This design comes from an exercise in tuning for small area and a short achievable clock period on the open sky130 flow, not from production work. The RTL was checked by simulation tests, not by an equivalence proof against the original design. The series may have gaps, and a smaller design here may also do less where the tests do not look. Treat power and IR drop as tool artefacts here; the default activity estimate runs too high for this design.

<file path="flow/config.mk">
export PLATFORM = sky130hd
export DESIGN_NAME = cic_decimator
export DESIGN_NICKNAME = cic_decimator
export VERILOG_FILES = /design/flow/design.v
export SDC_FILE = /design/flow/constraint.sdc
export NUM_CORES = 4
export LEC_CHECK = 0
export CAP_MARGIN = 20
export CORE_MARGIN = 2
export CORE_UTILIZATION = 40
export SLEW_MARGIN = 20
</file>
<file path="flow/constraint.sdc">
create_clock -name core_clock -period 13.0 [get_ports {clk}]
set_input_delay 2.6000 -clock core_clock [delete_from_list [all_inputs] [get_ports {clk}]]
set_output_delay 2.6000 -clock core_clock [all_outputs]
set_load 0.01 [all_outputs]
</file>
<file path="flow/design.v">
module cic_dec_filter #(
    parameter R     = 32,            
    parameter M     = 1 ,            
    parameter N     = 3 ,            
    parameter BIN   = 12,            
    parameter BOUT  = 24             
) (
    input   wire                clk         ,
    input   wire                rst         ,
    input   wire    [BIN-1:0]   din         ,
    input   wire                din_valid   ,
    output  wire    [BOUT-1:0]  dout        ,
    output  wire                dout_valid  
);
    generate    
        genvar i;
        for ( i=0 ; i<N ; i=i+1 ) begin :LOOP
            reg  [BOUT-1:0]acc;
            wire [BOUT-1:0]sum;
            if ( i == 0 ) begin
                assign sum = acc + {{(BOUT-BIN){din[BIN-1]}},din};
            end else begin
                assign sum = acc + ( LOOP[i-1].sum );
            end
            always@(posedge clk)begin
                if (rst==1'b1)begin
                    acc <= {(BOUT){1'd0}};
                end else if (din_valid == 1'b1) begin
                    acc <= sum;
                end   
            end    
        end
    endgenerate
    wire [BOUT-1:0]acc_out;
    assign acc_out=LOOP[N-1].sum;
    reg [$clog2(R)-1:0]cnt0;
    reg [BOUT-1:0]dec_out;
    wire dval;
    assign dval = (cnt0==(R-1)) && (din_valid == 1'b1);
    always@(posedge clk)begin
        if (rst==1'b1) begin
            cnt0    <=  'd0;
            dec_out <=  'd0;
        end else if(din_valid == 1'b1)begin
            cnt0    <=  dval?'d0        :cnt0 + 1'd1;
            dec_out <=  dval?acc_out   :dec_out;
        end
    end
    generate
        genvar j;
        for ( j=0 ; j<N ; j=j+1 ) begin :LOOP2
            reg  [BOUT-1:0]comb[0:M-1];
            wire [BOUT-1:0]sub;   
            integer k;
            if ( j == 0 ) begin
                if (M==1) begin
                    assign sub = dec_out - comb[0];
                    always@(posedge clk )begin
                        if (rst==1'b1)begin
                            comb[0] <= {(BOUT){1'd0}};
                        end else begin
                            comb[0] <= (dval) ? dec_out : comb[0];
                        end
                    end  
                end else begin
                    assign sub = dec_out - comb[M-1];
                    always@(posedge clk )begin
                        if (rst==1'b1)begin
                            for (k = 0; k<M; k=k+1) begin
                                comb[k] <= {(BOUT){1'd0}};
                            end
                        end else if (dval) begin
                            comb[0] <= dec_out;
                            for (k = 1; k<M; k=k+1) begin
                                comb[k] <= comb[k-1];
                            end
                        end 
                    end  
                end
            end else begin
                if (M==1) begin
                    assign sub = LOOP2[j-1].sub - comb[0];
                    always@(posedge clk )begin
                        if (rst==1'b1)begin
                            comb[0] <= {(BOUT){1'd0}};
                        end else begin
                            comb[0] <= (dval) ? LOOP2[j-1].sub : comb[0];
                        end
                    end  
                end else begin
                    assign sub = LOOP2[j-1].sub - comb[M-1];
                    always@(posedge clk )begin
                        if (rst==1'b1)begin
                            for (k = 0; k<M; k=k+1) begin
                                comb[k] <= {(BOUT){1'd0}};
                            end
                        end else if(dval)begin
                            comb[0] <=  LOOP2[j-1].sub;
                            for (k = 1; k<M; k=k+1) begin
                                comb[k] <= comb[k-1];
                            end
                        end
                    end 
                end
            end
        end
        endgenerate
        assign dout = LOOP2[N-1].sub;
        reg comb_valid;
        always @(posedge clk ) begin
            if (rst==1'b1) begin
                comb_valid <= 1'b0;
            end else begin
                comb_valid <= dval;
            end
        end
        assign dout_valid = comb_valid;
endmodule
module cic_decimator (
    input   wire            clk         ,
    input   wire            rst         ,
    input   wire    [11:0]  din         ,
    input   wire            din_valid   ,
    output  wire    [36:0]  dout        ,
    output  wire            dout_valid
);
    cic_dec_filter #(
        .R    ( 16 ),
        .M    ( 2  ),
        .N    ( 5  ),
        .BIN  ( 12 ),
        .BOUT ( 37 )
    ) u_cic_dec_filter (
        .clk        ( clk        ),
        .rst        ( rst        ),
        .din        ( din        ),
        .din_valid  ( din_valid  ),
        .dout       ( dout       ),
        .dout_valid ( dout_valid )
    );
endmodule
</file>
<file path="flow/run.sh">
#!/bin/bash
# synth_recipe.tcl (not shown) runs the flow's synth.tcl, then flattens the netlist and writes it again
# the make line also repeats each setting of config.mk as NAME=value (left out here)
make -C /OpenROAD-flow-scripts/flow DESIGN_CONFIG=/design/flow/config.mk WORK_HOME=/design/flow/orfs CLKGATE_MAP_FILE= SYNTH_SCRIPT=/design/flow/synth_recipe.tcl finish
</file>
Run 1, port wiring:
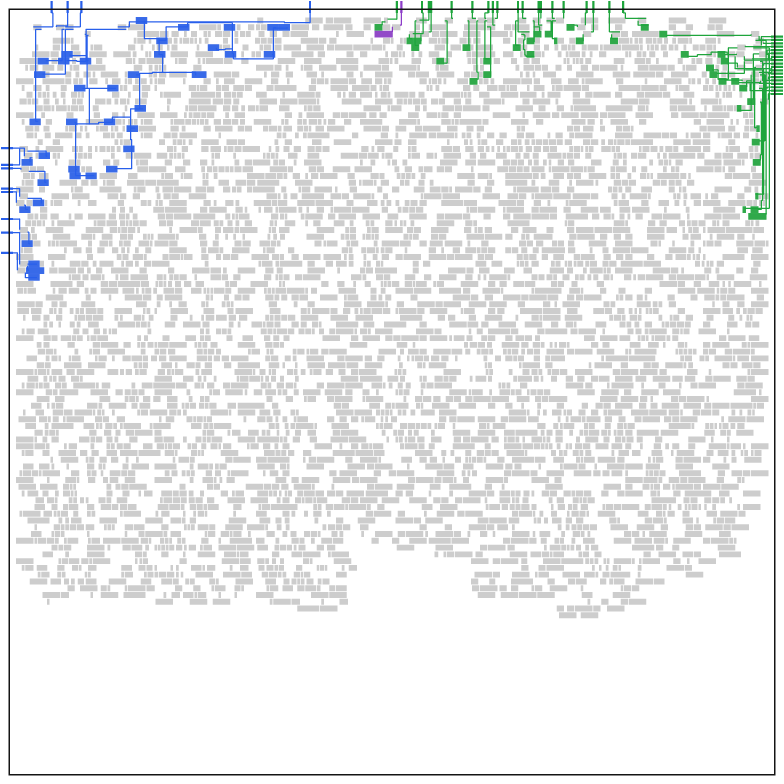
Purple stands for dout_valid, direction output, edge north, end cells 1, buffers 1, wire 8.10 um. Green stands for dout, direction output, edge 19 north, 18 east, end cells 37, buffers 37, wire 966 um. Blue stands for din, direction input, edge 8 west, 4 north, end cells 38, buffers 13, wire 685 um.
input/output buffers: 52
IO Pins: 53

Run 1, sequential cells colored by netlist name:
Other sequential cells in the stronger gray, the rest of the logic in the fainter gray.
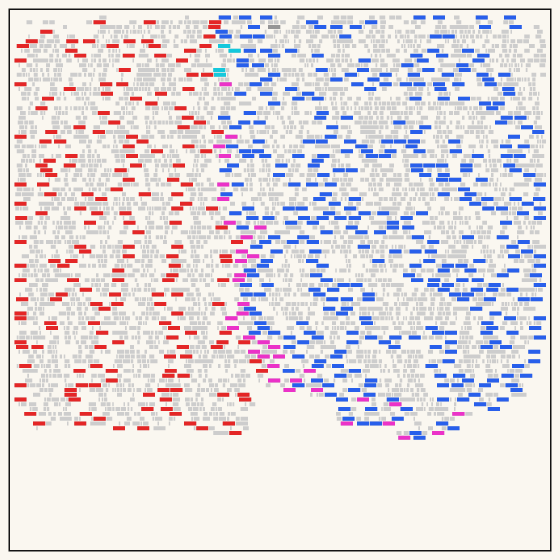
Red stands for u_cic_dec_filter.LOOP.acc, placed flops 185. Magenta stands for u_cic_dec_filter.dec_out, placed flops 37. Blue stands for u_cic_dec_filter.LOOP2.comb, placed flops 370. Cyan stands for u_cic_dec_filter.cnt0, placed flops 4, where north.

==> impl_results.md, run 1 <==
* Tmin final at 12.54 ns
* CTS Hold Bufs at 0
* Cell variety after synth at 95
* Share of cells above drive strength 1 at 0.0741
* Routed metal-1 wire length at 41.9 mm
* R2R Path End: u_cic_dec_filter.dec_out[36]
* WL met3 at 2.21 mm
* Vias per cell at 5.43
* Critical R2R Launch: u_cic_dec_filter.LOOP[0].acc[0]
* Critical setup path kind: flip-flop to output pin
* DPL Wire Length at 61.8 mm
* Worst hold slack at 0.452 ns
* Total gr overflow at 0
* RSZ-0062 raised after global routing: yes
* Synth Cell Area at 36800 um^2
* TritonCTS Buffers at 68
* Worst hold endpoint: u_cic_dec_filter.LOOP2[2].comb[0][1]
* Wire per inst at 16.0 um
* Final non-filler cell total at 5394
* Commonest cells after routing, fill and taps aside: 597 x dfxtp_1, 410 x a22o_1, 353 x ha_1
* Iter 0 DRT Violations at 1585
* CTS H-tree depth at 3
* Synthesized area per cell at 8.93 um^2
* First-pass GRT wire length at 142 mm
* Reg area at 12000 um^2
* Inst Count DP at 5253
* Worst-margin pin slew at 1.08 ns
* Number of synthesis warnings at 6
* Met3 usage at 0.0218
* Hold WC Path Type: flip-flop to flip-flop
* Fillcell total at 8862
* WL final at 86.3 mm
* Die Ht at 308 um
* Reg2Reg Setup Slack at 2.98 ns
* Multi-input gate area at 23700 um^2
* Cell count after synthesis at 4125
* Die Wd at 308 um
* Status: timing/DRC/antenna clean
* Crit path buf inv count at 3
Run 1, clock network drawn from the DEF:
The bar under the picture is 100 um long.
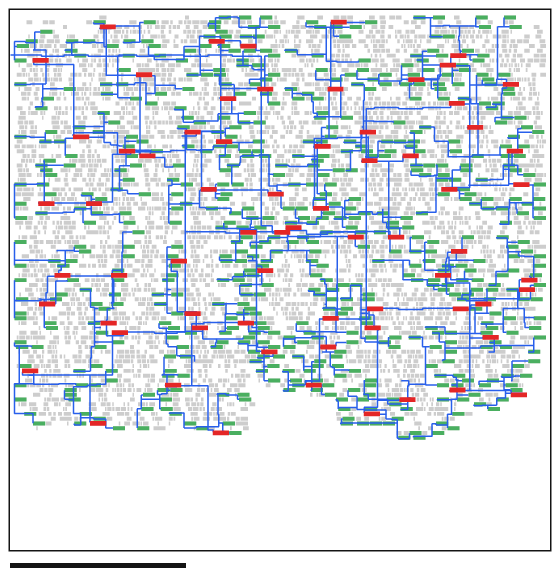
Red stands for cells driving clock nets, count 68. Blue stands for clock wires, length 8350 um. Green stands for flip-flops, count 597.
Position of the flops: spread over the die. There are 69 routed clock nets.

Run 1, IR drop map:
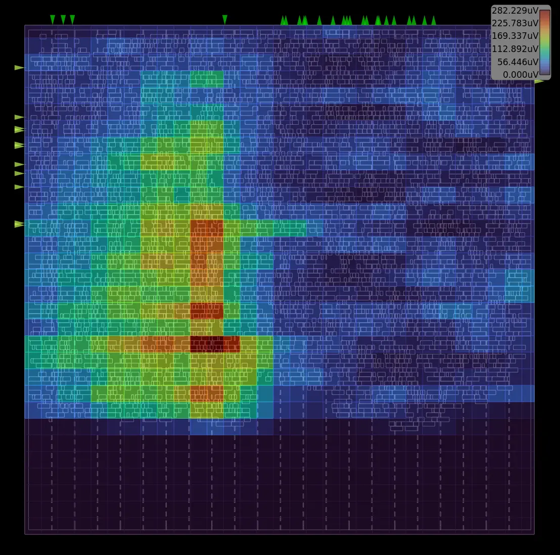

[run 1: stage by stage]
step	cell area (um^2)	TNS, ns	worst slack (ns)
floorplan	36800	0	1.56
global placement	38600	0	0.0820
detailed placement	38600	-0.0240	-0.0240
CTS	41100	0	0.0919
global route	41600	-0.647	-0.191
finish	41600	0	0.460
[run 1: synthesized netlist by cell type (14+ instances only)]
library cell	number	area (um^2)
a21boi_0	18	135
nor2_1	331	1240
o21bai_1	53	398
buf_1	15	56.3
o31ai_1	17	128
nand3_1	55	275
o21ai_0	147	736
a21o_1	180	1350
or2_2	14	87.6
clkbuf_1	131	492
dfxtp_1	597	12000
or3_1	18	113
xor2_1	110	963
a31oi_1	30	188
a22o_1	410	3590
o211ai_1	16	120
mux2i_1	148	1480
inv_1	279	1050
ha_1	365	4570
o21ai_1	24	120
a211oi_1	25	188
nand4_1	31	194
a21oi_1	298	1490
nor2b_1	36	225
nand2_1	179	672
nor3_1	40	200
xnor2_1	215	1880
nand2b_1	52	325
o21a_1	49	368
and2_1	14	87.6
and3_1	37	231
[run 1: sequential cells by signal, indices dropped and copies added (netlist names)]
name	count
u_cic_dec_filter.LOOP2.comb	370
u_cic_dec_filter.LOOP.acc	185
u_cic_dec_filter.dec_out	37
u_cic_dec_filter.cnt0	4
u_cic_dec_filter.comb_valid	1
[run 1: cell families (layout without fill, tap and decap cells)]
group | after synthesis | after routing | share of synthesized area
AO/OA/AOI/OAI | 1388 | 1388 | 0.271
XOR/XNOR | 330 | 330 | 0.0803
adder cells (fa/ha/maj) | 375 | 375 | 0.129
buffers and inverters | 433 | 516 | 0.0456
flip-flops | 597 | 597 | 0.324
multiplexers | 149 | 149 | 0.0405
AND/OR/NAND/NOR | 853 | 853 | 0.109
[run 1: area by class of cell]
class	count	area share
Clock buffer	95	0.0471
Multi-Input combinational cell	3095	0.570
Timing Repair Buffer	116	0.0247
Inverter	281	0.0256
Tap cell	1186	0.0357
Clock inverter	24	0.00915
Sequential cell	597	0.288
[run 1: what timing repair did]
| action | 4_1_cts | 5_1_grt |
|---|---|---|
| cloned | 0 | 0 |
| buffers inserted | 6 | 16 |
| pin swaps | 9 | 40 |
| resized for setup | 19 | 90 |
| setup endpoints to repair | 5 | 12 |
Run 1, M4 wires:
Cells faint in the background.
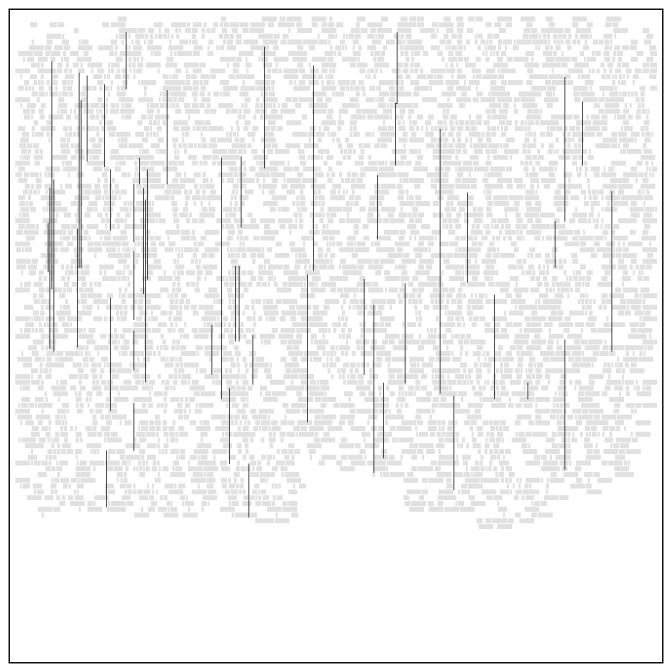

==> run 2: changes to the inputs <==
==> flow/design.v (replaced) <==
module cic_add #(
    parameter W = 8
) (
    input  wire [W-1:0] a,
    input  wire [W-1:0] b,
    input  wire         ci,
    output wire [W-1:0] s,
    output wire         co
);
    assign {co, s} = a + b + ci;
endmodule
module cic_decimator (
    input   wire            clk         ,
    input   wire            rst         ,
    input   wire    [11:0]  din         ,
    input   wire            din_valid   ,
    output  wire    [36:0]  dout        ,
    output  wire            dout_valid
);
    localparam W  = 37;
    localparam N  = 5;
    localparam K  = 3;                        
    localparam D  = N + K;                    
    function integer LO(input integer k);
        LO = (k * W + K - 1) / K;
    endfunction
    function integer WD(input integer k);
        WD = LO(k + 1) - LO(k);
    endfunction
    reg  [11:0]  xr;
    reg  [3:0]   cnt;
    reg  [D-1:0] vd;                  
    reg  [D-1:0] rd;                  
    reg  [D-1:0] dd;                  
    always @(posedge clk) begin
        xr <= din;
        vd <= {vd[D-2:0], din_valid & ~rst};
        rd <= {rd[D-2:0], rst};
        if (rst) begin
            cnt <= 4'd0;
            dd  <= {D{1'b0}};
        end else begin
            if (din_valid) cnt <= cnt + 4'd1;
            dd  <= {dd[D-2:0], din_valid & (cnt == 4'd15)};
        end
    end
    wire [W-1:0] xs [0:K-1];
    assign xs[0] = {{(W-12){xr[11]}}, xr};
    genvar i, k;
    generate
        for (k = 1; k < K; k = k + 1) begin : XD
            reg [W-1:0] x;
            always @(posedge clk) x <= xs[k-1];
            assign xs[k] = x;
        end
    endgenerate
    wire [W-1:0] acc [0:N];
    assign acc[0] = 0;
    generate
        for (i = 1; i <= N; i = i + 1) begin : INT
            for (k = 0; k < K; k = k + 1) begin : S
                reg  [WD(k)-1:0] a;
                wire [WD(k)-1:0] src = (i == 1) ? xs[k][LO(k) +: WD(k)]
                                                : acc[i-1][LO(k) +: WD(k)];
                wire [WD(k)-1:0] b   = src & {WD(k){vd[i+k-1]}};
                wire [WD(k)-1:0] fb  = a & {WD(k){~rd[i+k-1]}};
                wire [WD(k)-1:0] s;
                wire             ci, co;
                if (k == 0) begin : C
                    assign ci = 1'b0;
                end else begin : C
                    reg c;
                    always @(posedge clk) c <= INT[i].S[k-1].co;
                    assign ci = c;
                end
                cic_add #(.W(WD(k))) u_add (.a(fb), .b(b), .ci(ci), .s(s), .co(co));
                always @(posedge clk) a <= s;
                assign acc[i][LO(k) +: WD(k)] = a;
            end
        end
    endgenerate
    reg  [2:0] ph;                    
    reg        pend, run;
    reg  [1:0] grp;                   
    reg  [K-1:1] act_d, byp_d, last_d;
    reg        vout;
    wire cap0  = dd[N];               
    wire go    = (cap0 | pend) & (ph == 3'd0);
    wire act0  = go | (run & (ph != 3'd0));
    wire byp0  = go & cap0;
    wire last0 = act0 & (ph == 3'd4);
    wire [K-1:0] act  = {act_d,  act0};
    wire [K-1:0] byp  = {byp_d,  byp0};
    wire [K-1:0] last = {last_d, last0};
    wire         mask = grp[1];
    always @(posedge clk) begin
        if (rst) begin
            ph     <= 3'd0;
            pend   <= 1'b0;
            run    <= 1'b0;
            grp    <= 2'd0;
            act_d  <= {(K-1){1'b0}};
            byp_d  <= {(K-1){1'b0}};
            last_d <= {(K-1){1'b0}};
            vout   <= 1'b0;
        end else begin
            ph     <= (ph == 3'd4) ? 3'd0 : ph + 3'd1;
            pend   <= (cap0 | pend) & ~go;
            run    <= act0 & ~last0;
            act_d  <= act[K-2:0];
            byp_d  <= byp[K-2:0];
            last_d <= last[K-2:0];
            vout   <= last[K-1];
            if (last[K-1] && !grp[1]) grp <= grp + 2'd1;
        end
    end
    generate
        for (k = 0; k < K; k = k + 1) begin : CB
            reg  [WD(k)-1:0]   cur;
            reg  [N*WD(k)-1:0] rn;            
            reg  [N*WD(k)-1:0] ro;            
            wire [WD(k)-1:0] rn0  = rn[WD(k)-1:0];
            wire [WD(k)-1:0] ro0  = ro[WD(k)-1:0];
            wire [WD(k)-1:0] d5   = acc[N][LO(k) +: WD(k)];
            wire [WD(k)-1:0] opnd = byp[k] ? d5 : cur;
            wire [WD(k)-1:0] old  = ro0 & {WD(k){mask}};
            wire [WD(k)-1:0] diff;
            wire             ci, co;
            if (k == 0) begin : C
                assign ci = 1'b1;
            end else begin : C
                reg c;
                always @(posedge clk) c <= CB[k-1].co;
                assign ci = c;
            end
            cic_add #(.W(WD(k))) u_sub (.a(opnd), .b(~old), .ci(ci), .s(diff), .co(co));
            always @(posedge clk) begin
                rn <= {act[k] ? opnd : rn0, rn[N*WD(k)-1:WD(k)]};
                ro <= {act[k] ? rn0  : ro0, ro[N*WD(k)-1:WD(k)]};
                if (act[k])
                    cur <= diff;
                else if (dd[N+k])
                    cur <= d5;
            end
            assign dout[LO(k) +: WD(k)] = cur;
        end
    endgenerate
    assign dout_valid = vout;
endmodule
Run 2, M4 wires:
Cells faint in the background.
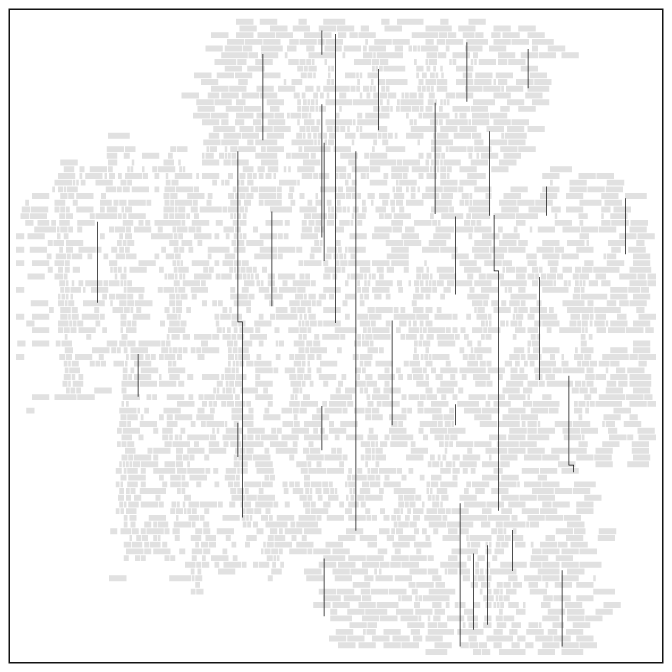
The layer carries 1340 um of wire. The layer holds 2.7% of the routed length. 17 nets have wire on it. The wires run mostly vertical. The longest straight run is 154 um.

Run 2, IR drop map:
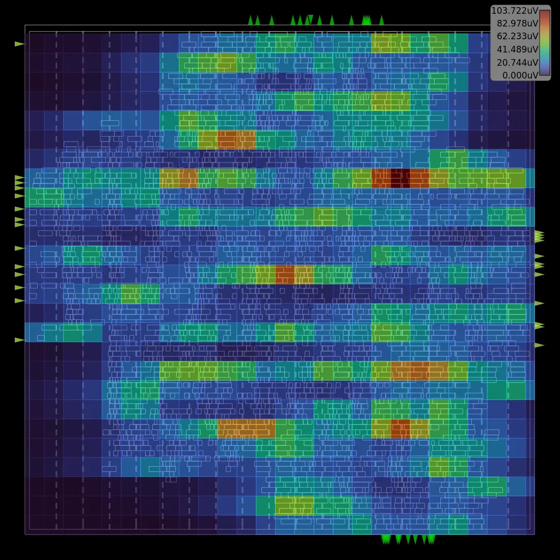

==> impl_results.md, run 2 <==
* Status: timing/DRC/antenna clean
* Place WS at 8.76 ns (+8.78 ns)
* Post-CTS Resized at 0 (-19)
* IO Pins at 53 (unchanged)
* Final non-filler cell total at 3523 (-35%)
* Share of the synthesized area in the top cell type at 0.458 (+0.134)
* Cell count after synthesis at 2520 (-39%)
* Setup bufs post-CTS at 0 (-6)
* Wire per inst at 14.0 um (-13%)
* DPL Wire Length at 35.4 mm (-43%)
* Ranking of synthesized cells by area: dfxtp_1 46%, ha_1 9.5%, nor2b_1 5.0%
* Vias per cell at 4.86 (-11%)
* Hold WC Path Type: flip-flop to flip-flop
* Total gr overflow at 0 (unchanged)
* Share of cells above drive strength 1 at 0.104 (+0.0296)
* Cell variety after synth at 69 (-27%)
* Number of synthesis warnings at 1 (-5)
* Commonest cells after routing, fill and taps aside: 618 x dfxtp_1, 215 x nor2b_1, 206 x ha_1
* Leading cell type by number of instances after synthesis: dfxtp_1
* WL final at 49.2 mm (-43%)
* Most common library cells after synthesis: 621 x dfxtp_1, 215 x nor2b_1, 206 x ha_1
* Sum Neg Setup Slack at 0 ns (unchanged)
* CTS H-tree depth at 3 (unchanged)
* Final setup margin at 8.73 ns (+8.27 ns)
* Synthesized area per cell at 10.8 um^2 (+21%)
* Die Wd at 265 um (-14%)
* Critical setup path kind: flip-flop to output pin
* Largest regs: CB.rn (185), CB.ro (185), INT.S.a (185)
Run 2, clock network drawn from the DEF:
The bar under the picture is 100 um long.
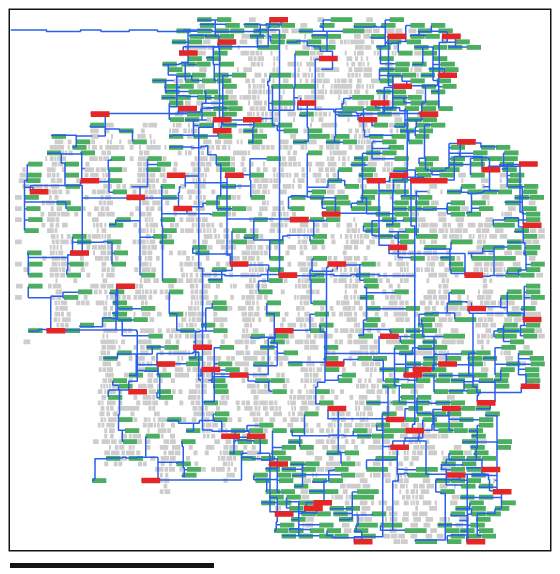
Red stands for cells driving clock nets, count 73. Blue stands for clock wires, length 8070 um. Green stands for flip-flops, count 658.
There are 74 routed clock nets. Position of the flops: spread over the die.

-- run 2: layout make-up --
type | count | area (um^2)
Multi-Input combinational cell | 1716 | 13100
Sequential cell | 658 | 13500
Timing Repair Buffer | 61 | 583
Clock inverter | 33 | 355
Tap cell | 873 | 1090
Clock buffer | 99 | 2160
Fill cell | 6118 | 36100
Inverter | 83 | 312
-- run 2: routing by layer --
metal,vias to the layer above,GRT usage,wire length [um]
li1,8843,-,-
met4,0,0.0548,1340
met2,250,0.238,22600
met3,74,0.0261,1760
met5,-,0,0
met1,7938,0.182,23500
-- run 2: metrics by stage --
step	instance area, um^2	utilization	hold WS [ns]
after detailed placement	28600	0.426	0.312
after floorplan	27100	-	0.310
after global routing	31100	0.463	0.317
after global placement	28600	0.426	0.310
after CTS	31100	0.463	0.306
final	31100	0.463	0.308
-- run 2: logic make-up (layout without fill, tap and decap cells) --
kind of cell    Yosys count  count (layout)  share of synthesized area
flops                   658             658                      0.499
compound gates          402             402                      0.101
fa+ha+maj               238             238                      0.118
mux                     123             123                     0.0508
xor+xnor                164             164                     0.0529
buf+inv                 146             276                     0.0206
simple gates            789             789                      0.158
-- run 2: worst paths after layout --
check | start | to | slack, ns | cells past startpoint
max | CB[0].cur[5] | dout[5] | 8.73 | 1
min | CB[1].ro[27] | CB[1].ro[15] | 0.31 | 0
max reg2reg | ph[0] | CB[0].cur[12] | 8.91 | 13
min reg2reg | CB[1].ro[27] | CB[1].ro[15] | 0.31 | 0
Run 2, sequential cells colored by netlist name:
Other sequential cells in the stronger gray, the rest of the logic in the fainter gray.
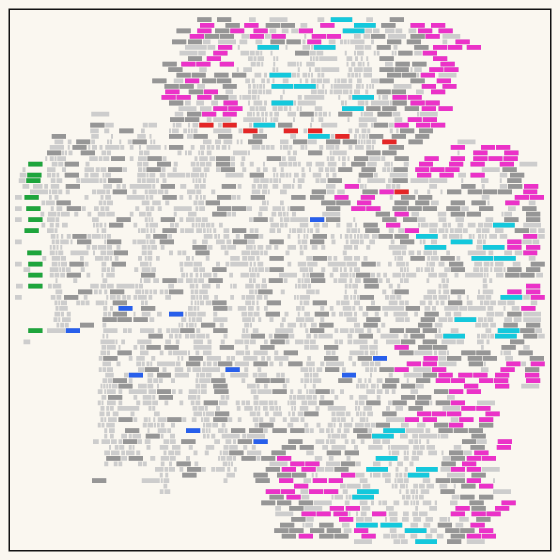

==> run 3: changes to the inputs <==
--- a/flow/config.mk
+++ b/flow/config.mk
@@ -10,2 +10,4 @@
 export CORE_UTILIZATION = 40
+export CTS_BUF_LIST = sky130_fd_sc_hd__clkbuf_4
+export CTS_CLUSTER_SIZE = 20
 export SLEW_MARGIN = 20
Run 3, sequential cells colored by netlist name:
Other sequential cells in the stronger gray, the rest of the logic in the fainter gray.
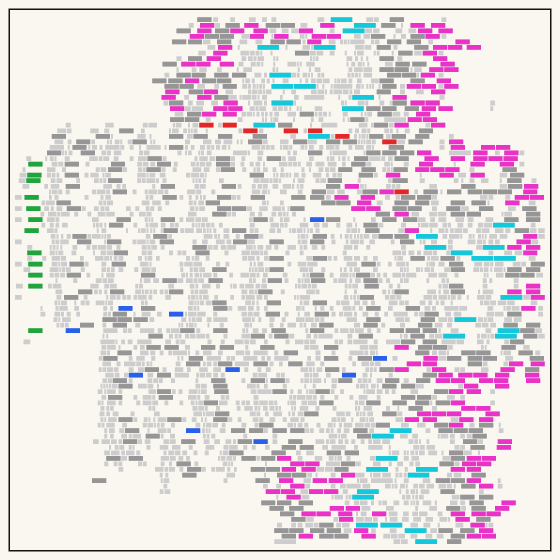
Cyan stands for CB.cur, placed flops 37. Blue stands for INT.S.C.c, placed flops 10. Red stands for dd, placed flops 8, where north. Magenta stands for CB.ro, placed flops 185. Green stands for xr, placed flops 12, where west.
final core utilization: 0.458

Run 3, clock network drawn from the DEF:
The bar under the picture is 100 um long.
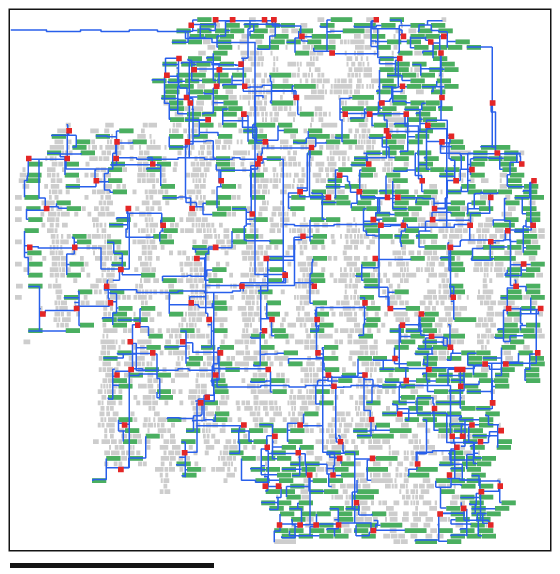
Blue stands for clock wires, length 8820 um. Green stands for flip-flops, count 658. Red stands for cells driving clock nets, count 172.
Position of the flops: spread over the die.
clock skew: 0.0640 ns

==> impl_results.md, run 3 <==
* Status: timing/DRC/antenna clean
* Die ar. at 70000 um^2
* DPL Wire Length at 35.4 mm (unchanged)
* Crit-path max FO at 5
* Root Buffer: clkbuf_4
* Share of cells above drive strength 1 at 0.143 (+0.0394)
* Commonest cells after routing, fill and taps aside: 618 x dfxtp_1, 230 x clkbuf_4, 215 x nor2b_1
* Ranking of synthesized cells by area: dfxtp_1 46%, ha_1 9.5%, nor2b_1 5.0%
* Synthesized area per cell at 10.8 um^2 (unchanged)
* Synth Cell Area at 27100 um^2
* Vias at 17700
* Setup bufs post-CTS at 0 (unchanged)
* Share of the synthesized area in the top cell type at 0.458 (unchanged)
* Most common library cells after synthesis: 621 x dfxtp_1, 215 x nor2b_1, 206 x ha_1
* Core area at 67200 um^2
* Post-CTS Resized at 0 (unchanged)
* Sum Neg Setup Slack at 0 ns (unchanged)
* Layout area overhead at 13.2%
* Number of synthesis warnings at 1 (unchanged)
* Hold WC Path Type: flip-flop to flip-flop
* Critical setup path kind: flip-flop to output pin
* Area leader, netlist: dfxtp_1
* Slowest-stage cell, CP: clkdlybuf4s50_1
* WL final at 50.3 mm (+2.1%)
* Fin. max-slew vios at 0
* Crit path buf inv count at 1
* Vias per cell at 4.81 (-0.98%)
* TritonCTS Buffers at 172
* Leading cell type by number of instances after synthesis: dfxtp_1
* CP arrival at 2.00 ns
* Max cap viols at 0
* Cell count after synthesis at 2520 (unchanged)
* Final Cycle Share at 0.354
* Cell variety after synth at 69 (unchanged)
* Worst hold slack at 0.285 ns (-0.0227 ns)
* Largest regs: CB.rn (185), CB.ro (185), INT.S.a (185)
* Wire per inst at 13.7 um (-2.3%)
* Row count at 95
* Worst skew pair latency at 0.98 ns
* Tmin final at 4.60 ns
* Worst-margin pin slew at 1.06 ns
* CP required at 10.40 ns
* Commonest non-fill, non-tap cell in the layout: dfxtp_1
* Iter 0 DRT Violations at 605
* Fillcell total at 6232 (+1.9%)
* Worst path max stage delay at 0.59 ns
* IO Pins at 53 (unchanged)
* CTS H-tree depth at 4 (+1)
* Die Wd at 265 um (unchanged)
* GRT Overall Usage at 0.147
* Total gr overflow at 0 (unchanged)
Run 3, M4 wires:
Cells faint in the background.
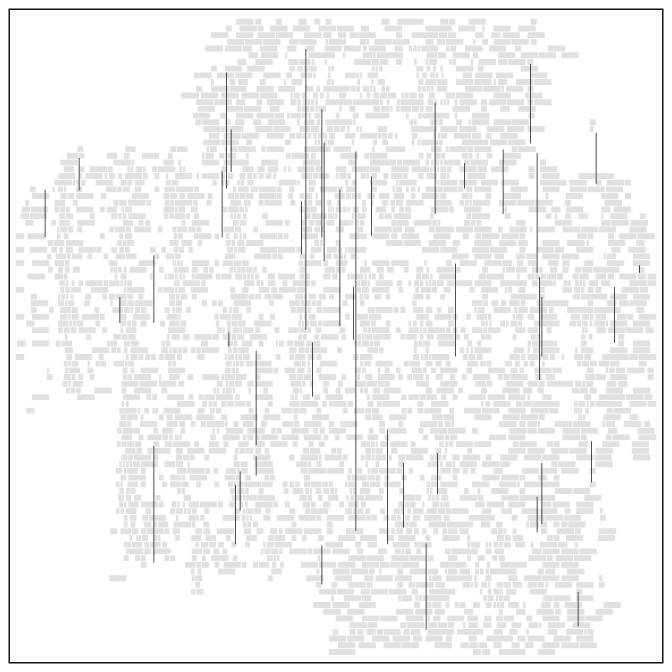
The wires run mostly vertical. 24 nets have wire on it. The layer carries 1320 um of wire. The longest straight run is 154 um. The layer holds 2.6% of the routed length.

## run 3: kinds of logic (layout without fill, tap and decap cells)
family / after synthesis / in the layout / synth area share
simple gates: 789 / 789 / 0.158
buf+inv: 146 / 433 / 0.0206
other cells: 0 / 2 / 0
xor+xnor: 164 / 164 / 0.0529
compound gates: 402 / 402 / 0.101
mux: 123 / 123 / 0.0508
flops: 658 / 658 / 0.499
fa+ha+maj: 238 / 238 / 0.118
## run 3: path summary, 6_finish.rpt
check / start / end / slack [ns] / cells after the start
min reg2reg: CB[2].rn[39] / CB[2].rn[27] / 0.29 / 0
max reg2reg: ph[0] / CB[0].cur[12] / 8.88 / 13
max: CB[0].cur[5] / dout[5] / 8.40 / 1
min: CB[2].rn[39] / CB[2].rn[27] / 0.29 / 0
## run 3: per-layer routing
| layer | track usage | wire length [um] |
|---|---|---|
| met3 | 0.0414 | 2020 |
| met4 | 0.0650 | 1320 |
| met2 | 0.244 | 23500 |
| met5 | 0 | 0 |
| met1 | 0.178 | 23400 |
## run 3: through the flow
step                      instance area (um^2)  utilization  instances  setup slack, ns
after floorplan                          27100            -       2520             9.56
after global placement                   28600        0.426       3391             8.80
after detailed placement                 28600        0.426       3391             8.76
after CTS                                30700        0.458       3680             8.22
after global routing                     30700        0.458       3682             8.22
final                                    30700        0.458       3682             8.40
## run 3: layout make-up
cell class / count / area, um^2 / share of cell area
antenna: 2 / 5.00 / 0.000163
clock buffer: 230 / 1730 / 0.0562
clock inverter: 59 / 407 / 0.0132
inverter: 83 / 312 / 0.0101
multi-input combinational: 1716 / 13100 / 0.425
sequential: 658 / 13500 / 0.441
tap: 873 / 1090 / 0.0355
timing repair buffer: 61 / 583 / 0.0190
Run 3, IR drop map:
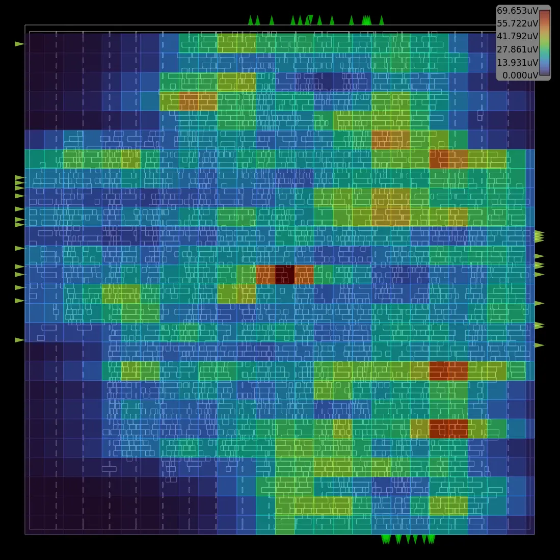

==> run 4: changes to the inputs <==
--- a/flow/config.mk
+++ b/flow/config.mk
@@ -10,4 +10,4 @@
 export CORE_UTILIZATION = 40
-export CTS_BUF_LIST = sky130_fd_sc_hd__clkbuf_4
-export CTS_CLUSTER_SIZE = 20
+export CTS_BUF_LIST = sky130_fd_sc_hd__clkbuf_8
+export CTS_CLUSTER_SIZE = 30
 export SLEW_MARGIN = 20
Run 4, IR drop map:
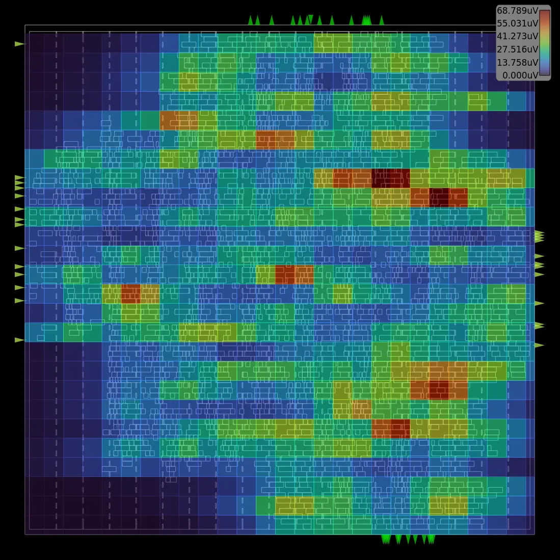

Run 4, M4 wires:
Cells faint in the background.
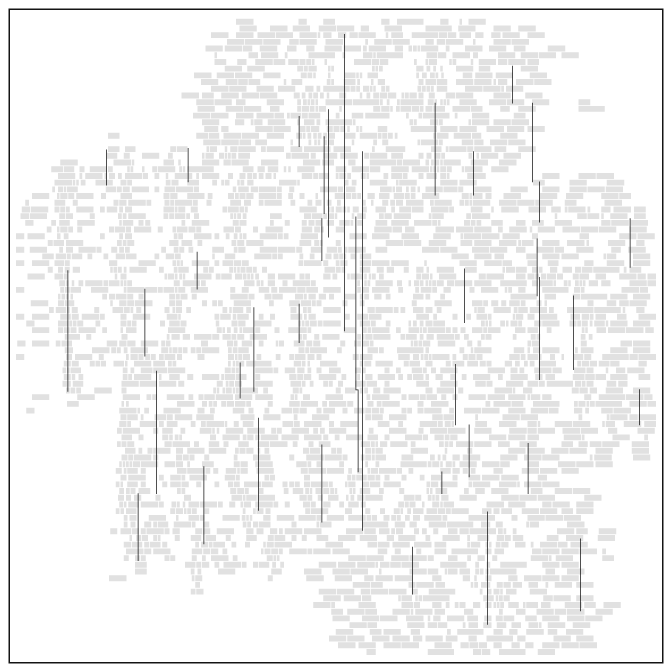
The longest straight run is 154 um. The layer carries 1290 um of wire. The layer holds 2.6% of the routed length. The wires run mostly vertical. 17 nets have wire on it.

==> impl_results.md, run 4 <==
* Max cap viols at 0 (unchanged)
* Setup bufs post-CTS at 0 (unchanged)
* Sum Neg Setup Slack at 0 ns (unchanged)
* Cell variety after synth at 69 (unchanged)
* IO Pins at 53 (unchanged)
* DPL Wire Length at 35.4 mm (unchanged)
* Share of cells above drive strength 1 at 0.112 (-0.0310)
* Startpoint class of the critical path: flip-flop
* Largest regs: CB.rn (185), CB.ro (185), INT.S.a (185)
* Asr flop ratio synth at 0
* Fin. max-slew vios at 0 (unchanged)
* Worst hold slack at 0.296 ns (+0.0106 ns)
* Synthesized area per cell at 10.8 um^2 (unchanged)
* Tmin final at 4.35 ns (-0.252 ns)
* TritonCTS Buffers at 107 (-38%)
* Crit-path max FO at 5 (unchanged)
* Critical setup path kind: flip-flop to output pin
* GRT Overall Usage at 0.144 (-0.00328)
* Post-CTS Resized at 0 (unchanged)
* Total gr overflow at 0 (unchanged)
* Worst skew pair latency at 0.71 ns (-0.27 ns)
* Number of synthesis warnings at 1 (unchanged)
* Leading cell type by number of instances after synthesis: dfxtp_1
* Area leader, netlist: dfxtp_1
* Cell count after synthesis at 2520 (unchanged)
* Synth Cell Area at 27100 um^2 (unchanged)
* Final nets at 2878
* Wire per inst at 13.9 um (+1.7%)
* Root Buffer: clkbuf_8
* Die ar. at 70000 um^2 (unchanged)
* Crit path buf inv count at 1 (unchanged)
* Core area at 67200 um^2 (unchanged)
* Slowest-stage cell, CP: clkdlybuf4s50_1
* Final core utilization at 0.458 (about the same)
* Share of the synthesized area in the top cell type at 0.458 (unchanged)
* Final Cycle Share at 0.335 (-0.0194)
* CTS H-tree depth at 3 (-1)
* Seq/Total Area, Yosys at 0.499
* Layout area overhead at 13.3% (about the same)
* CP arrival at 1.75 ns (-0.25 ns)
* Critical Path Sink Type: output pin
* Vias per cell at 4.84 (+0.74%)
* Die Wd at 265 um (unchanged)
* CP required at 10.40 ns (about the same)
* Hold WC Path Type: flip-flop to flip-flop
* Worst path max stage delay at 0.59 ns (about the same)
* Row count at 95 (unchanged)
* WL final at 49.6 mm (-1.3%)
* Commonest non-fill, non-tap cell in the layout: dfxtp_1
* Placed cell area at 28600 um^2 (unchanged)
* Iter 0 DRT Violations at 656 (+8.4%)
* Vias at 17300 (-2.2%)
* Fin area at 30800 um^2 (about the same)
* Status: timing/DRC/antenna clean
* Clk buf depth at 3
Run 4, clock network drawn from the DEF:
The bar under the picture is 100 um long.
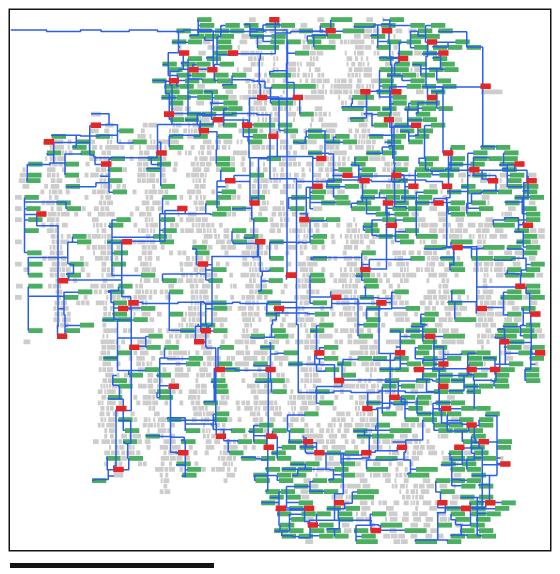
Blue stands for clock wires, length 8320 um. Green stands for flip-flops, count 658. Red stands for cells driving clock nets, count 107.
Position of the flops: spread over the die.
clock skew: 0.0384 ns

[run 4: final timing paths]
check	from	endpoint	slack, ns	cells after the start
worst max-delay path	CB[0].cur[5]	dout[5]	8.65	1
worst min-delay path	CB[2].rn[49]	CB[2].rn[37]	0.30	0
worst max register to register	ph[0]	CB[0].cur[12]	8.91	13
worst min register to register	CB[2].rn[49]	CB[2].rn[37]	0.30	0
[run 4: area by class of cell]
cell class,instances,area [um^2]
clock buffers,123,1690
flip-flops and latches,658,13500
diodes,1,2.50
multi-input cells,1716,13100
repair buffers,61,583
fillers,6192,36400
clock inverters,60,465
well taps,873,1090
inverters,83,312
[run 4: cells by family after synthesis]
group                    after synthesis  synth area share
AND/OR/NAND/NOR                      789             0.158
flip-flops                           658             0.499
AO/OA/AOI/OAI                        402             0.101
adder cells (fa/ha/maj)              238             0.118
XOR/XNOR                             164            0.0529
buffers and inverters                146            0.0206
multiplexers                         123            0.0508
[run 4: through the flow]
stage | cells | setup WS [ns]
after floorplan | 2520 | 9.56
after global placement | 3391 | 8.80
after detailed placement | 3391 | 8.76
after CTS | 3574 | 8.55
after global routing | 3575 | 8.53
final | 3575 | 8.65
[run 4: routing by layer]
metal | vias up | part of all wire | track usage
li1 | 8895 | - | -
met1 | 8062 | 0.47 | 0.180
met2 | 265 | 0.47 | 0.243
met3 | 93 | 0.037 | 0.0316
met4 | 0 | 0.026 | 0.0504
met5 | - | 0 | 0
Run 4, port wiring:
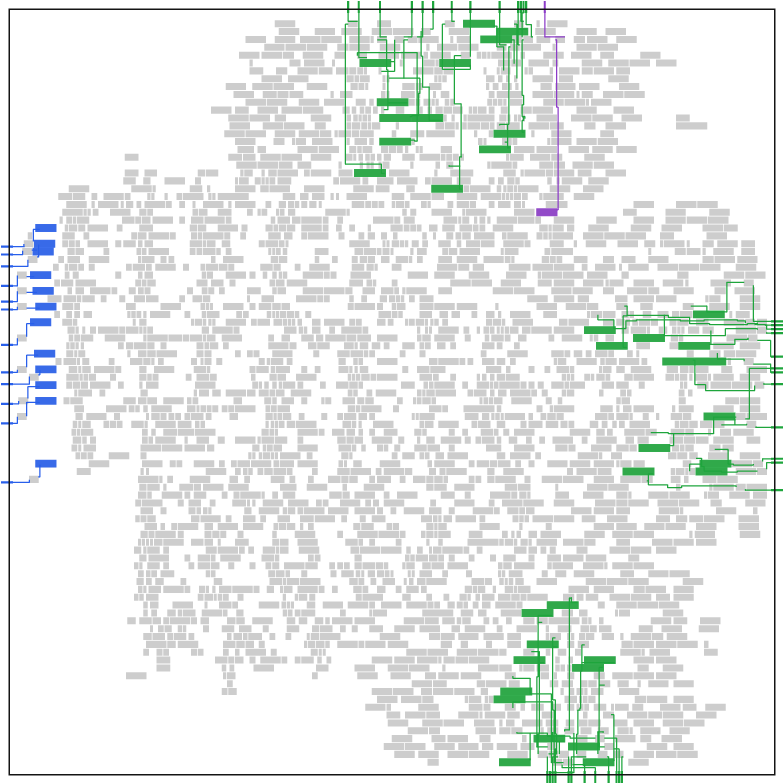

==> run 5: changes to the inputs <==
--- a/flow/config.mk
+++ b/flow/config.mk
@@ -7,2 +7,3 @@
 export LEC_CHECK = 0
+export ABC_CLOCK_PERIOD_IN_PS = 3000
 export CAP_MARGIN = 20
@@ -10,4 +11,2 @@
 export CORE_UTILIZATION = 40
-export CTS_BUF_LIST = sky130_fd_sc_hd__clkbuf_8
-export CTS_CLUSTER_SIZE = 30
 export SLEW_MARGIN = 20
Run 5, port wiring:
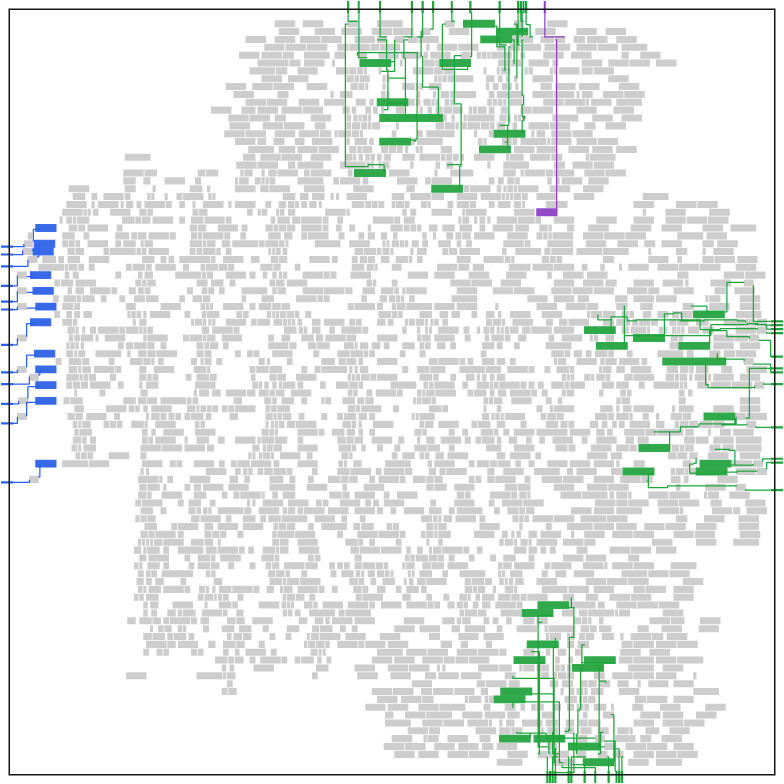
Purple stands for dout_valid, direction output, edge north, end cells 1, buffers 1, wire 75.2 um. Blue stands for din, direction input, edge west, end cells 12, buffers 12, wire 125 um. Green stands for dout, direction output, edge 13 north, 12 south, 12 east, end cells 37, buffers 37, wire 1680 um.

==> impl_results.md, run 5 <==
* Status: timing/DRC/antenna clean
* Worst path max stage delay at 0.59 ns (about the same)
* Critical Path Sink Type: output pin
* Beginning of the worst hold path: CB[1].ro[27]
* Startpoint class of the critical path: flip-flop
* Fin. max-slew vios at 0 (unchanged)
* Max cap viols at 0 (unchanged)
* Area leader, netlist: dfxtp_1
* Synth Cell Area at 27100 um^2 (unchanged)
* Reg2Reg Setup Slack at 8.91 ns (about the same)
* GRT Overall Usage at 0.142 (-0.00137)
* Die Wd at 265 um (unchanged)
* Crit path buf inv count at 1 (unchanged)
* Synthesized area per cell at 10.8 um^2 (unchanged)
* DPL Wire Length at 35.4 mm (unchanged)
* Antenna Cells at 0 (-1)
* Sum Neg Setup Slack at 0 ns (unchanged)
* Worst-case reg-to-reg path depth at 13 (unchanged)
* Hold Path Stages at 0 (unchanged)
* Inst Count DP at 3391 (unchanged)
* Vias per cell at 4.86 (+0.25%)
* Share of the synthesized area in the top cell type at 0.458 (unchanged)
* IO Pins at 53 (unchanged)
* TritonCTS Buffers at 73 (-32%)
* R2R Path End: CB[0].cur[12]
* Asr flop ratio synth at 0 (unchanged)
* Tmin final at 4.27 ns (-0.0774 ns)
* Cell count after synthesis at 2520 (unchanged)
* Crit-path max FO at 5 (unchanged)
* Die ar. at 70000 um^2 (unchanged)
* CP required at 10.40 ns (about the same)
* Number of synthesis warnings at 1 (unchanged)
* Wire per inst at 14.0 um (+0.65%)
* Critical Path Start: CB[0].cur[5]
* Leading cell type by number of instances after synthesis: dfxtp_1
* Final non-filler cell total at 3523 (-1.5%)
* Largest regs: CB.rn (185), CB.ro (185), INT.S.a (185)
* Worst hold endpoint: CB[1].ro[15]
* Critical R2R Launch: ph[0]
* Worst skew pair latency at 0.61 ns (-0.10 ns)
* Clock skew at 0.0226 ns (-0.0158 ns)
* CTS H-tree depth at 3 (unchanged)
* Share of cells above drive strength 1 at 0.104 (-0.00841)
* Seq/Total Area, Yosys at 0.499 (unchanged)
* Critical setup path kind: flip-flop to output pin
* Core area at 67200 um^2 (unchanged)
* Final nets at 2844 (-1.2%)
* Layout area overhead at 14.6%
* Hold WC Path Type: flip-flop to flip-flop
* CP arrival at 1.67 ns (-0.08 ns)
* Row count at 95 (unchanged)
* Commonest non-fill, non-tap cell in the layout: dfxtp_1
* Slowest-stage cell, CP: clkdlybuf4s50_1
* Setup bufs post-CTS at 0 (unchanged)
* Final Cycle Share at 0.329 (-0.00596)
* WL final at 49.2 mm (-0.81%)
[run 5: kinds of logic after synthesis]
logic type,count (synthesis),synth area share
and+or+nand+nor,789,0.158
AOI/OAI and AO/OA,402,0.101
muxes,123,0.0508
DFF,658,0.499
buffers and inverters,146,0.0206
xor gates and xnor gates,164,0.0529
adders and majority gates,238,0.118
[run 5: how the worst max path moves through the flow]
| stage | to | slack, ns | depth (start not counted) |
|---|---|---|---|
| after CTS | dout[5] | 8.67 | 1 |
| after floorplan | CB[0].cur[12] | 9.56 | 15 |
| final | dout[5] | 8.73 | 1 |
| after global placement | dd[0] | 8.80 | 3 |
| after global routing | CB[0].cur[12] | 8.64 | 13 |
| after detailed placement | dd[0] | 8.76 | 3 |
[run 5: layer usage]
| layer | global-route usage | share of wire |
|---|---|---|
| met1 | 0.182 | 0.48 |
| met3 | 0.0261 | 0.036 |
| met2 | 0.238 | 0.46 |
| met5 | 0 | 0 |
| met4 | 0.0548 | 0.027 |
[run 5: through the flow]
step / instance area (um^2) / utilization / setup slack, ns / hold WS [ns]
floorplan: 27100 / - / 9.56 / 0.310
CTS: 31100 / 0.463 / 8.67 / 0.306
detailed placement: 28600 / 0.426 / 8.76 / 0.312
global route: 31100 / 0.463 / 8.64 / 0.317
global placement: 28600 / 0.426 / 8.80 / 0.310
finish: 31100 / 0.463 / 8.73 / 0.308
[run 5: final cells by class]
type / instances / area (um^2)
clock buffers: 99 / 2160
clock inverters: 33 / 355
fillers: 6118 / 36100
inverters: 83 / 312
multi-input cells: 1716 / 13100
flip-flops and latches: 658 / 13500
well taps: 873 / 1090
repair buffers: 61 / 583
==> run 6: changes to the inputs <==
--- a/flow/config.mk
+++ b/flow/config.mk
@@ -7,6 +7,8 @@
 export LEC_CHECK = 0
-export ABC_CLOCK_PERIOD_IN_PS = 3000
 export CAP_MARGIN = 20
 export CORE_MARGIN = 2
-export CORE_UTILIZATION = 40
+export CORE_UTILIZATION = 60
+export CTS_BUF_LIST = sky130_fd_sc_hd__clkbuf_16
+export CTS_CLUSTER_DIAMETER = 100
+export CTS_CLUSTER_SIZE = 30
 export SLEW_MARGIN = 20
Run 6, sequential cells colored by netlist name:
Other sequential cells in the stronger gray, the rest of the logic in the fainter gray.
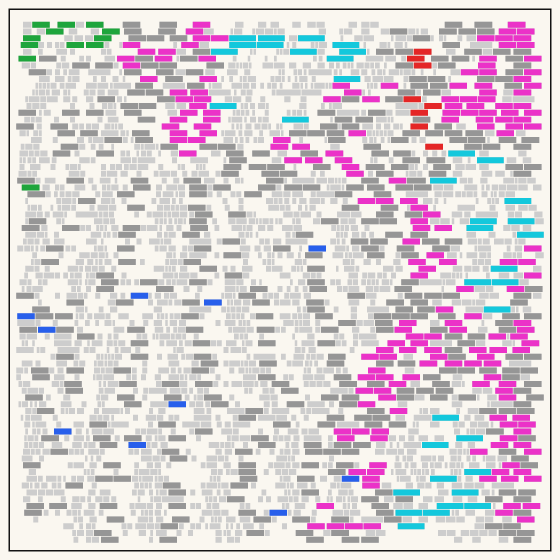
Blue stands for INT.S.C.c, placed flops 10. Magenta stands for CB.ro, placed flops 185. Cyan stands for CB.cur, placed flops 37. Red stands for dd, placed flops 8, where north-east. Green stands for xr, placed flops 12, where north-west.
Another 406 sequential cells are not colored.
fraction of standard cell area that is sequential: 0.468
Reg area: 13500 um^2
final core utilization: 0.651

Run 6, M4 wires:
Cells faint in the background.
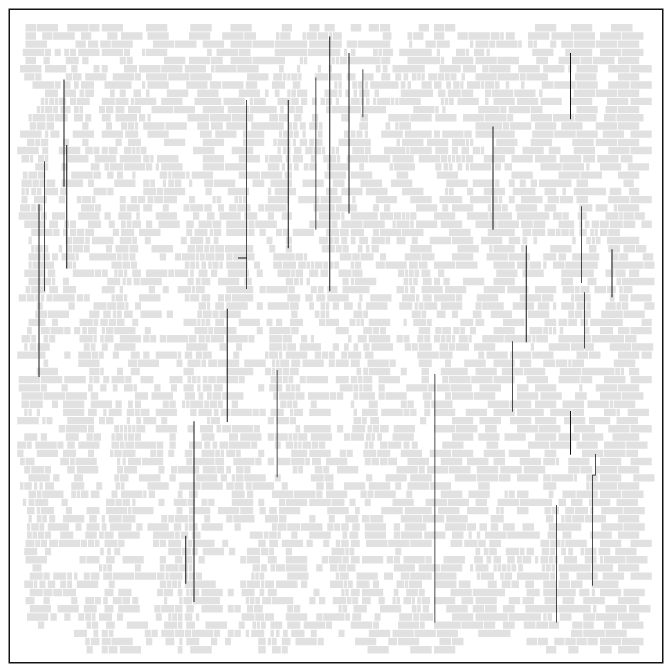
The wires run mostly vertical. The longest straight run is 84.3 um. The layer carries 992 um of wire. 17 nets have wire on it. The layer holds 2.1% of the routed length.
vias: 16700
WL final: 47.1 mm

Run 6, port wiring:
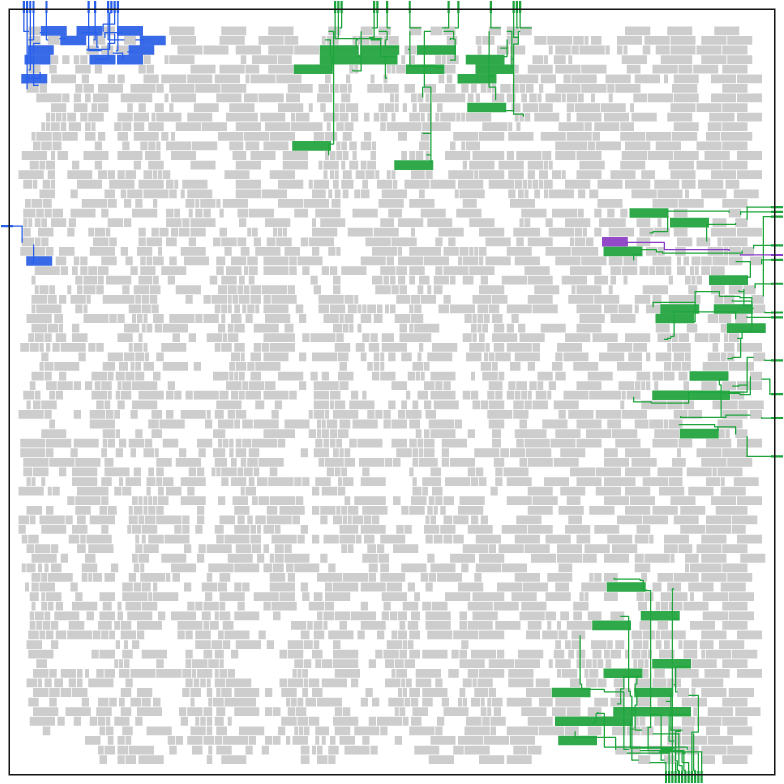
Blue stands for din, direction input, edge 11 north, 1 west, end cells 12, buffers 12, wire 213 um. Green stands for dout, direction output, edge 13 north, 12 south, 12 east, end cells 37, buffers 37, wire 1300 um. Purple stands for dout_valid, direction output, edge east, end cells 1, buffers 1, wire 41.3 um.

==> impl_results.md, run 6 <==
* Synth Cell Area at 27100 um^2 (unchanged)
* Seq/Total Area, Yosys at 0.499 (unchanged)
* Inst Count DP at 3110 (-8.3%)
* Core area at 44400 um^2 (-34%)
* GRT Overall Usage at 0.204 (+0.0615)
* Worst path max stage delay at 0.58 ns (about the same)
* Fin. max-slew vios at 0 (unchanged)
* Share of cells above drive strength 1 at 0.0689 (-0.0349)
* Reg2Reg Setup Slack at 9.15 ns (+0.24 ns)
* Area leader, netlist: dfxtp_1
* CP required at 10.40 ns (about the same)
* Status: timing/DRC/antenna clean
* Wire per inst at 15.0 um (+7.1%)
* Cell count after synthesis at 2520 (unchanged)
* Synthesized area per cell at 10.8 um^2 (unchanged)
* Die ar. at 47000 um^2 (-33%)
* Critical setup path kind: flip-flop to output pin
* Final nets at 2796 (-1.7%)
* Worst hold endpoint: CB[2].rn[28]
* TritonCTS Buffers at 25 (-66%)
* Die Wd at 217 um (-18%)
* Tmin final at 4.28 ns (+0.00348 ns)
* Sum Neg Setup Slack at 0 ns (unchanged)
* Final Cycle Share at 0.329 (about the same)
* Critical R2R Launch: byp_d[2]
* IO Pins at 53 (unchanged)
* Critical Path Start: CB[0].cur[5]
* Largest regs: CB.rn (185), CB.ro (185), INT.S.a (185)
run 6: cell counts after synthesis:
Identical to the previous run, type by type.
run 6: per-layer routing:
layer / global-route usage / vias to the layer above / wire length (um)
met3: 0.0227 / 57 / 1200
met2: 0.343 / 172 / 21700
met1: 0.283 / 7789 / 23200
li1: - / 8683 / -
met5: 0 / - / 0
met4: 0.0450 / 0 / 991
run 6: how the worst max path moves through the flow:
stage,to,cells past startpoint
3_3_place_gp,dd[0],3
3_5_place_dp,dd[0],3
4_1_cts,dout[5],1
5_1_grt,dout[5],1
2_1_floorplan,CB[0].cur[12],15
6_report,dout[5],1
run 6: final cells by class:
cell class | count | area, um^2 | share of cell area
Multi-Input combinational cell | 1716 | 13100 | 0.451
Inverter | 83 | 312 | 0.0108
Tap cell | 592 | 741 | 0.0256
Clock buffer | 25 | 626 | 0.0216
Clock inverter | 11 | 57.6 | 0.00199
Timing Repair Buffer | 61 | 588 | 0.0203
Sequential cell | 658 | 13500 | 0.468
run 6: worst reg2reg max path, delay by kind of cell (launching register included):
kind | cells | cell delay (ns)
xor+xnor | 1 | 0.15
flops | 1 | 0.83
mux | 1 | 0.44
compound gates | 4 | 1.22
fa+ha+maj | 1 | 0.46
simple gates | 2 | 0.62
run 6: kinds of logic (layout without fill, tap and decap cells):
family          count (synthesis)  after routing  synth area share
simple gates                  789            789             0.158
fa+ha+maj                     238            238             0.118
mux                           123            123            0.0508
compound gates                402            402             0.101
xor+xnor                      164            164            0.0529
flops                         658            658             0.499
buf+inv                       146            180            0.0206
run 6: per-stage QoR:
stage / area, um^2 / hold WS, ns / util
finish: 28900 / 0.327 / 0.651
detailed placement: 28200 / 0.312 / 0.636
global route: 28900 / 0.334 / 0.651
global placement: 28200 / 0.310 / 0.636
floorplan: 27100 / 0.310 / -
CTS: 28900 / 0.328 / 0.651
Run 6, IR drop map:
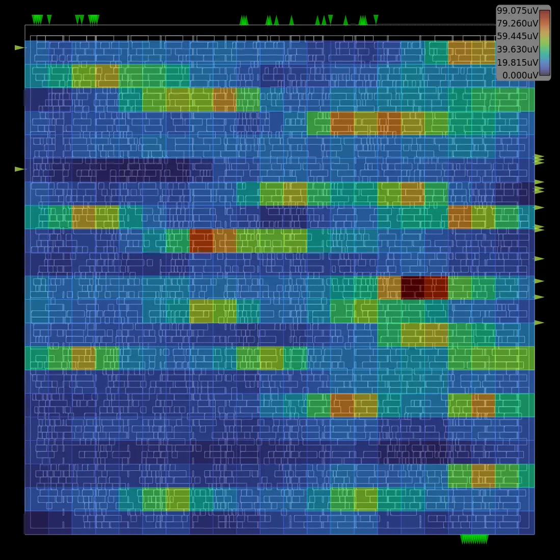

==> run 7: changes to the inputs <==
==> flow/flow/run.sh (new file) <==
#!/bin/bash
# Standard synthesis and layout; only the port buffers use a faster cell
# than the one buffer_ports picks by default.
set -euo pipefail
bash standard.sh synth > synth.log 2>&1
bash standard.sh "BUFFER_PORTS_ARGS=-buffer_cell sky130_fd_sc_hd__buf_4" finish > layout.log 2>&1
==> flow/standard.sh (new file) <==
#!/bin/bash
# synth_recipe.tcl (not shown) runs the flow's synth.tcl, then flattens the netlist and writes it again
# the make line also repeats each setting of config.mk as NAME=value (left out here)
make -C /OpenROAD-flow-scripts/flow DESIGN_CONFIG=/design/flow/config.mk WORK_HOME=/design/flow/orfs CLKGATE_MAP_FILE= SYNTH_SCRIPT=/design/flow/synth_recipe.tcl "${@:-finish}"
removed: flow/run.sh
Run 7, IR drop map:
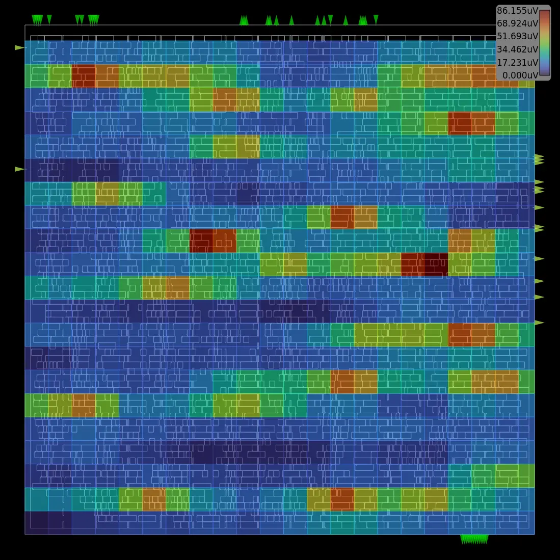

Run 7, sequential cells colored by netlist name:
Other sequential cells in the stronger gray, the rest of the logic in the fainter gray.
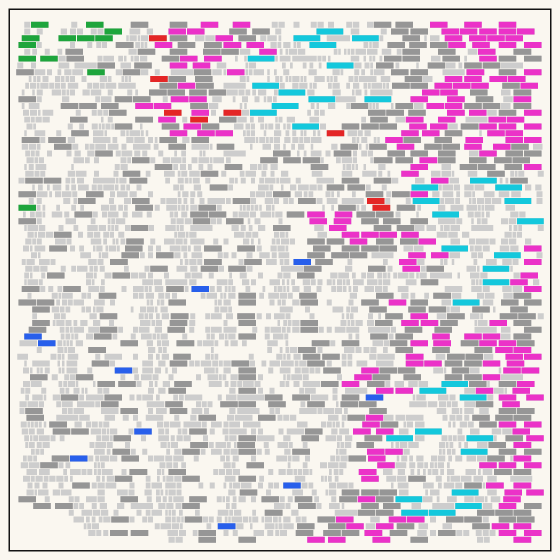
Cyan stands for CB.cur, placed flops 37. Magenta stands for CB.ro, placed flops 185. Green stands for xr, placed flops 12, where north-west. Blue stands for INT.S.C.c, placed flops 10. Red stands for dd, placed flops 8.

==> impl_results.md, run 7 <==
* CTS H-tree depth at 1
* Cell count after synthesis at 2520 (unchanged)
* WL final at 47.3 mm (+0.45%)
* Vias in the first global route at 16400
* Final nets at 2796 (unchanged)
* Final non-filler cell total at 3150
* Synthesized area per cell at 10.8 um^2 (unchanged)
* Fillcell total at 3552
* Share of cells above drive strength 1 at 0.0907 (+0.0218)
* Core area at 44400 um^2 (unchanged)
* GRT Overall Usage at 0.201 (-0.00240)
* Share of the synthesized area in the top cell type at 0.458
* Vias at 16700 (+0.16%)
* Final core utilization at 0.650 (-0.00118)
* Critical R2R Launch: ph[0]
* Slowest-stage cell, CP: nand3b_1
* Critical setup path kind: flip-flop to flip-flop
* Reg area at 13500 um^2 (unchanged)
* Fin. max-slew vios at 0 (unchanged)
* Row count at 77
* Multi-input gate area at 13100 um^2 (unchanged)
* Cells along the critical path: inv_1 > ha_1 > nand3b_1 > mux2i_1 > ha_1 > fa_1 > nor2b_1 > o21ai_0 > nand2b_1 > a221oi_4 > o41ai_4 > a21oi_1 > or3_1
* Sum Neg Setup Slack at 0 ns (unchanged)
* Clk pin slew, worst setup/hold paths at 0.12 ns
* IO Pins at 53 (unchanged)
* Inst Count DP at 3109 (-0.032%)
* TritonCTS Buffers at 26 (+4.0%)
* Wire per inst at 15.0 um (+0.32%)
* Seq/Total Area, Yosys at 0.499 (unchanged)
* Worst path max stage delay at 0.72 ns (+0.14 ns)
* Area leader, netlist: dfxtp_1
* Largest regs: CB.rn (185), CB.ro (185), INT.S.a (185)
* Die ar. at 47000 um^2 (unchanged)
* Worst hold slack at 0.326 ns (-0.000447 ns)
* Critical Path Start: ph[0]
* Die Wd at 217 um (unchanged)
* Reg2Reg Setup Slack at 8.85 ns (-0.30 ns)
* Worst-margin pin slew at 1.02 ns
* Final Cycle Share at 0.320 (-0.00928)
* Post-synth top flop: dfxtp_1
* Tmin final at 4.15 ns (-0.121 ns)
* Worst hold endpoint: CB[2].ro[19]
* CTS tree: built
* CP required at 13.35 ns (+2.95 ns)
* Most common library cells after synthesis: 621 x dfxtp_1, 215 x nor2b_1, 206 x ha_1
* Synth Cell Area at 27100 um^2 (unchanged)
* Status: timing/DRC/antenna clean
* Worst skew pair latency at 0.61 ns
Run 7, clock network drawn from the DEF:
The bar under the picture is 50 um long.
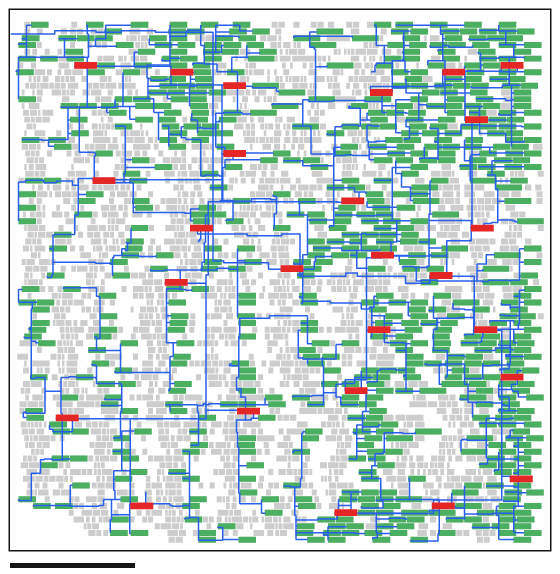
Green stands for flip-flops, count 658. Red stands for cells driving clock nets, count 26. Blue stands for clock wires, length 6420 um.
Position of the flops: spread over the die.

-- run 7: cell counts after synthesis --
Identical to the previous run, type by type.
-- run 7: area by class of cell --
class	count	area share
multi-input cells	1716	0.452
repair buffers	60	0.0156
clock inverters	15	0.00407
inverters	83	0.0108
flip-flops and latches	658	0.469
clock buffers	26	0.0225
well taps	592	0.0257
-- run 7: worst max-delay path, delay by kind of cell (launching register included) --
kind                       cells  cell delay, ns
and+or+nand+nor                4            1.40
buffers and inverters          1            0.06
DFF                            1            0.33
muxes                          1            0.32
AOI/OAI and AO/OA              4            0.84
adders and majority gates      3            0.94
-- run 7: worst max path at each step --
stage,end,slack [ns]
4_1_cts,CB[0].cur[12],8.86
3_3_place_gp,CB[0].cur[12],9.04
2_1_floorplan,CB[0].cur[12],9.56
5_1_grt,CB[0].cur[12],8.56
6_report,CB[0].cur[12],8.85
3_5_place_dp,CB[0].cur[12],8.88
-- run 7: cell families (layout without fill, tap and decap cells) --
family / count (synthesis) / in the layout / share of synthesized area
AO/OA/AOI/OAI: 402 / 402 / 0.101
XOR/XNOR: 164 / 164 / 0.0529
adder cells (fa/ha/maj): 238 / 238 / 0.118
buffers and inverters: 146 / 184 / 0.0206
flip-flops: 658 / 658 / 0.499
multiplexers: 123 / 123 / 0.0508
AND/OR/NAND/NOR: 789 / 789 / 0.158
-- run 7: routing by layer --
layer | up-vias | track usage | routed length (um) | part of all wire
met1 | 7813 | 0.280 | 23500 | 0.50
met4 | 0 | 0.0379 | 804 | 0.017
met2 | 176 | 0.342 | 21900 | 0.46
li1 | 8687 | - | - | -
met3 | 52 | 0.0220 | 1160 | 0.025
met5 | - | 0 | 0 | 0
-- run 7: stage by stage --
step	setup slack (ns)	instance area [um^2]
5_1_grt	8.56	28900
3_5_place_dp	8.88	28100
4_1_cts	8.86	28900
6_report	8.85	28900
2_1_floorplan	9.56	27100
3_3_place_gp	9.04	28100
Run 7, M4 wires:
Cells faint in the background.
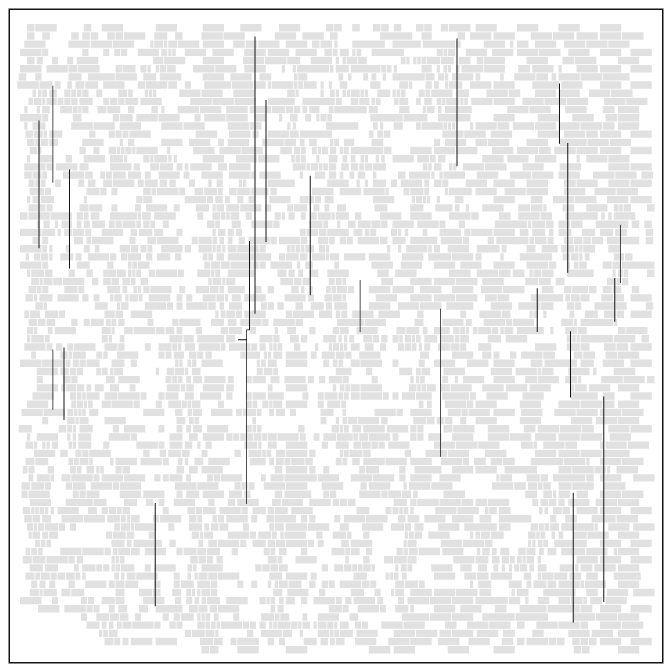

==> run 8: changes to the inputs <==
--- a/flow/design.v
+++ b/flow/design.v
@@ -31,5 +31,5 @@
     reg  [3:0]   cnt;
-    reg  [D-1:0] vd;                  
-    reg  [D-1:0] rd;                  
-    reg  [D-1:0] dd;                  
+    reg  [D-1:0] vd;
+    reg  [D-1:0] rd;
+    reg  [D-1:0] dd;
     always @(posedge clk) begin
@@ -83,2 +83,3 @@
     reg        pend, run;
+    reg        go, act0, byp0, last0;
     reg  [1:0] grp;                   
@@ -86,7 +87,9 @@
     reg        vout;
-    wire cap0  = dd[N];               
-    wire go    = (cap0 | pend) & (ph == 3'd0);
-    wire act0  = go | (run & (ph != 3'd0));
-    wire byp0  = go & cap0;
-    wire last0 = act0 & (ph == 3'd4);
+    wire cap0   = dd[N];              
+    wire cap_n  = dd[N-1];            
+    wire [2:0] ph_n = (ph == 3'd4) ? 3'd0 : ph + 3'd1;
+    wire pend_n = (cap0 | pend) & ~go;
+    wire run_n  = act0 & ~last0;
+    wire go_n   = (cap_n | pend_n) & (ph_n == 3'd0);
+    wire act_n  = go_n | (run_n & (ph_n != 3'd0));
     wire [K-1:0] act  = {act_d,  act0};
@@ -100,2 +103,6 @@
             run    <= 1'b0;
+            go     <= 1'b0;
+            act0   <= 1'b0;
+            byp0   <= 1'b0;
+            last0  <= 1'b0;
             grp    <= 2'd0;
@@ -106,5 +113,9 @@
         end else begin
-            ph     <= (ph == 3'd4) ? 3'd0 : ph + 3'd1;
-            pend   <= (cap0 | pend) & ~go;
-            run    <= act0 & ~last0;
+            ph     <= ph_n;
+            pend   <= pend_n;
+            run    <= run_n;
+            go     <= go_n;
+            act0   <= act_n;
+            byp0   <= go_n & cap_n;
+            last0  <= act_n & (ph_n == 3'd4);
             act_d  <= act[K-2:0];
Run 8, M4 wires:
Cells faint in the background.
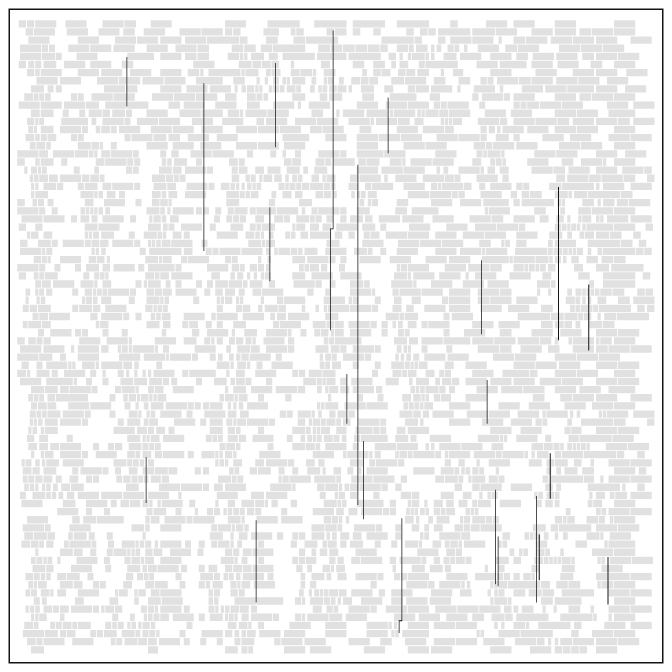
The layer carries 721 um of wire. The layer holds 1.5% of the routed length.
WL final: 48.8 mm
vias: 17400

Run 8, IR drop map:
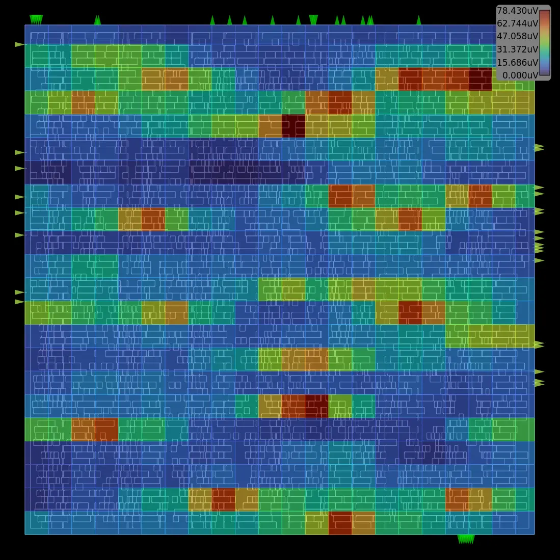

Run 8, sequential cells colored by netlist name:
Other sequential cells in the stronger gray, the rest of the logic in the fainter gray.
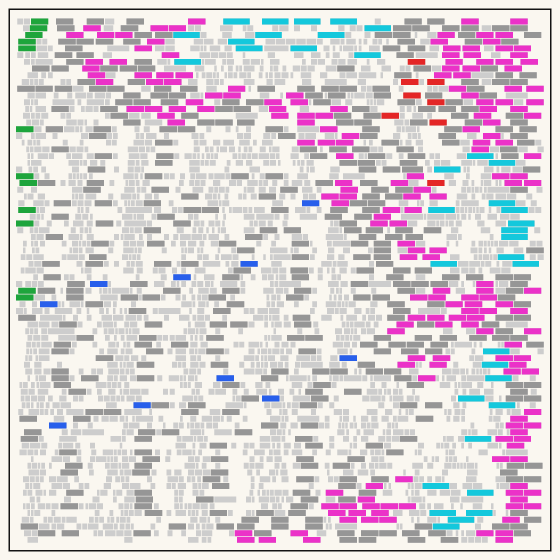
Cyan stands for CB.cur, placed flops 37. Blue stands for INT.S.C.c, placed flops 10. Red stands for dd, placed flops 8, where north-east. Green stands for xr, placed flops 12. Magenta stands for CB.ro, placed flops 185, where spread over the die.
fraction of standard cell area that is sequential: 0.466
Reg area: 13600 um^2
final core utilization: 0.645

==> impl_results.md, run 8 <==
* Wire per inst at 15.0 um (+0.14%)
* Seq/Total Area, Yosys at 0.494 (-0.00449)
* Cell count after synthesis at 2618 (+3.9%)
* Final Cycle Share at 0.293 (-0.0261)
* Status: timing/DRC/antenna clean
* TritonCTS Buffers at 26 (unchanged)
* Critical setup path kind: flip-flop to output pin
* Core area at 45300 um^2 (+2.0%)
* Slowest-stage cell, CP: edfxtp_1
* Fin. max-slew vios at 0 (unchanged)
* Tmin final at 3.82 ns (-0.339 ns)
* Sum Neg Setup Slack at 0 ns (unchanged)
* Worst-margin pin slew at 1.00 ns (-0.0199 ns)
* Critical R2R Launch: byp0
* Die Wd at 218 um (+0.66%)
* CTS H-tree depth at 1 (unchanged)
* Die ar. at 47600 um^2 (+1.3%)
* Final non-filler cell total at 3248 (+3.1%)
* CTS tree: built
* Vias in the first global route at 17000 (+3.7%)
* Final setup margin at 9.18 ns (+0.339 ns)
* Final nets at 2890 (+3.4%)
## run 8: path summary, 6_finish.rpt
check / end / slack, ns / depth (start not counted)
max: dout[13] / 9.18 / 1
min: CB[2].rn[9] / 0.32 / 0
max reg2reg: CB[0].cur[10] / 9.57 / 10
min reg2reg: CB[2].rn[9] / 0.32 / 0
## run 8: kinds of logic (layout without fill, tap and decap cells)
group,after synthesis,after routing,synth area share
AO/OA/AOI/OAI,459,459,0.108
XOR/XNOR,159,159,0.0506
adder cells (fa/ha/maj),237,237,0.116
buffers and inverters,164,194,0.0224
flip-flops,661,661,0.494
multiplexers,126,126,0.0511
AND/OR/NAND/NOR,812,812,0.158
## run 8: area by class of cell
type                    instances  area share
multi-input cells            1793       0.455
flip-flops and latches        661       0.466
well taps                     600      0.0257
repair buffers                 57      0.0146
clock buffers                  26      0.0223
clock inverters                12     0.00381
inverters                      99      0.0127
## run 8: per-layer routing
layer	part of all wire	vias to the layer above	GRT usage	wire length, um
met3	0.030	50	0.0227	1450
met5	0	-	0	0
met2	0.45	206	0.346	22100
met4	0.015	0	0.0417	720
li1	-	9010	-	-
met1	0.50	8122	0.293	24600
## run 8: per-stage QoR
step | area (um^2) | utilization
6_report | 29200 | 0.645
3_3_place_gp | 28500 | 0.628
2_1_floorplan | 27500 | -
3_5_place_dp | 28500 | 0.628
4_1_cts | 29200 | 0.645
5_1_grt | 29200 | 0.645
Run 8, port wiring:
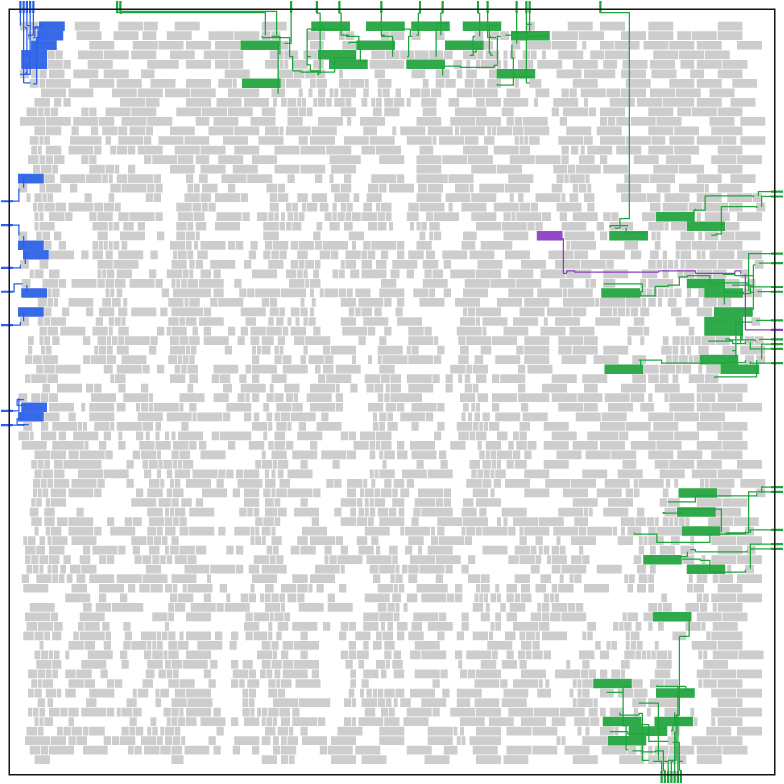

==> run 9: changes to the inputs <==
--- a/flow/config.mk
+++ b/flow/config.mk
@@ -10,4 +10,4 @@
 export CORE_UTILIZATION = 60
-export CTS_BUF_LIST = sky130_fd_sc_hd__clkbuf_16
-export CTS_CLUSTER_DIAMETER = 100
+export CTS_BUF_LIST = sky130_fd_sc_hd__clkbuf_16 sky130_fd_sc_hd__clkbuf_8
+export CTS_CLUSTER_DIAMETER = 60
 export CTS_CLUSTER_SIZE = 30
Run 9, port wiring:
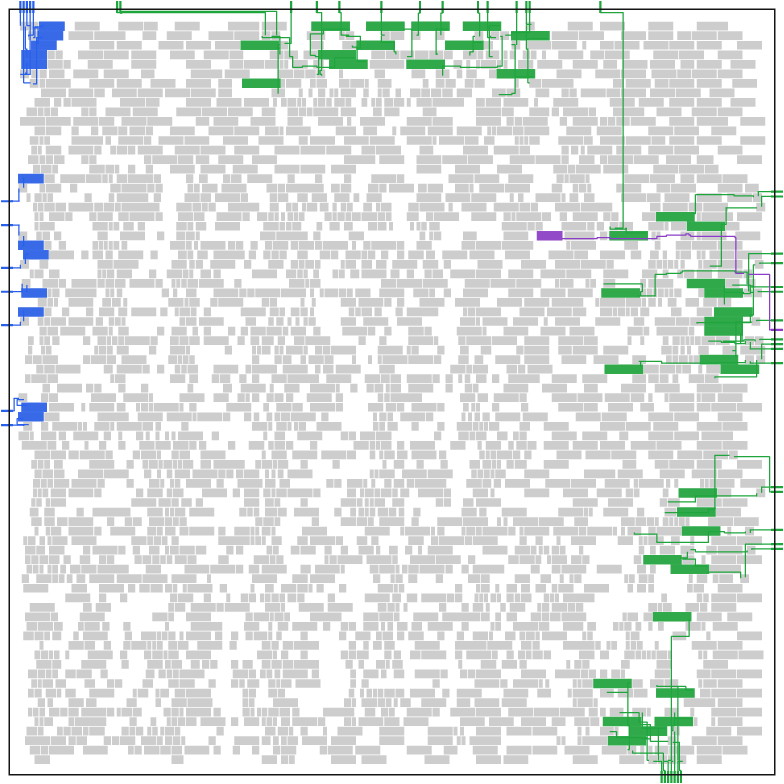
Purple stands for dout_valid, direction output, edge east, end cells 1, buffers 1, wire 87.7 um. Green stands for dout, direction output, edge 16 east, 14 north, 7 south, end cells 37, buffers 37, wire 1310 um. Blue stands for din, direction input, edge 7 west, 5 north, end cells 12, buffers 12, wire 161 um.

Run 9, sequential cells colored by netlist name:
Other sequential cells in the stronger gray, the rest of the logic in the fainter gray.
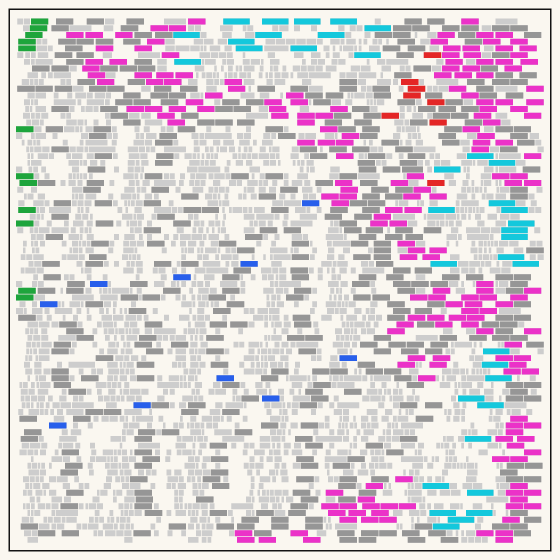
Blue stands for INT.S.C.c, placed flops 10. Cyan stands for CB.cur, placed flops 37. Magenta stands for CB.ro, placed flops 185, where spread over the die. Red stands for dd, placed flops 8, where north-east. Green stands for xr, placed flops 12.
Another 409 sequential cells are not colored.

Run 9, IR drop map:
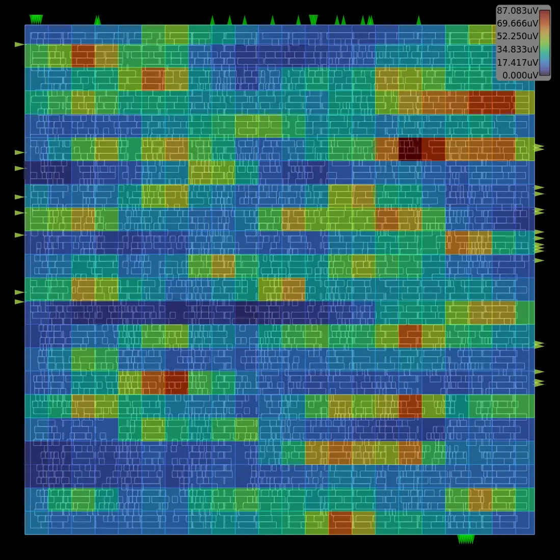

==> impl_results.md, run 9 <==
* Status: timing/DRC/antenna clean
* WL final at 49.1 mm (+0.47%)
* Sum Neg Setup Slack at 0 ns (unchanged)
* CTS H-tree depth at 2 (+1)
* DPL Wire Length at 36.1 mm
* Slowest-stage cell, CP: edfxtp_1
* Final Cycle Share at 0.295 (+0.00150)
* Vias at 17400 (+0.31%)
* Fin. max-slew vios at 0 (unchanged)
* Vias in the first global route at 17200 (+0.87%)
* Hold Path Stages at 0 (unchanged)
* Fin area at 30000 um^2 (+2.7%)
* Critical R2R Launch: byp0
* Cell count after synthesis at 2618 (unchanged)
* Placed cell area at 28500 um^2 (unchanged)
* Seq/Total Area, Yosys at 0.494 (unchanged)
* R2R Path End: CB[0].cur[10]
* Metal2 WL at 22.1 mm (-0.15%)
* Final nets at 2906 (+0.55%)
* Worst hold endpoint: CB[2].rn[19]
* Die Wd at 218 um (unchanged)
* Final setup margin at 9.17 ns (-0.0195 ns)
* Core area at 45300 um^2 (unchanged)
* Top layer in use: met4
* Wire per inst at 14.9 um (-0.66%)
* Tmin final at 3.83 ns (+0.0195 ns)
* Routed metal-1 wire length at 24.6 mm (about the same)
* Worst-margin pin slew at 1.00 ns (+0.000730 ns)
* CTS tree: built
* Vias per cell at 5.31
* TritonCTS Buffers at 42 (+62%)
* Reg area at 13600 um^2 (unchanged)
* Reg2Reg Setup Slack at 9.56 ns (about the same)
## run 9: kinds of logic (layout without fill, tap and decap cells)
logic type	count (synthesis)	in the layout	share of synthesized area
DFF	661	661	0.494
muxes	126	126	0.0511
and+or+nand+nor	812	812	0.158
xor gates and xnor gates	159	159	0.0506
AOI/OAI and AO/OA	459	459	0.108
adders and majority gates	237	237	0.116
buffers and inverters	164	231	0.0224
## run 9: area by class of cell
cell class	instances	share of cell area
multi-input combinational	1793	0.443
tap	600	0.0250
timing repair buffer	57	0.0143
sequential	661	0.454
clock buffer	44	0.0360
inverter	99	0.0124
clock inverter	31	0.0155
## run 9: worst max path at each step
stage / start / to / slack (ns) / cells after the start
detailed placement: byp0 / CB[0].cur[10] / 9.58 / 10
floorplan: rst / go / 9.66 / 3
CTS: CB[1].cur[0] / dout[13] / 9.14 / 1
global route: CB[1].cur[0] / dout[13] / 9.12 / 1
finish: CB[1].cur[0] / dout[13] / 9.17 / 1
global placement: byp0 / CB[0].cur[10] / 9.67 / 10
## run 9: per-stage QoR
step,hold WS (ns),cells,util
4_1_cts,0.322,3285,0.662
5_1_grt,0.319,3285,0.662
2_1_floorplan,0.310,2618,-
3_5_place_dp,0.312,3210,0.628
3_3_place_gp,0.309,3210,0.628
6_report,0.314,3285,0.662
## run 9: per-layer routing
metal	vias up	global-route usage
li1	9069	-
met1	8102	0.292
met2	200	0.345
met3	71	0.0322
met4	0	0.0515
met5	-	0
Run 9, clock network drawn from the DEF:
The bar under the picture is 50 um long.
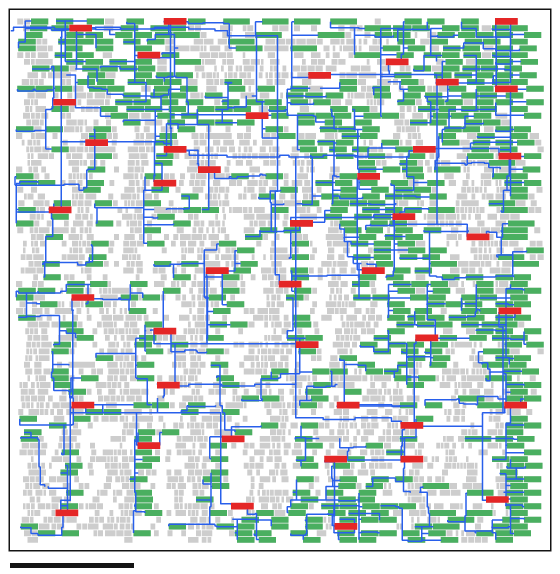

==> run 10: changes to the inputs <==
==> flow/run.sh (new file) <==
#!/bin/bash
# synth_recipe.tcl (not shown) runs the flow's synth.tcl, then flattens the netlist and writes it again
# the make line also repeats each setting of config.mk as NAME=value (left out here)
make -C /OpenROAD-flow-scripts/flow DESIGN_CONFIG=/design/flow/config.mk WORK_HOME=/design/flow/orfs CLKGATE_MAP_FILE= SYNTH_SCRIPT=/design/flow/synth_recipe.tcl finish
--- a/flow/config.mk
+++ b/flow/config.mk
@@ -10,4 +10,4 @@
 export CORE_UTILIZATION = 60
-export CTS_BUF_LIST = sky130_fd_sc_hd__clkbuf_16 sky130_fd_sc_hd__clkbuf_8
-export CTS_CLUSTER_DIAMETER = 60
+export CTS_BUF_LIST = sky130_fd_sc_hd__clkbuf_16
+export CTS_CLUSTER_DIAMETER = 100
 export CTS_CLUSTER_SIZE = 30
removed: flow/flow/run.sh
removed: flow/standard.sh
Run 10, clock network drawn from the DEF:
The bar under the picture is 50 um long.
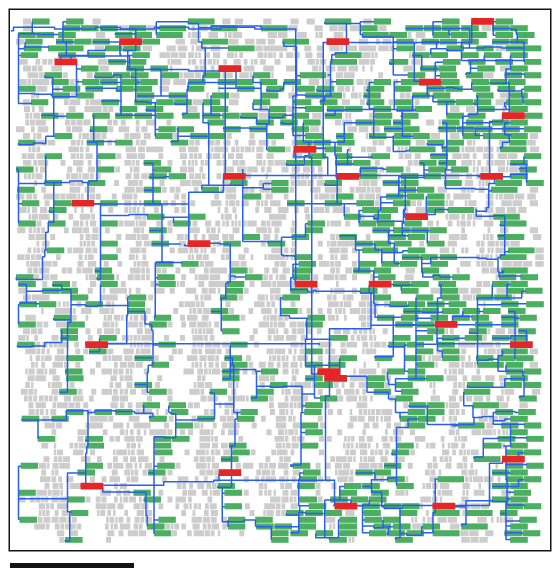
Red stands for cells driving clock nets, count 26. Green stands for flip-flops, count 661. Blue stands for clock wires, length 6280 um.
There are 27 routed clock nets.
clock skew: 0.0319 ns
worst skew pair latency: 0.61 ns

Run 10, port wiring:
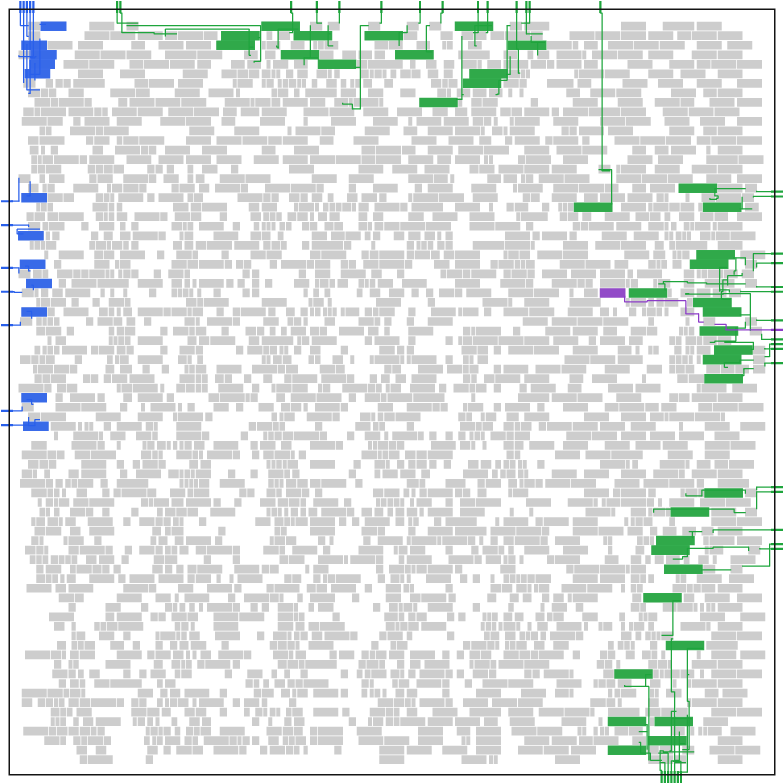
Green stands for dout, direction output, edge 16 east, 14 north, 7 south, end cells 37, buffers 37, wire 1020 um. Blue stands for din, direction input, edge 7 west, 5 north, end cells 12, buffers 12, wire 181 um. Purple stands for dout_valid, direction output, edge east, end cells 1, buffers 1, wire 48.6 um.

Run 10, sequential cells colored by netlist name:
Other sequential cells in the stronger gray, the rest of the logic in the fainter gray.
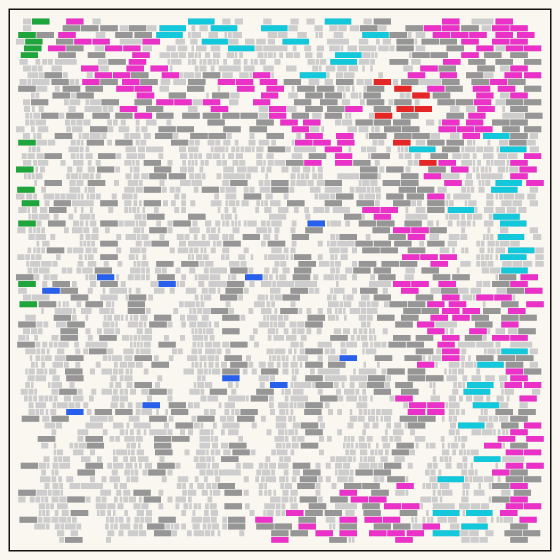
Green stands for xr, placed flops 12. Magenta stands for CB.ro, placed flops 185, where spread over the die. Blue stands for INT.S.C.c, placed flops 10. Cyan stands for CB.cur, placed flops 37. Red stands for dd, placed flops 8, where north-east.
Another 409 sequential cells are not colored.

==> impl_results.md, run 10 <==
* Critical R2R Launch: byp0
* R2R Path End: CB[0].cur[10]
* DPL Wire Length at 35.8 mm (-0.99%)
* Final Cycle Share at 0.321 (+0.0256)
* Wire per inst at 14.8 um (-0.95%)
* Mux share of post-synthesis cell area at 0.0511 (unchanged)
* Slowest-stage cell, CP: clkdlybuf4s50_1
* Largest family of logic cells by synthesized area: simple AND/OR/NAND/NOR gates
* Metal2 WL at 21.8 mm (-1.2%)
* Final nets at 2890 (-0.55%)
* Simple-gate portion of the synthesized area at 0.158 (unchanged)
* Placed cell area at 28600 um^2 (+0.46%)
* Inst Count DP at 3210 (unchanged)
* WP depth at 1 (unchanged)
* CTS tree: built
* Adder-cell share of the synthesized area at 0.116 (unchanged)
* Vias in the first global route at 17000 (-1.0%)
* Post-Synth XOR/XNOR Area at 0.0506 (unchanged)
* Final non-filler cell total at 3250 (-1.1%)
* Routed metal-1 wire length at 24.3 mm (-1.1%)
* WL final at 48.1 mm (-2.0%)
* Vias per cell at 5.31 (about the same)
* Fin. max-slew vios at 0 (unchanged)
* Worst hold slack at 0.307 ns (-0.00650 ns)
* CTS H-tree depth at 1 (-1)
* Vias at 17300 (-1.0%)
* Status: timing/DRC/antenna clean
* TritonCTS Buffers at 26 (-38%)
* Fin area at 29300 um^2 (-2.3%)
* Worst-margin pin slew at 1.05 ns (+0.0475 ns)
* Top layer in use: met4
[run 10: cell counts after synthesis]
No cell type changed its count.
[run 10: layout make-up]
class / count / area, um^2 / area share
repair buffers: 57 / 558 / 0.0190
flip-flops and latches: 661 / 13600 / 0.464
multi-input cells: 1793 / 13300 / 0.453
inverters: 99 / 372 / 0.0127
clock inverters: 14 / 88.8 / 0.00303
clock buffers: 26 / 651 / 0.0222
well taps: 600 / 751 / 0.0256
[run 10: through the flow]
stage,setup slack (ns),util
floorplan,9.66,-
global placement,8.79,0.631
detailed placement,8.75,0.631
CTS,8.79,0.648
global route,8.76,0.648
finish,8.83,0.648
[run 10: worst min-delay path by stage]
| stage | endpoint | from | cells after the start | slack, ns |
|---|---|---|---|---|
| finish | CB[1].rn[11] | CB[1].rn[23] | 0 | 0.31 |
| global route | CB[0].rn[18] | CB[0].rn[31] | 0 | 0.33 |
| floorplan | CB[0].rn[0] | CB[0].rn[13] | 0 | 0.31 |
| detailed placement | CB[0].rn[18] | CB[0].rn[31] | 0 | 0.31 |
| global placement | CB[2].rn[33] | CB[2].rn[45] | 0 | 0.31 |
| CTS | CB[1].rn[11] | CB[1].rn[23] | 0 | 0.32 |
[run 10: metal layers]
layer | up-vias | track usage
met3 | 41 | 0.0223
met5 | - | 0
met1 | 8044 | 0.293
met2 | 182 | 0.342
met4 | 0 | 0.0363
li1 | 8999 | -
[run 10: kinds of logic (layout without fill, tap and decap cells)]
kind of cell,count (synthesis),count (layout)
AO/OA/AOI/OAI,459,459
buffers and inverters,164,196
flip-flops,661,661
AND/OR/NAND/NOR,812,812
adder cells (fa/ha/maj),237,237
XOR/XNOR,159,159
multiplexers,126,126
Run 10, IR drop map:
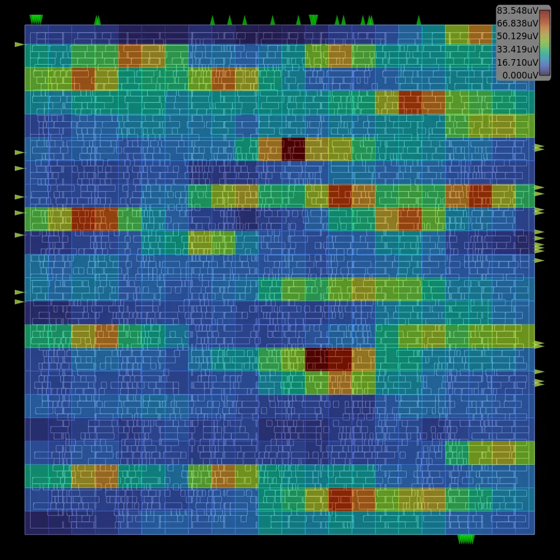

==> run 11: changes to the inputs <==
==> flow/flow/run.sh (new file) <==
#!/bin/bash
# Standard synthesis and layout; the port buffers use a faster cell than
# the one buffer_ports picks by default, and timing repair aims for a
# slack margin so the design closes well under the clock period.
set -euo pipefail
bash standard.sh synth > synth.log 2>&1
bash standard.sh "BUFFER_PORTS_ARGS=-buffer_cell sky130_fd_sc_hd__buf_4" SETUP_SLACK_MARGIN=9.6 finish > layout.log 2>&1
==> flow/standard.sh (new file) <==
#!/bin/bash
# synth_recipe.tcl (not shown) runs the flow's synth.tcl, then flattens the netlist and writes it again
# the make line also repeats each setting of config.mk as NAME=value (left out here)
make -C /OpenROAD-flow-scripts/flow DESIGN_CONFIG=/design/flow/config.mk WORK_HOME=/design/flow/orfs CLKGATE_MAP_FILE= SYNTH_SCRIPT=/design/flow/synth_recipe.tcl "${@:-finish}"
removed: flow/run.sh
Run 11, IR drop map:
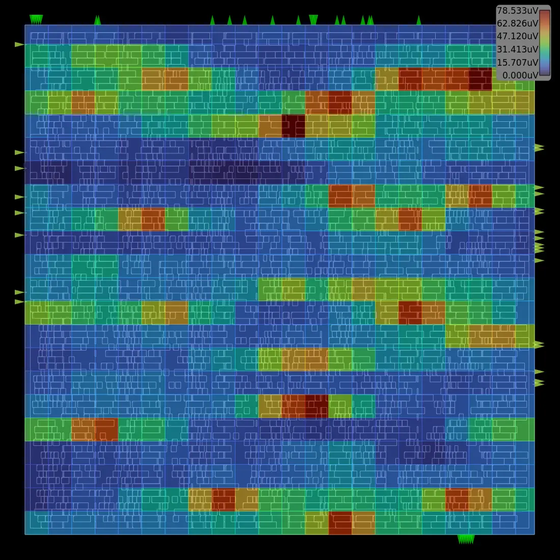

Run 11, port wiring:
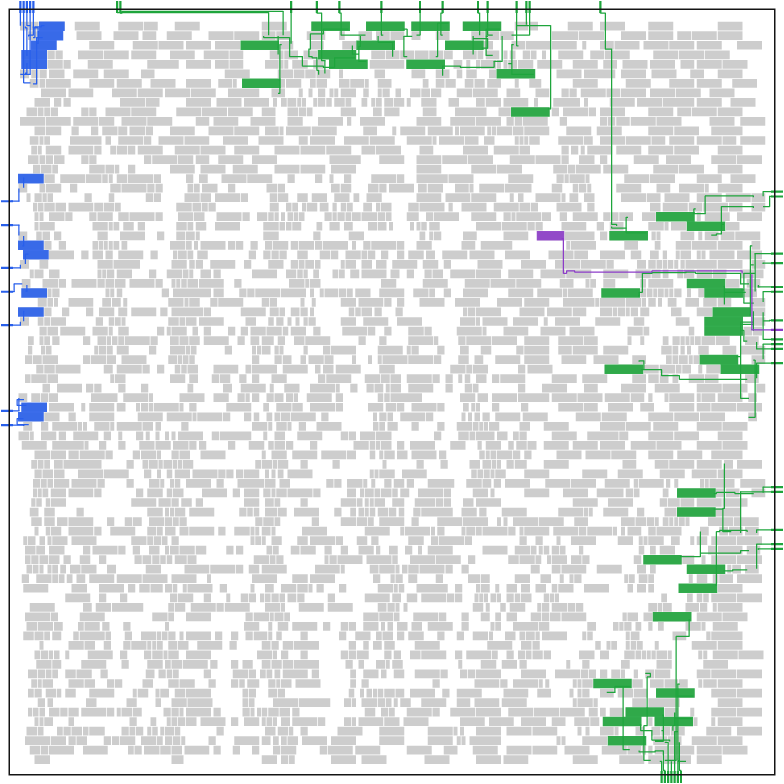
Green stands for dout, direction output, edge 16 east, 14 north, 7 south, end cells 37, buffers 37, wire 1210 um. Purple stands for dout_valid, direction output, edge east, end cells 1, buffers 1, wire 85.0 um. Blue stands for din, direction input, edge 7 west, 5 north, end cells 12, buffers 12, wire 161 um.

==> impl_results.md, run 11 <==
* Final nets at 2912 (+0.76%)
* Vias per cell at 5.33 (+0.33%)
* Clock Sinks at 661
* Post-Synth XOR/XNOR Area at 0.0506 (unchanged)
* Vias at 17400 (+0.95%)
* Worst-margin pin slew at 0.987 ns (-0.0638 ns)
* Mux share of post-synthesis cell area at 0.0511 (unchanged)
* DPL Wire Length at 36.1 mm (+1.0%)
* Final non-filler cell total at 3270 (+0.62%)
* Fin area at 29500 um^2 (+0.74%)
* CTS H-tree depth at 1 (unchanged)
* Worst skew pair latency at 0.61 ns (about the same)
* Inst Count DP at 3210 (unchanged)
* Final core utilization at 0.652 (+0.00478)
* F_max at 263 MHz
* Status: timing/DRC/antenna clean
* Adder-cell share of the synthesized area at 0.116 (unchanged)
* Seq/Total Area, Yosys at 0.494
* Slowest-stage cell, CP: edfxtp_1
* Commonest cells after routing, fill and taps aside: 614 x dfxtp_1, 215 x nor2b_1, 207 x ha_1
* Wire per inst at 15.1 um (+1.8%)
* Vias in the first global route at 17100 (+0.76%)
* Clock skew at 0.0255 ns (-0.00641 ns)
* CTS tree: built
* Asr flop ratio synth at 0
* WL final at 49.3 mm (+2.4%)
* First-pass GRT wire length at 83.1 mm
* Largest family of logic cells by synthesized area: simple AND/OR/NAND/NOR gates
* CTS Hold Bufs at 0
* TritonCTS Buffers at 26 (unchanged)
* Fin. max-slew vios at 0 (unchanged)
Run 11, clock network drawn from the DEF:
The bar under the picture is 50 um long.
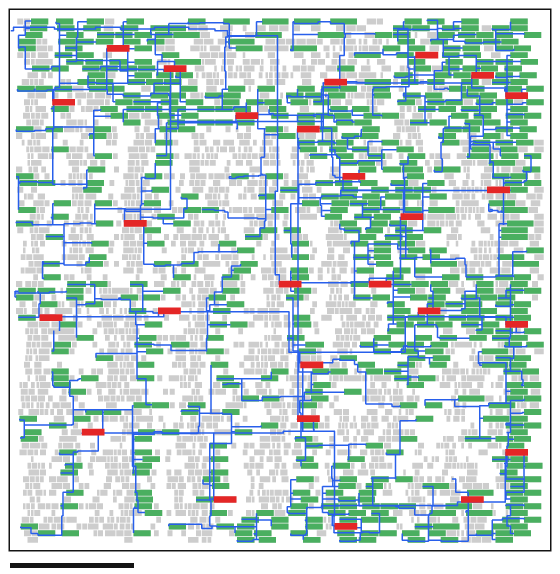
Blue stands for clock wires, length 6550 um. Green stands for flip-flops, count 661. Red stands for cells driving clock nets, count 26.
Position of the flops: spread over the die. There are 27 routed clock nets.

run 11: cell types whose count changed in the layout (fill, tap and decap cells not counted), moves of 2 or more:
cell	before	now
clkdlybuf4s50_1	52	0
buf_6	0	37
dfxtp_1	622	614
dfxtp_2	2	9
buf_4	5	42
inv_8	2	0
run 11: logic make-up after synthesis:
logic type / after synthesis
AO/OA/AOI/OAI: 459
XOR/XNOR: 159
adder cells (fa/ha/maj): 237
buffers and inverters: 164
flip-flops: 661
multiplexers: 126
AND/OR/NAND/NOR: 812
run 11: repair_timing:
action                     4_1_cts  5_1_grt
buffers inserted                14        8
setup endpoints to repair       40       55
hold endpoints to repair         0        0
gates resized for setup         33       14
run 11: per-layer routing:
layer	part of all wire	vias to the layer above	wire, um	global-route usage
li1	-	9051	-	-
met1	0.50	8122	24800	0.295
met2	0.46	207	22500	0.350
met3	0.027	50	1340	0.0219
met4	0.014	0	669	0.0410
met5	0	-	0	0
run 11: area by class of cell:
class	instances	area, um^2
Fill cell	3615	15700
Sequential cell	661	13600
Multi-Input combinational cell	1793	13300
Tap cell	600	751
Timing Repair Buffer	79	732
Clock buffer	26	651
Inverter	99	372
Clock inverter	12	111
run 11: path summary, 6_finish.rpt:
path	cells after the start	slack (ns)	startpoint	end
worst max-delay path	1	9.19	CB[2].cur[10]	dout[35]
worst max register to register	10	9.77	grp[1]	CB[2].cur[10]
worst min register to register	0	0.33	CB[2].ro[25]	CB[2].ro[13]
worst min-delay path	0	0.33	CB[2].ro[25]	CB[2].ro[13]
run 11: per-stage QoR:
stage	setup slack (ns)	hold WS, ns
6_report	9.19	0.325
5_1_grt	9.14	0.334
4_1_cts	9.15	0.328
3_5_place_dp	9.58	0.312
3_3_place_gp	9.67	0.309
2_1_floorplan	9.66	0.310
Run 11, sequential cells colored by netlist name:
Other sequential cells in the stronger gray, the rest of the logic in the fainter gray.
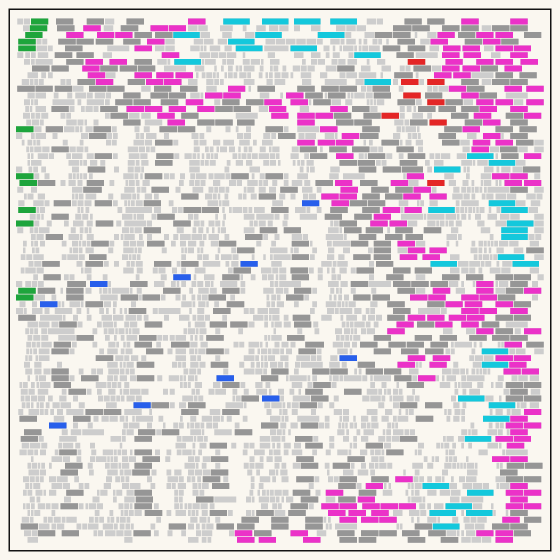

==> run 12: changes to the inputs <==
--- a/flow/design.v
+++ b/flow/design.v
@@ -150,6 +150,5 @@
                 ro <= {act[k] ? rn0  : ro0, ro[N*WD(k)-1:WD(k)]};
-                if (act[k])
-                    cur <= diff;
-                else if (dd[N+k])
-                    cur <= d5;
+                cur <= ({WD(k){act[k]}} & diff)
+                     | ({WD(k){~act[k] & dd[N+k]}} & d5)
+                     | ({WD(k){~act[k] & ~dd[N+k]}} & cur);
             end
Run 12, sequential cells colored by netlist name:
Other sequential cells in the stronger gray, the rest of the logic in the fainter gray.
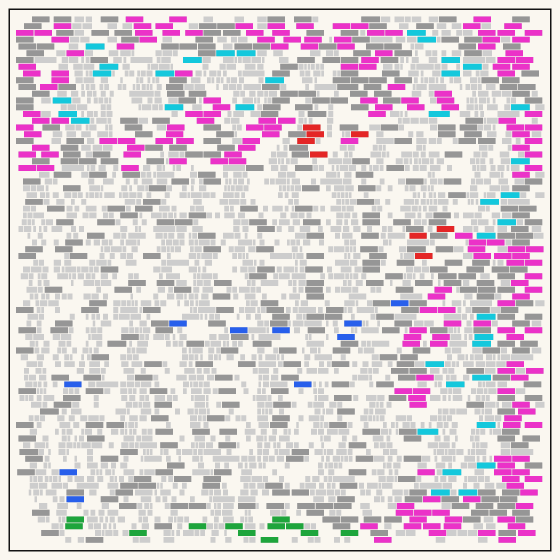
Cyan stands for CB.cur, placed flops 37, where spread over the die. Blue stands for INT.S.C.c, placed flops 10. Magenta stands for CB.ro, placed flops 185, where spread over the die. Green stands for xr, placed flops 12. Red stands for dd, placed flops 8, where north.
Another 409 sequential cells are not colored.

Run 12, IR drop map:
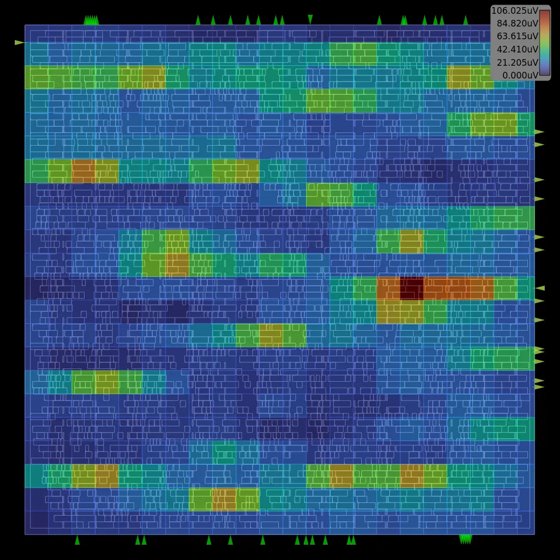

Run 12, M4 wires:
Cells faint in the background.
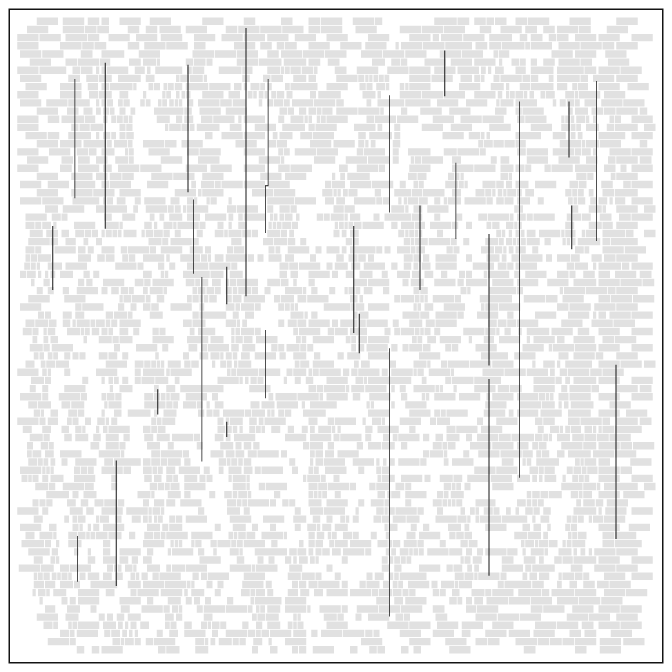
The wires run mostly vertical. The longest straight run is 125 um.
WL final: 49.7 mm
vias: 17500

==> impl_results.md, run 12 <==
* Status: timing/DRC/antenna clean
* Cells along the critical path: buf_6
* Worst skew pair latency at 0.62 ns (about the same)
* Ranking of synthesized cells by area: dfxtp_1 48%, ha_1 9.5%, nor2b_1 5.3%
* Commonest cells after routing, fill and taps aside: 613 x dfxtp_1, 230 x nor2b_1, 207 x ha_1
* Pin count of the biggest net entering global routing at 58
* Worst-case reg-to-reg path depth at 11 (+1)
* Seq/Total Area, Yosys at 0.485 (-0.00958)
* Die ar. at 47200 um^2
* Fin. max-slew vios at 0 (unchanged)
* Asr flop ratio synth at 0 (unchanged)
* Vias in the first global route at 17500 (+2.4%)
* Critical Path Start: CB[2].cur[11]
* Clock Sinks at 661 (unchanged)
* Slowest-stage cell, CP: dfxtp_4
* Reg2Reg Setup Slack at 9.79 ns (+0.02 ns)
* Worst hold endpoint: CB[0].rn[21]
* Hold Path Stages at 0 (unchanged)
* Fin. Hold Viols at 0
* DPL Wire Length at 35.9 mm (-0.65%)
* CTS H-tree depth at 1 (unchanged)
* F_max at 271 MHz (+3.2%)
* Final nets at 2916 (+0.14%)
* TritonCTS Buffers at 26 (unchanged)
* First-pass GRT wire length at 84.2 mm (+1.4%)
* Row count at 78
* Worst-margin pin slew at 1.07 ns (+0.0840 ns)
* Share of the synthesized area in the top cell type at 0.485
* Clock skew at 0.0277 ns (+0.00225 ns)
* Hold WC Path Type: flip-flop to flip-flop
* R2R Path End: INT[2].S[2].a[8]
* Count of antenna-violating nets left after detailed routing at 0
* Synth Cell Area at 27300 um^2
* Worst hold slack at 0.323 ns (-0.00232 ns)
* Layout area overhead at 7.90%
* Crit-path max FO at 3
* DRC violations left at 0
* Global placement routability congestion at 0.871
* Wire per inst at 15.2 um (+1.0%)
* Critical R2R Launch: rd[3]
* Vias per cell at 5.36 (+0.63%)
* Beginning of the worst hold path: CB[0].rn[34]
[run 12: cell types whose count changed in the layout (fill, tap and decap cells not counted), sizes merged, moves of 18 or more]
| cell | before | now |
|---|---|---|
| dfxtp | 624 | 661 |
| edfxtp | 37 | 0 |
| nor2 | 159 | 127 |
| mux2i | 13 | 38 |
| a21oi | 149 | 130 |
| nand3 | 38 | 20 |
| o21a | 27 | 45 |
[run 12: kinds of logic after synthesis]
logic type	share of synthesized area
XOR/XNOR	0.0510
multiplexers	0.0560
adder cells (fa/ha/maj)	0.117
flip-flops	0.485
AO/OA/AOI/OAI	0.110
buffers and inverters	0.0216
AND/OR/NAND/NOR	0.160
[run 12: worst max-delay path by stage]
stage / endpoint / slack [ns] / cells past startpoint
after global placement: CB[1].cur[10] / 9.47 / 11
after detailed placement: CB[1].cur[10] / 9.41 / 11
after global routing: dout[36] / 9.26 / 1
after CTS: dout[19] / 9.27 / 1
final: dout[36] / 9.31 / 1
after floorplan: ph[0] / 9.82 / 3
[run 12: layout make-up]
cell class                      count  area, um^2
Multi-Input combinational cell   1786       13500
Fill cell                        3552       15700
Tap cell                          600         751
Clock inverter                      5        78.8
Clock buffer                       26         651
Sequential cell                   661       13300
Timing Repair Buffer               92         833
Inverter                           97         364
[run 12: per-stage QoR]
step / utilization / instance area (um^2) / worst slack [ns] / std cells
6_report: 0.652 / 29500 / 9.31 / 3267
5_1_grt: 0.652 / 29500 / 9.26 / 3267
3_5_place_dp: 0.625 / 28300 / 9.41 / 3202
3_3_place_gp: 0.625 / 28300 / 9.47 / 3202
2_1_floorplan: - / 27300 / 9.82 / 2604
4_1_cts: 0.651 / 29400 / 9.27 / 3264
[run 12: what timing repair did]
item,CTS,global route
buffers inserted,31,3
resized for setup,78,6
setup endpoints to repair,39,44
hold buffers,0,0
[run 12: layer usage]
layer / vias up / global-route usage / wire [um]
met5: - / 0 / 0
met4: 0 / 0.0509 / 1110
met3: 65 / 0.0231 / 1240
met2: 191 / 0.375 / 23700
met1: 8253 / 0.279 / 23700
li1: 9015 / - / -

==> layout pictures side by side <==
Port wiring.
(a)
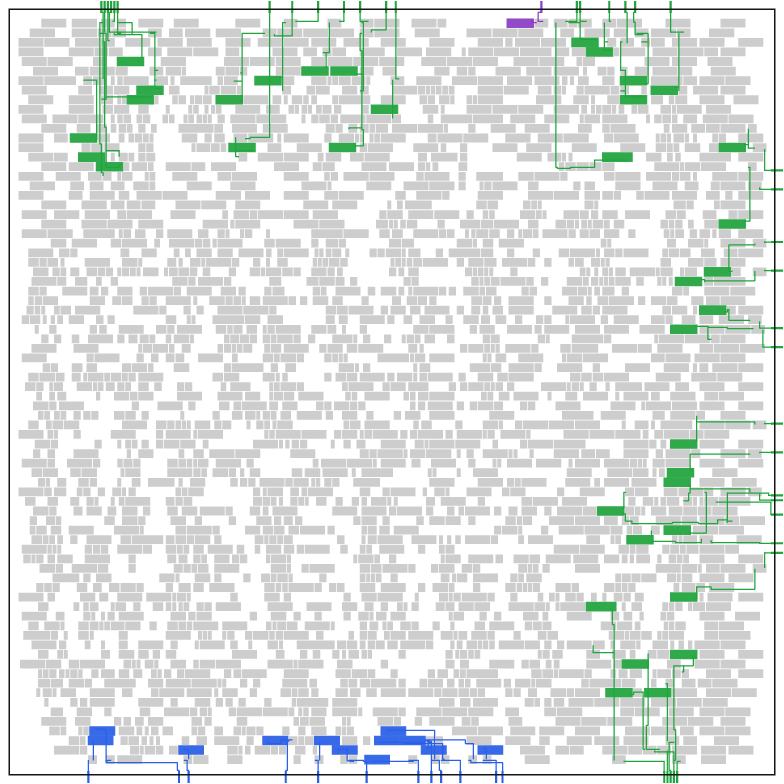
(b)
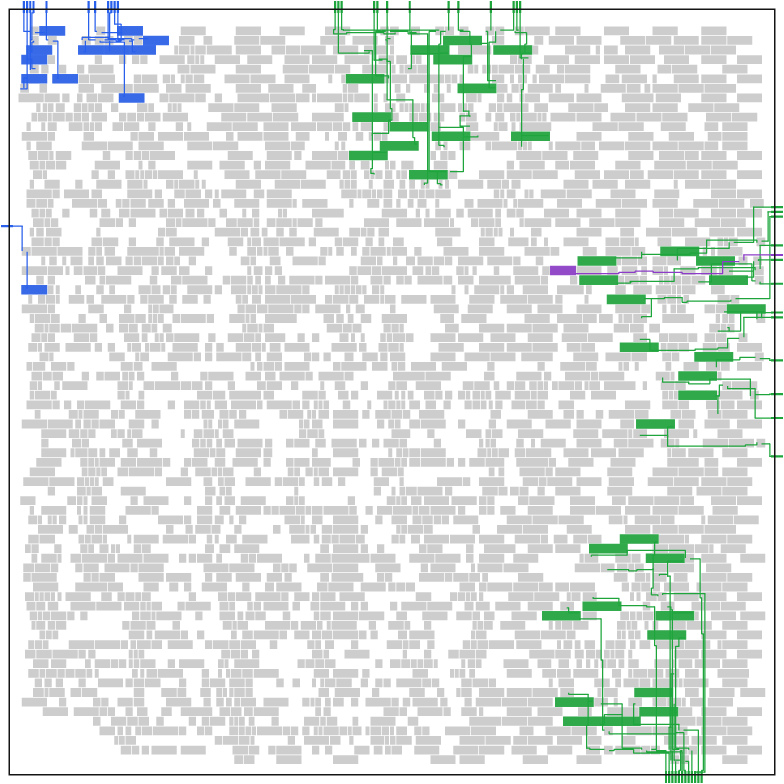
(c)
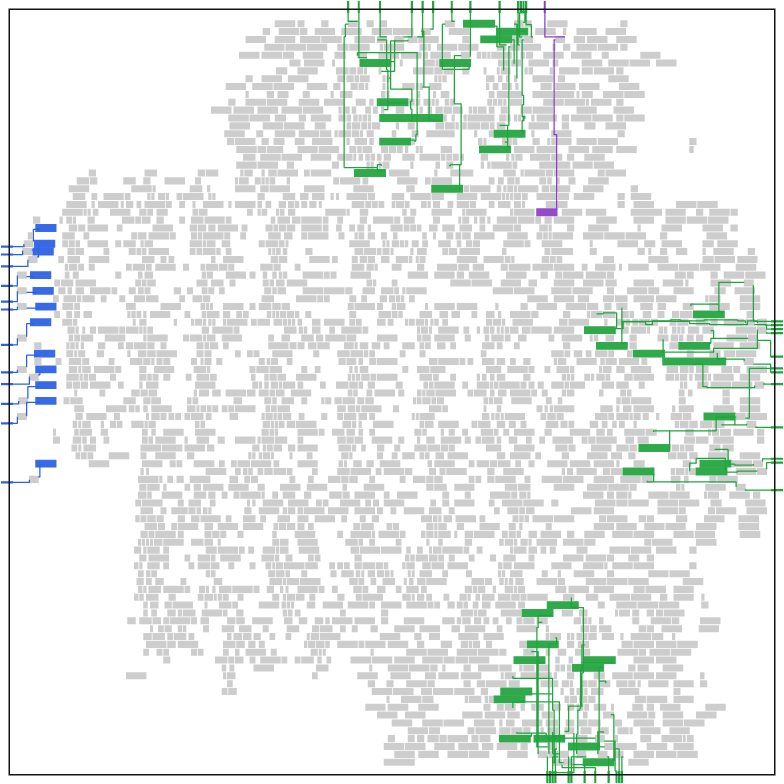
run 3: (c)
run 12: (a)
run 7: (b)

Key to (a):
Blue stands for din, direction input, edge south, end cells 12, buffers 12, wire 243 um. Green stands for dout, direction output, edge 19 north, 13 east, 5 south, end cells 37, buffers 37, wire 1290 um. Purple stands for dout_valid, direction output, edge north, end cells 1, buffers 1, wire 7.40 um.

afterwards: timing with drivers on the ports:
No port has a modelled driver above. Below, the same layouts with a new extraction and two added sets of constraints. Step 1: set_driving_cell puts a clkbuf_16 on clk and a buf_2 on each other input, an assumption about the parent block. Step 2 times the ports against the registers' clock, not the clock port: input delays grow and output delays shrink by t, the midpoint of the rising clock arrivals with the driver on. a / b / c = ideal ports / drivers / drivers and shift; a / b = the first two.
run | shift t [ns] | slack for setup (ns) | hold slack, ns | worst setup path after step 2 | clock arrival spread, ns
run 1 | 0.664 | 0.460 / 0.396 / 0.239 | 0.452 / 0.452 / 0.452 | input to register | 0.020 / 0.020
run 2 | 0.661 | 8.728 / 8.670 / 8.911 | 0.308 / 0.308 / 0.308 | register to register | 0.026 / 0.026
run 3 | 1.007 | 8.399 / 8.340 / 8.877 | 0.285 / 0.285 / 0.285 | register to register | 0.068 / 0.068
run 4 | 0.748 | 8.651 / 8.592 / 8.907 | 0.296 / 0.296 / 0.296 | register to register | 0.050 / 0.049
run 5 | 0.661 | 8.728 / 8.670 / 8.911 | 0.308 / 0.308 / 0.308 | register to register | 0.026 / 0.026
run 6 | 0.645 | 8.725 / 8.669 / 8.857 | 0.327 / 0.327 / 0.327 | input to register | 0.024 / 0.024
run 7 | 0.647 | 8.845 / 8.845 / 8.845 | 0.326 / 0.326 / 0.326 | register to register | 0.026 / 0.026
run 8 | 0.655 | 9.185 / 9.127 / 9.566 | 0.324 / 0.324 / 0.324 | register to register | 0.032 / 0.031
run 9 | 0.647 | 9.165 / 9.107 / 9.557 | 0.314 / 0.314 / 0.314 | register to register | 0.035 / 0.034
run 10 | 0.655 | 8.832 / 8.770 / 8.758 | 0.307 / 0.307 / 0.307 | input to register | 0.034 / 0.035
run 11 | 0.656 | 9.194 / 9.136 / 9.694 | 0.325 / 0.325 / 0.325 | input to register | 0.030 / 0.030
run 12 | 0.659 | 9.310 / 9.256 / 9.529 | 0.323 / 0.323 / 0.323 | input to register | 0.035 / 0.035
After both steps every run listed still meets setup and hold. For run 1, which loses most, drivers alone change the setup slack by -0.064 ns; drivers and shift together by -0.221 ns.
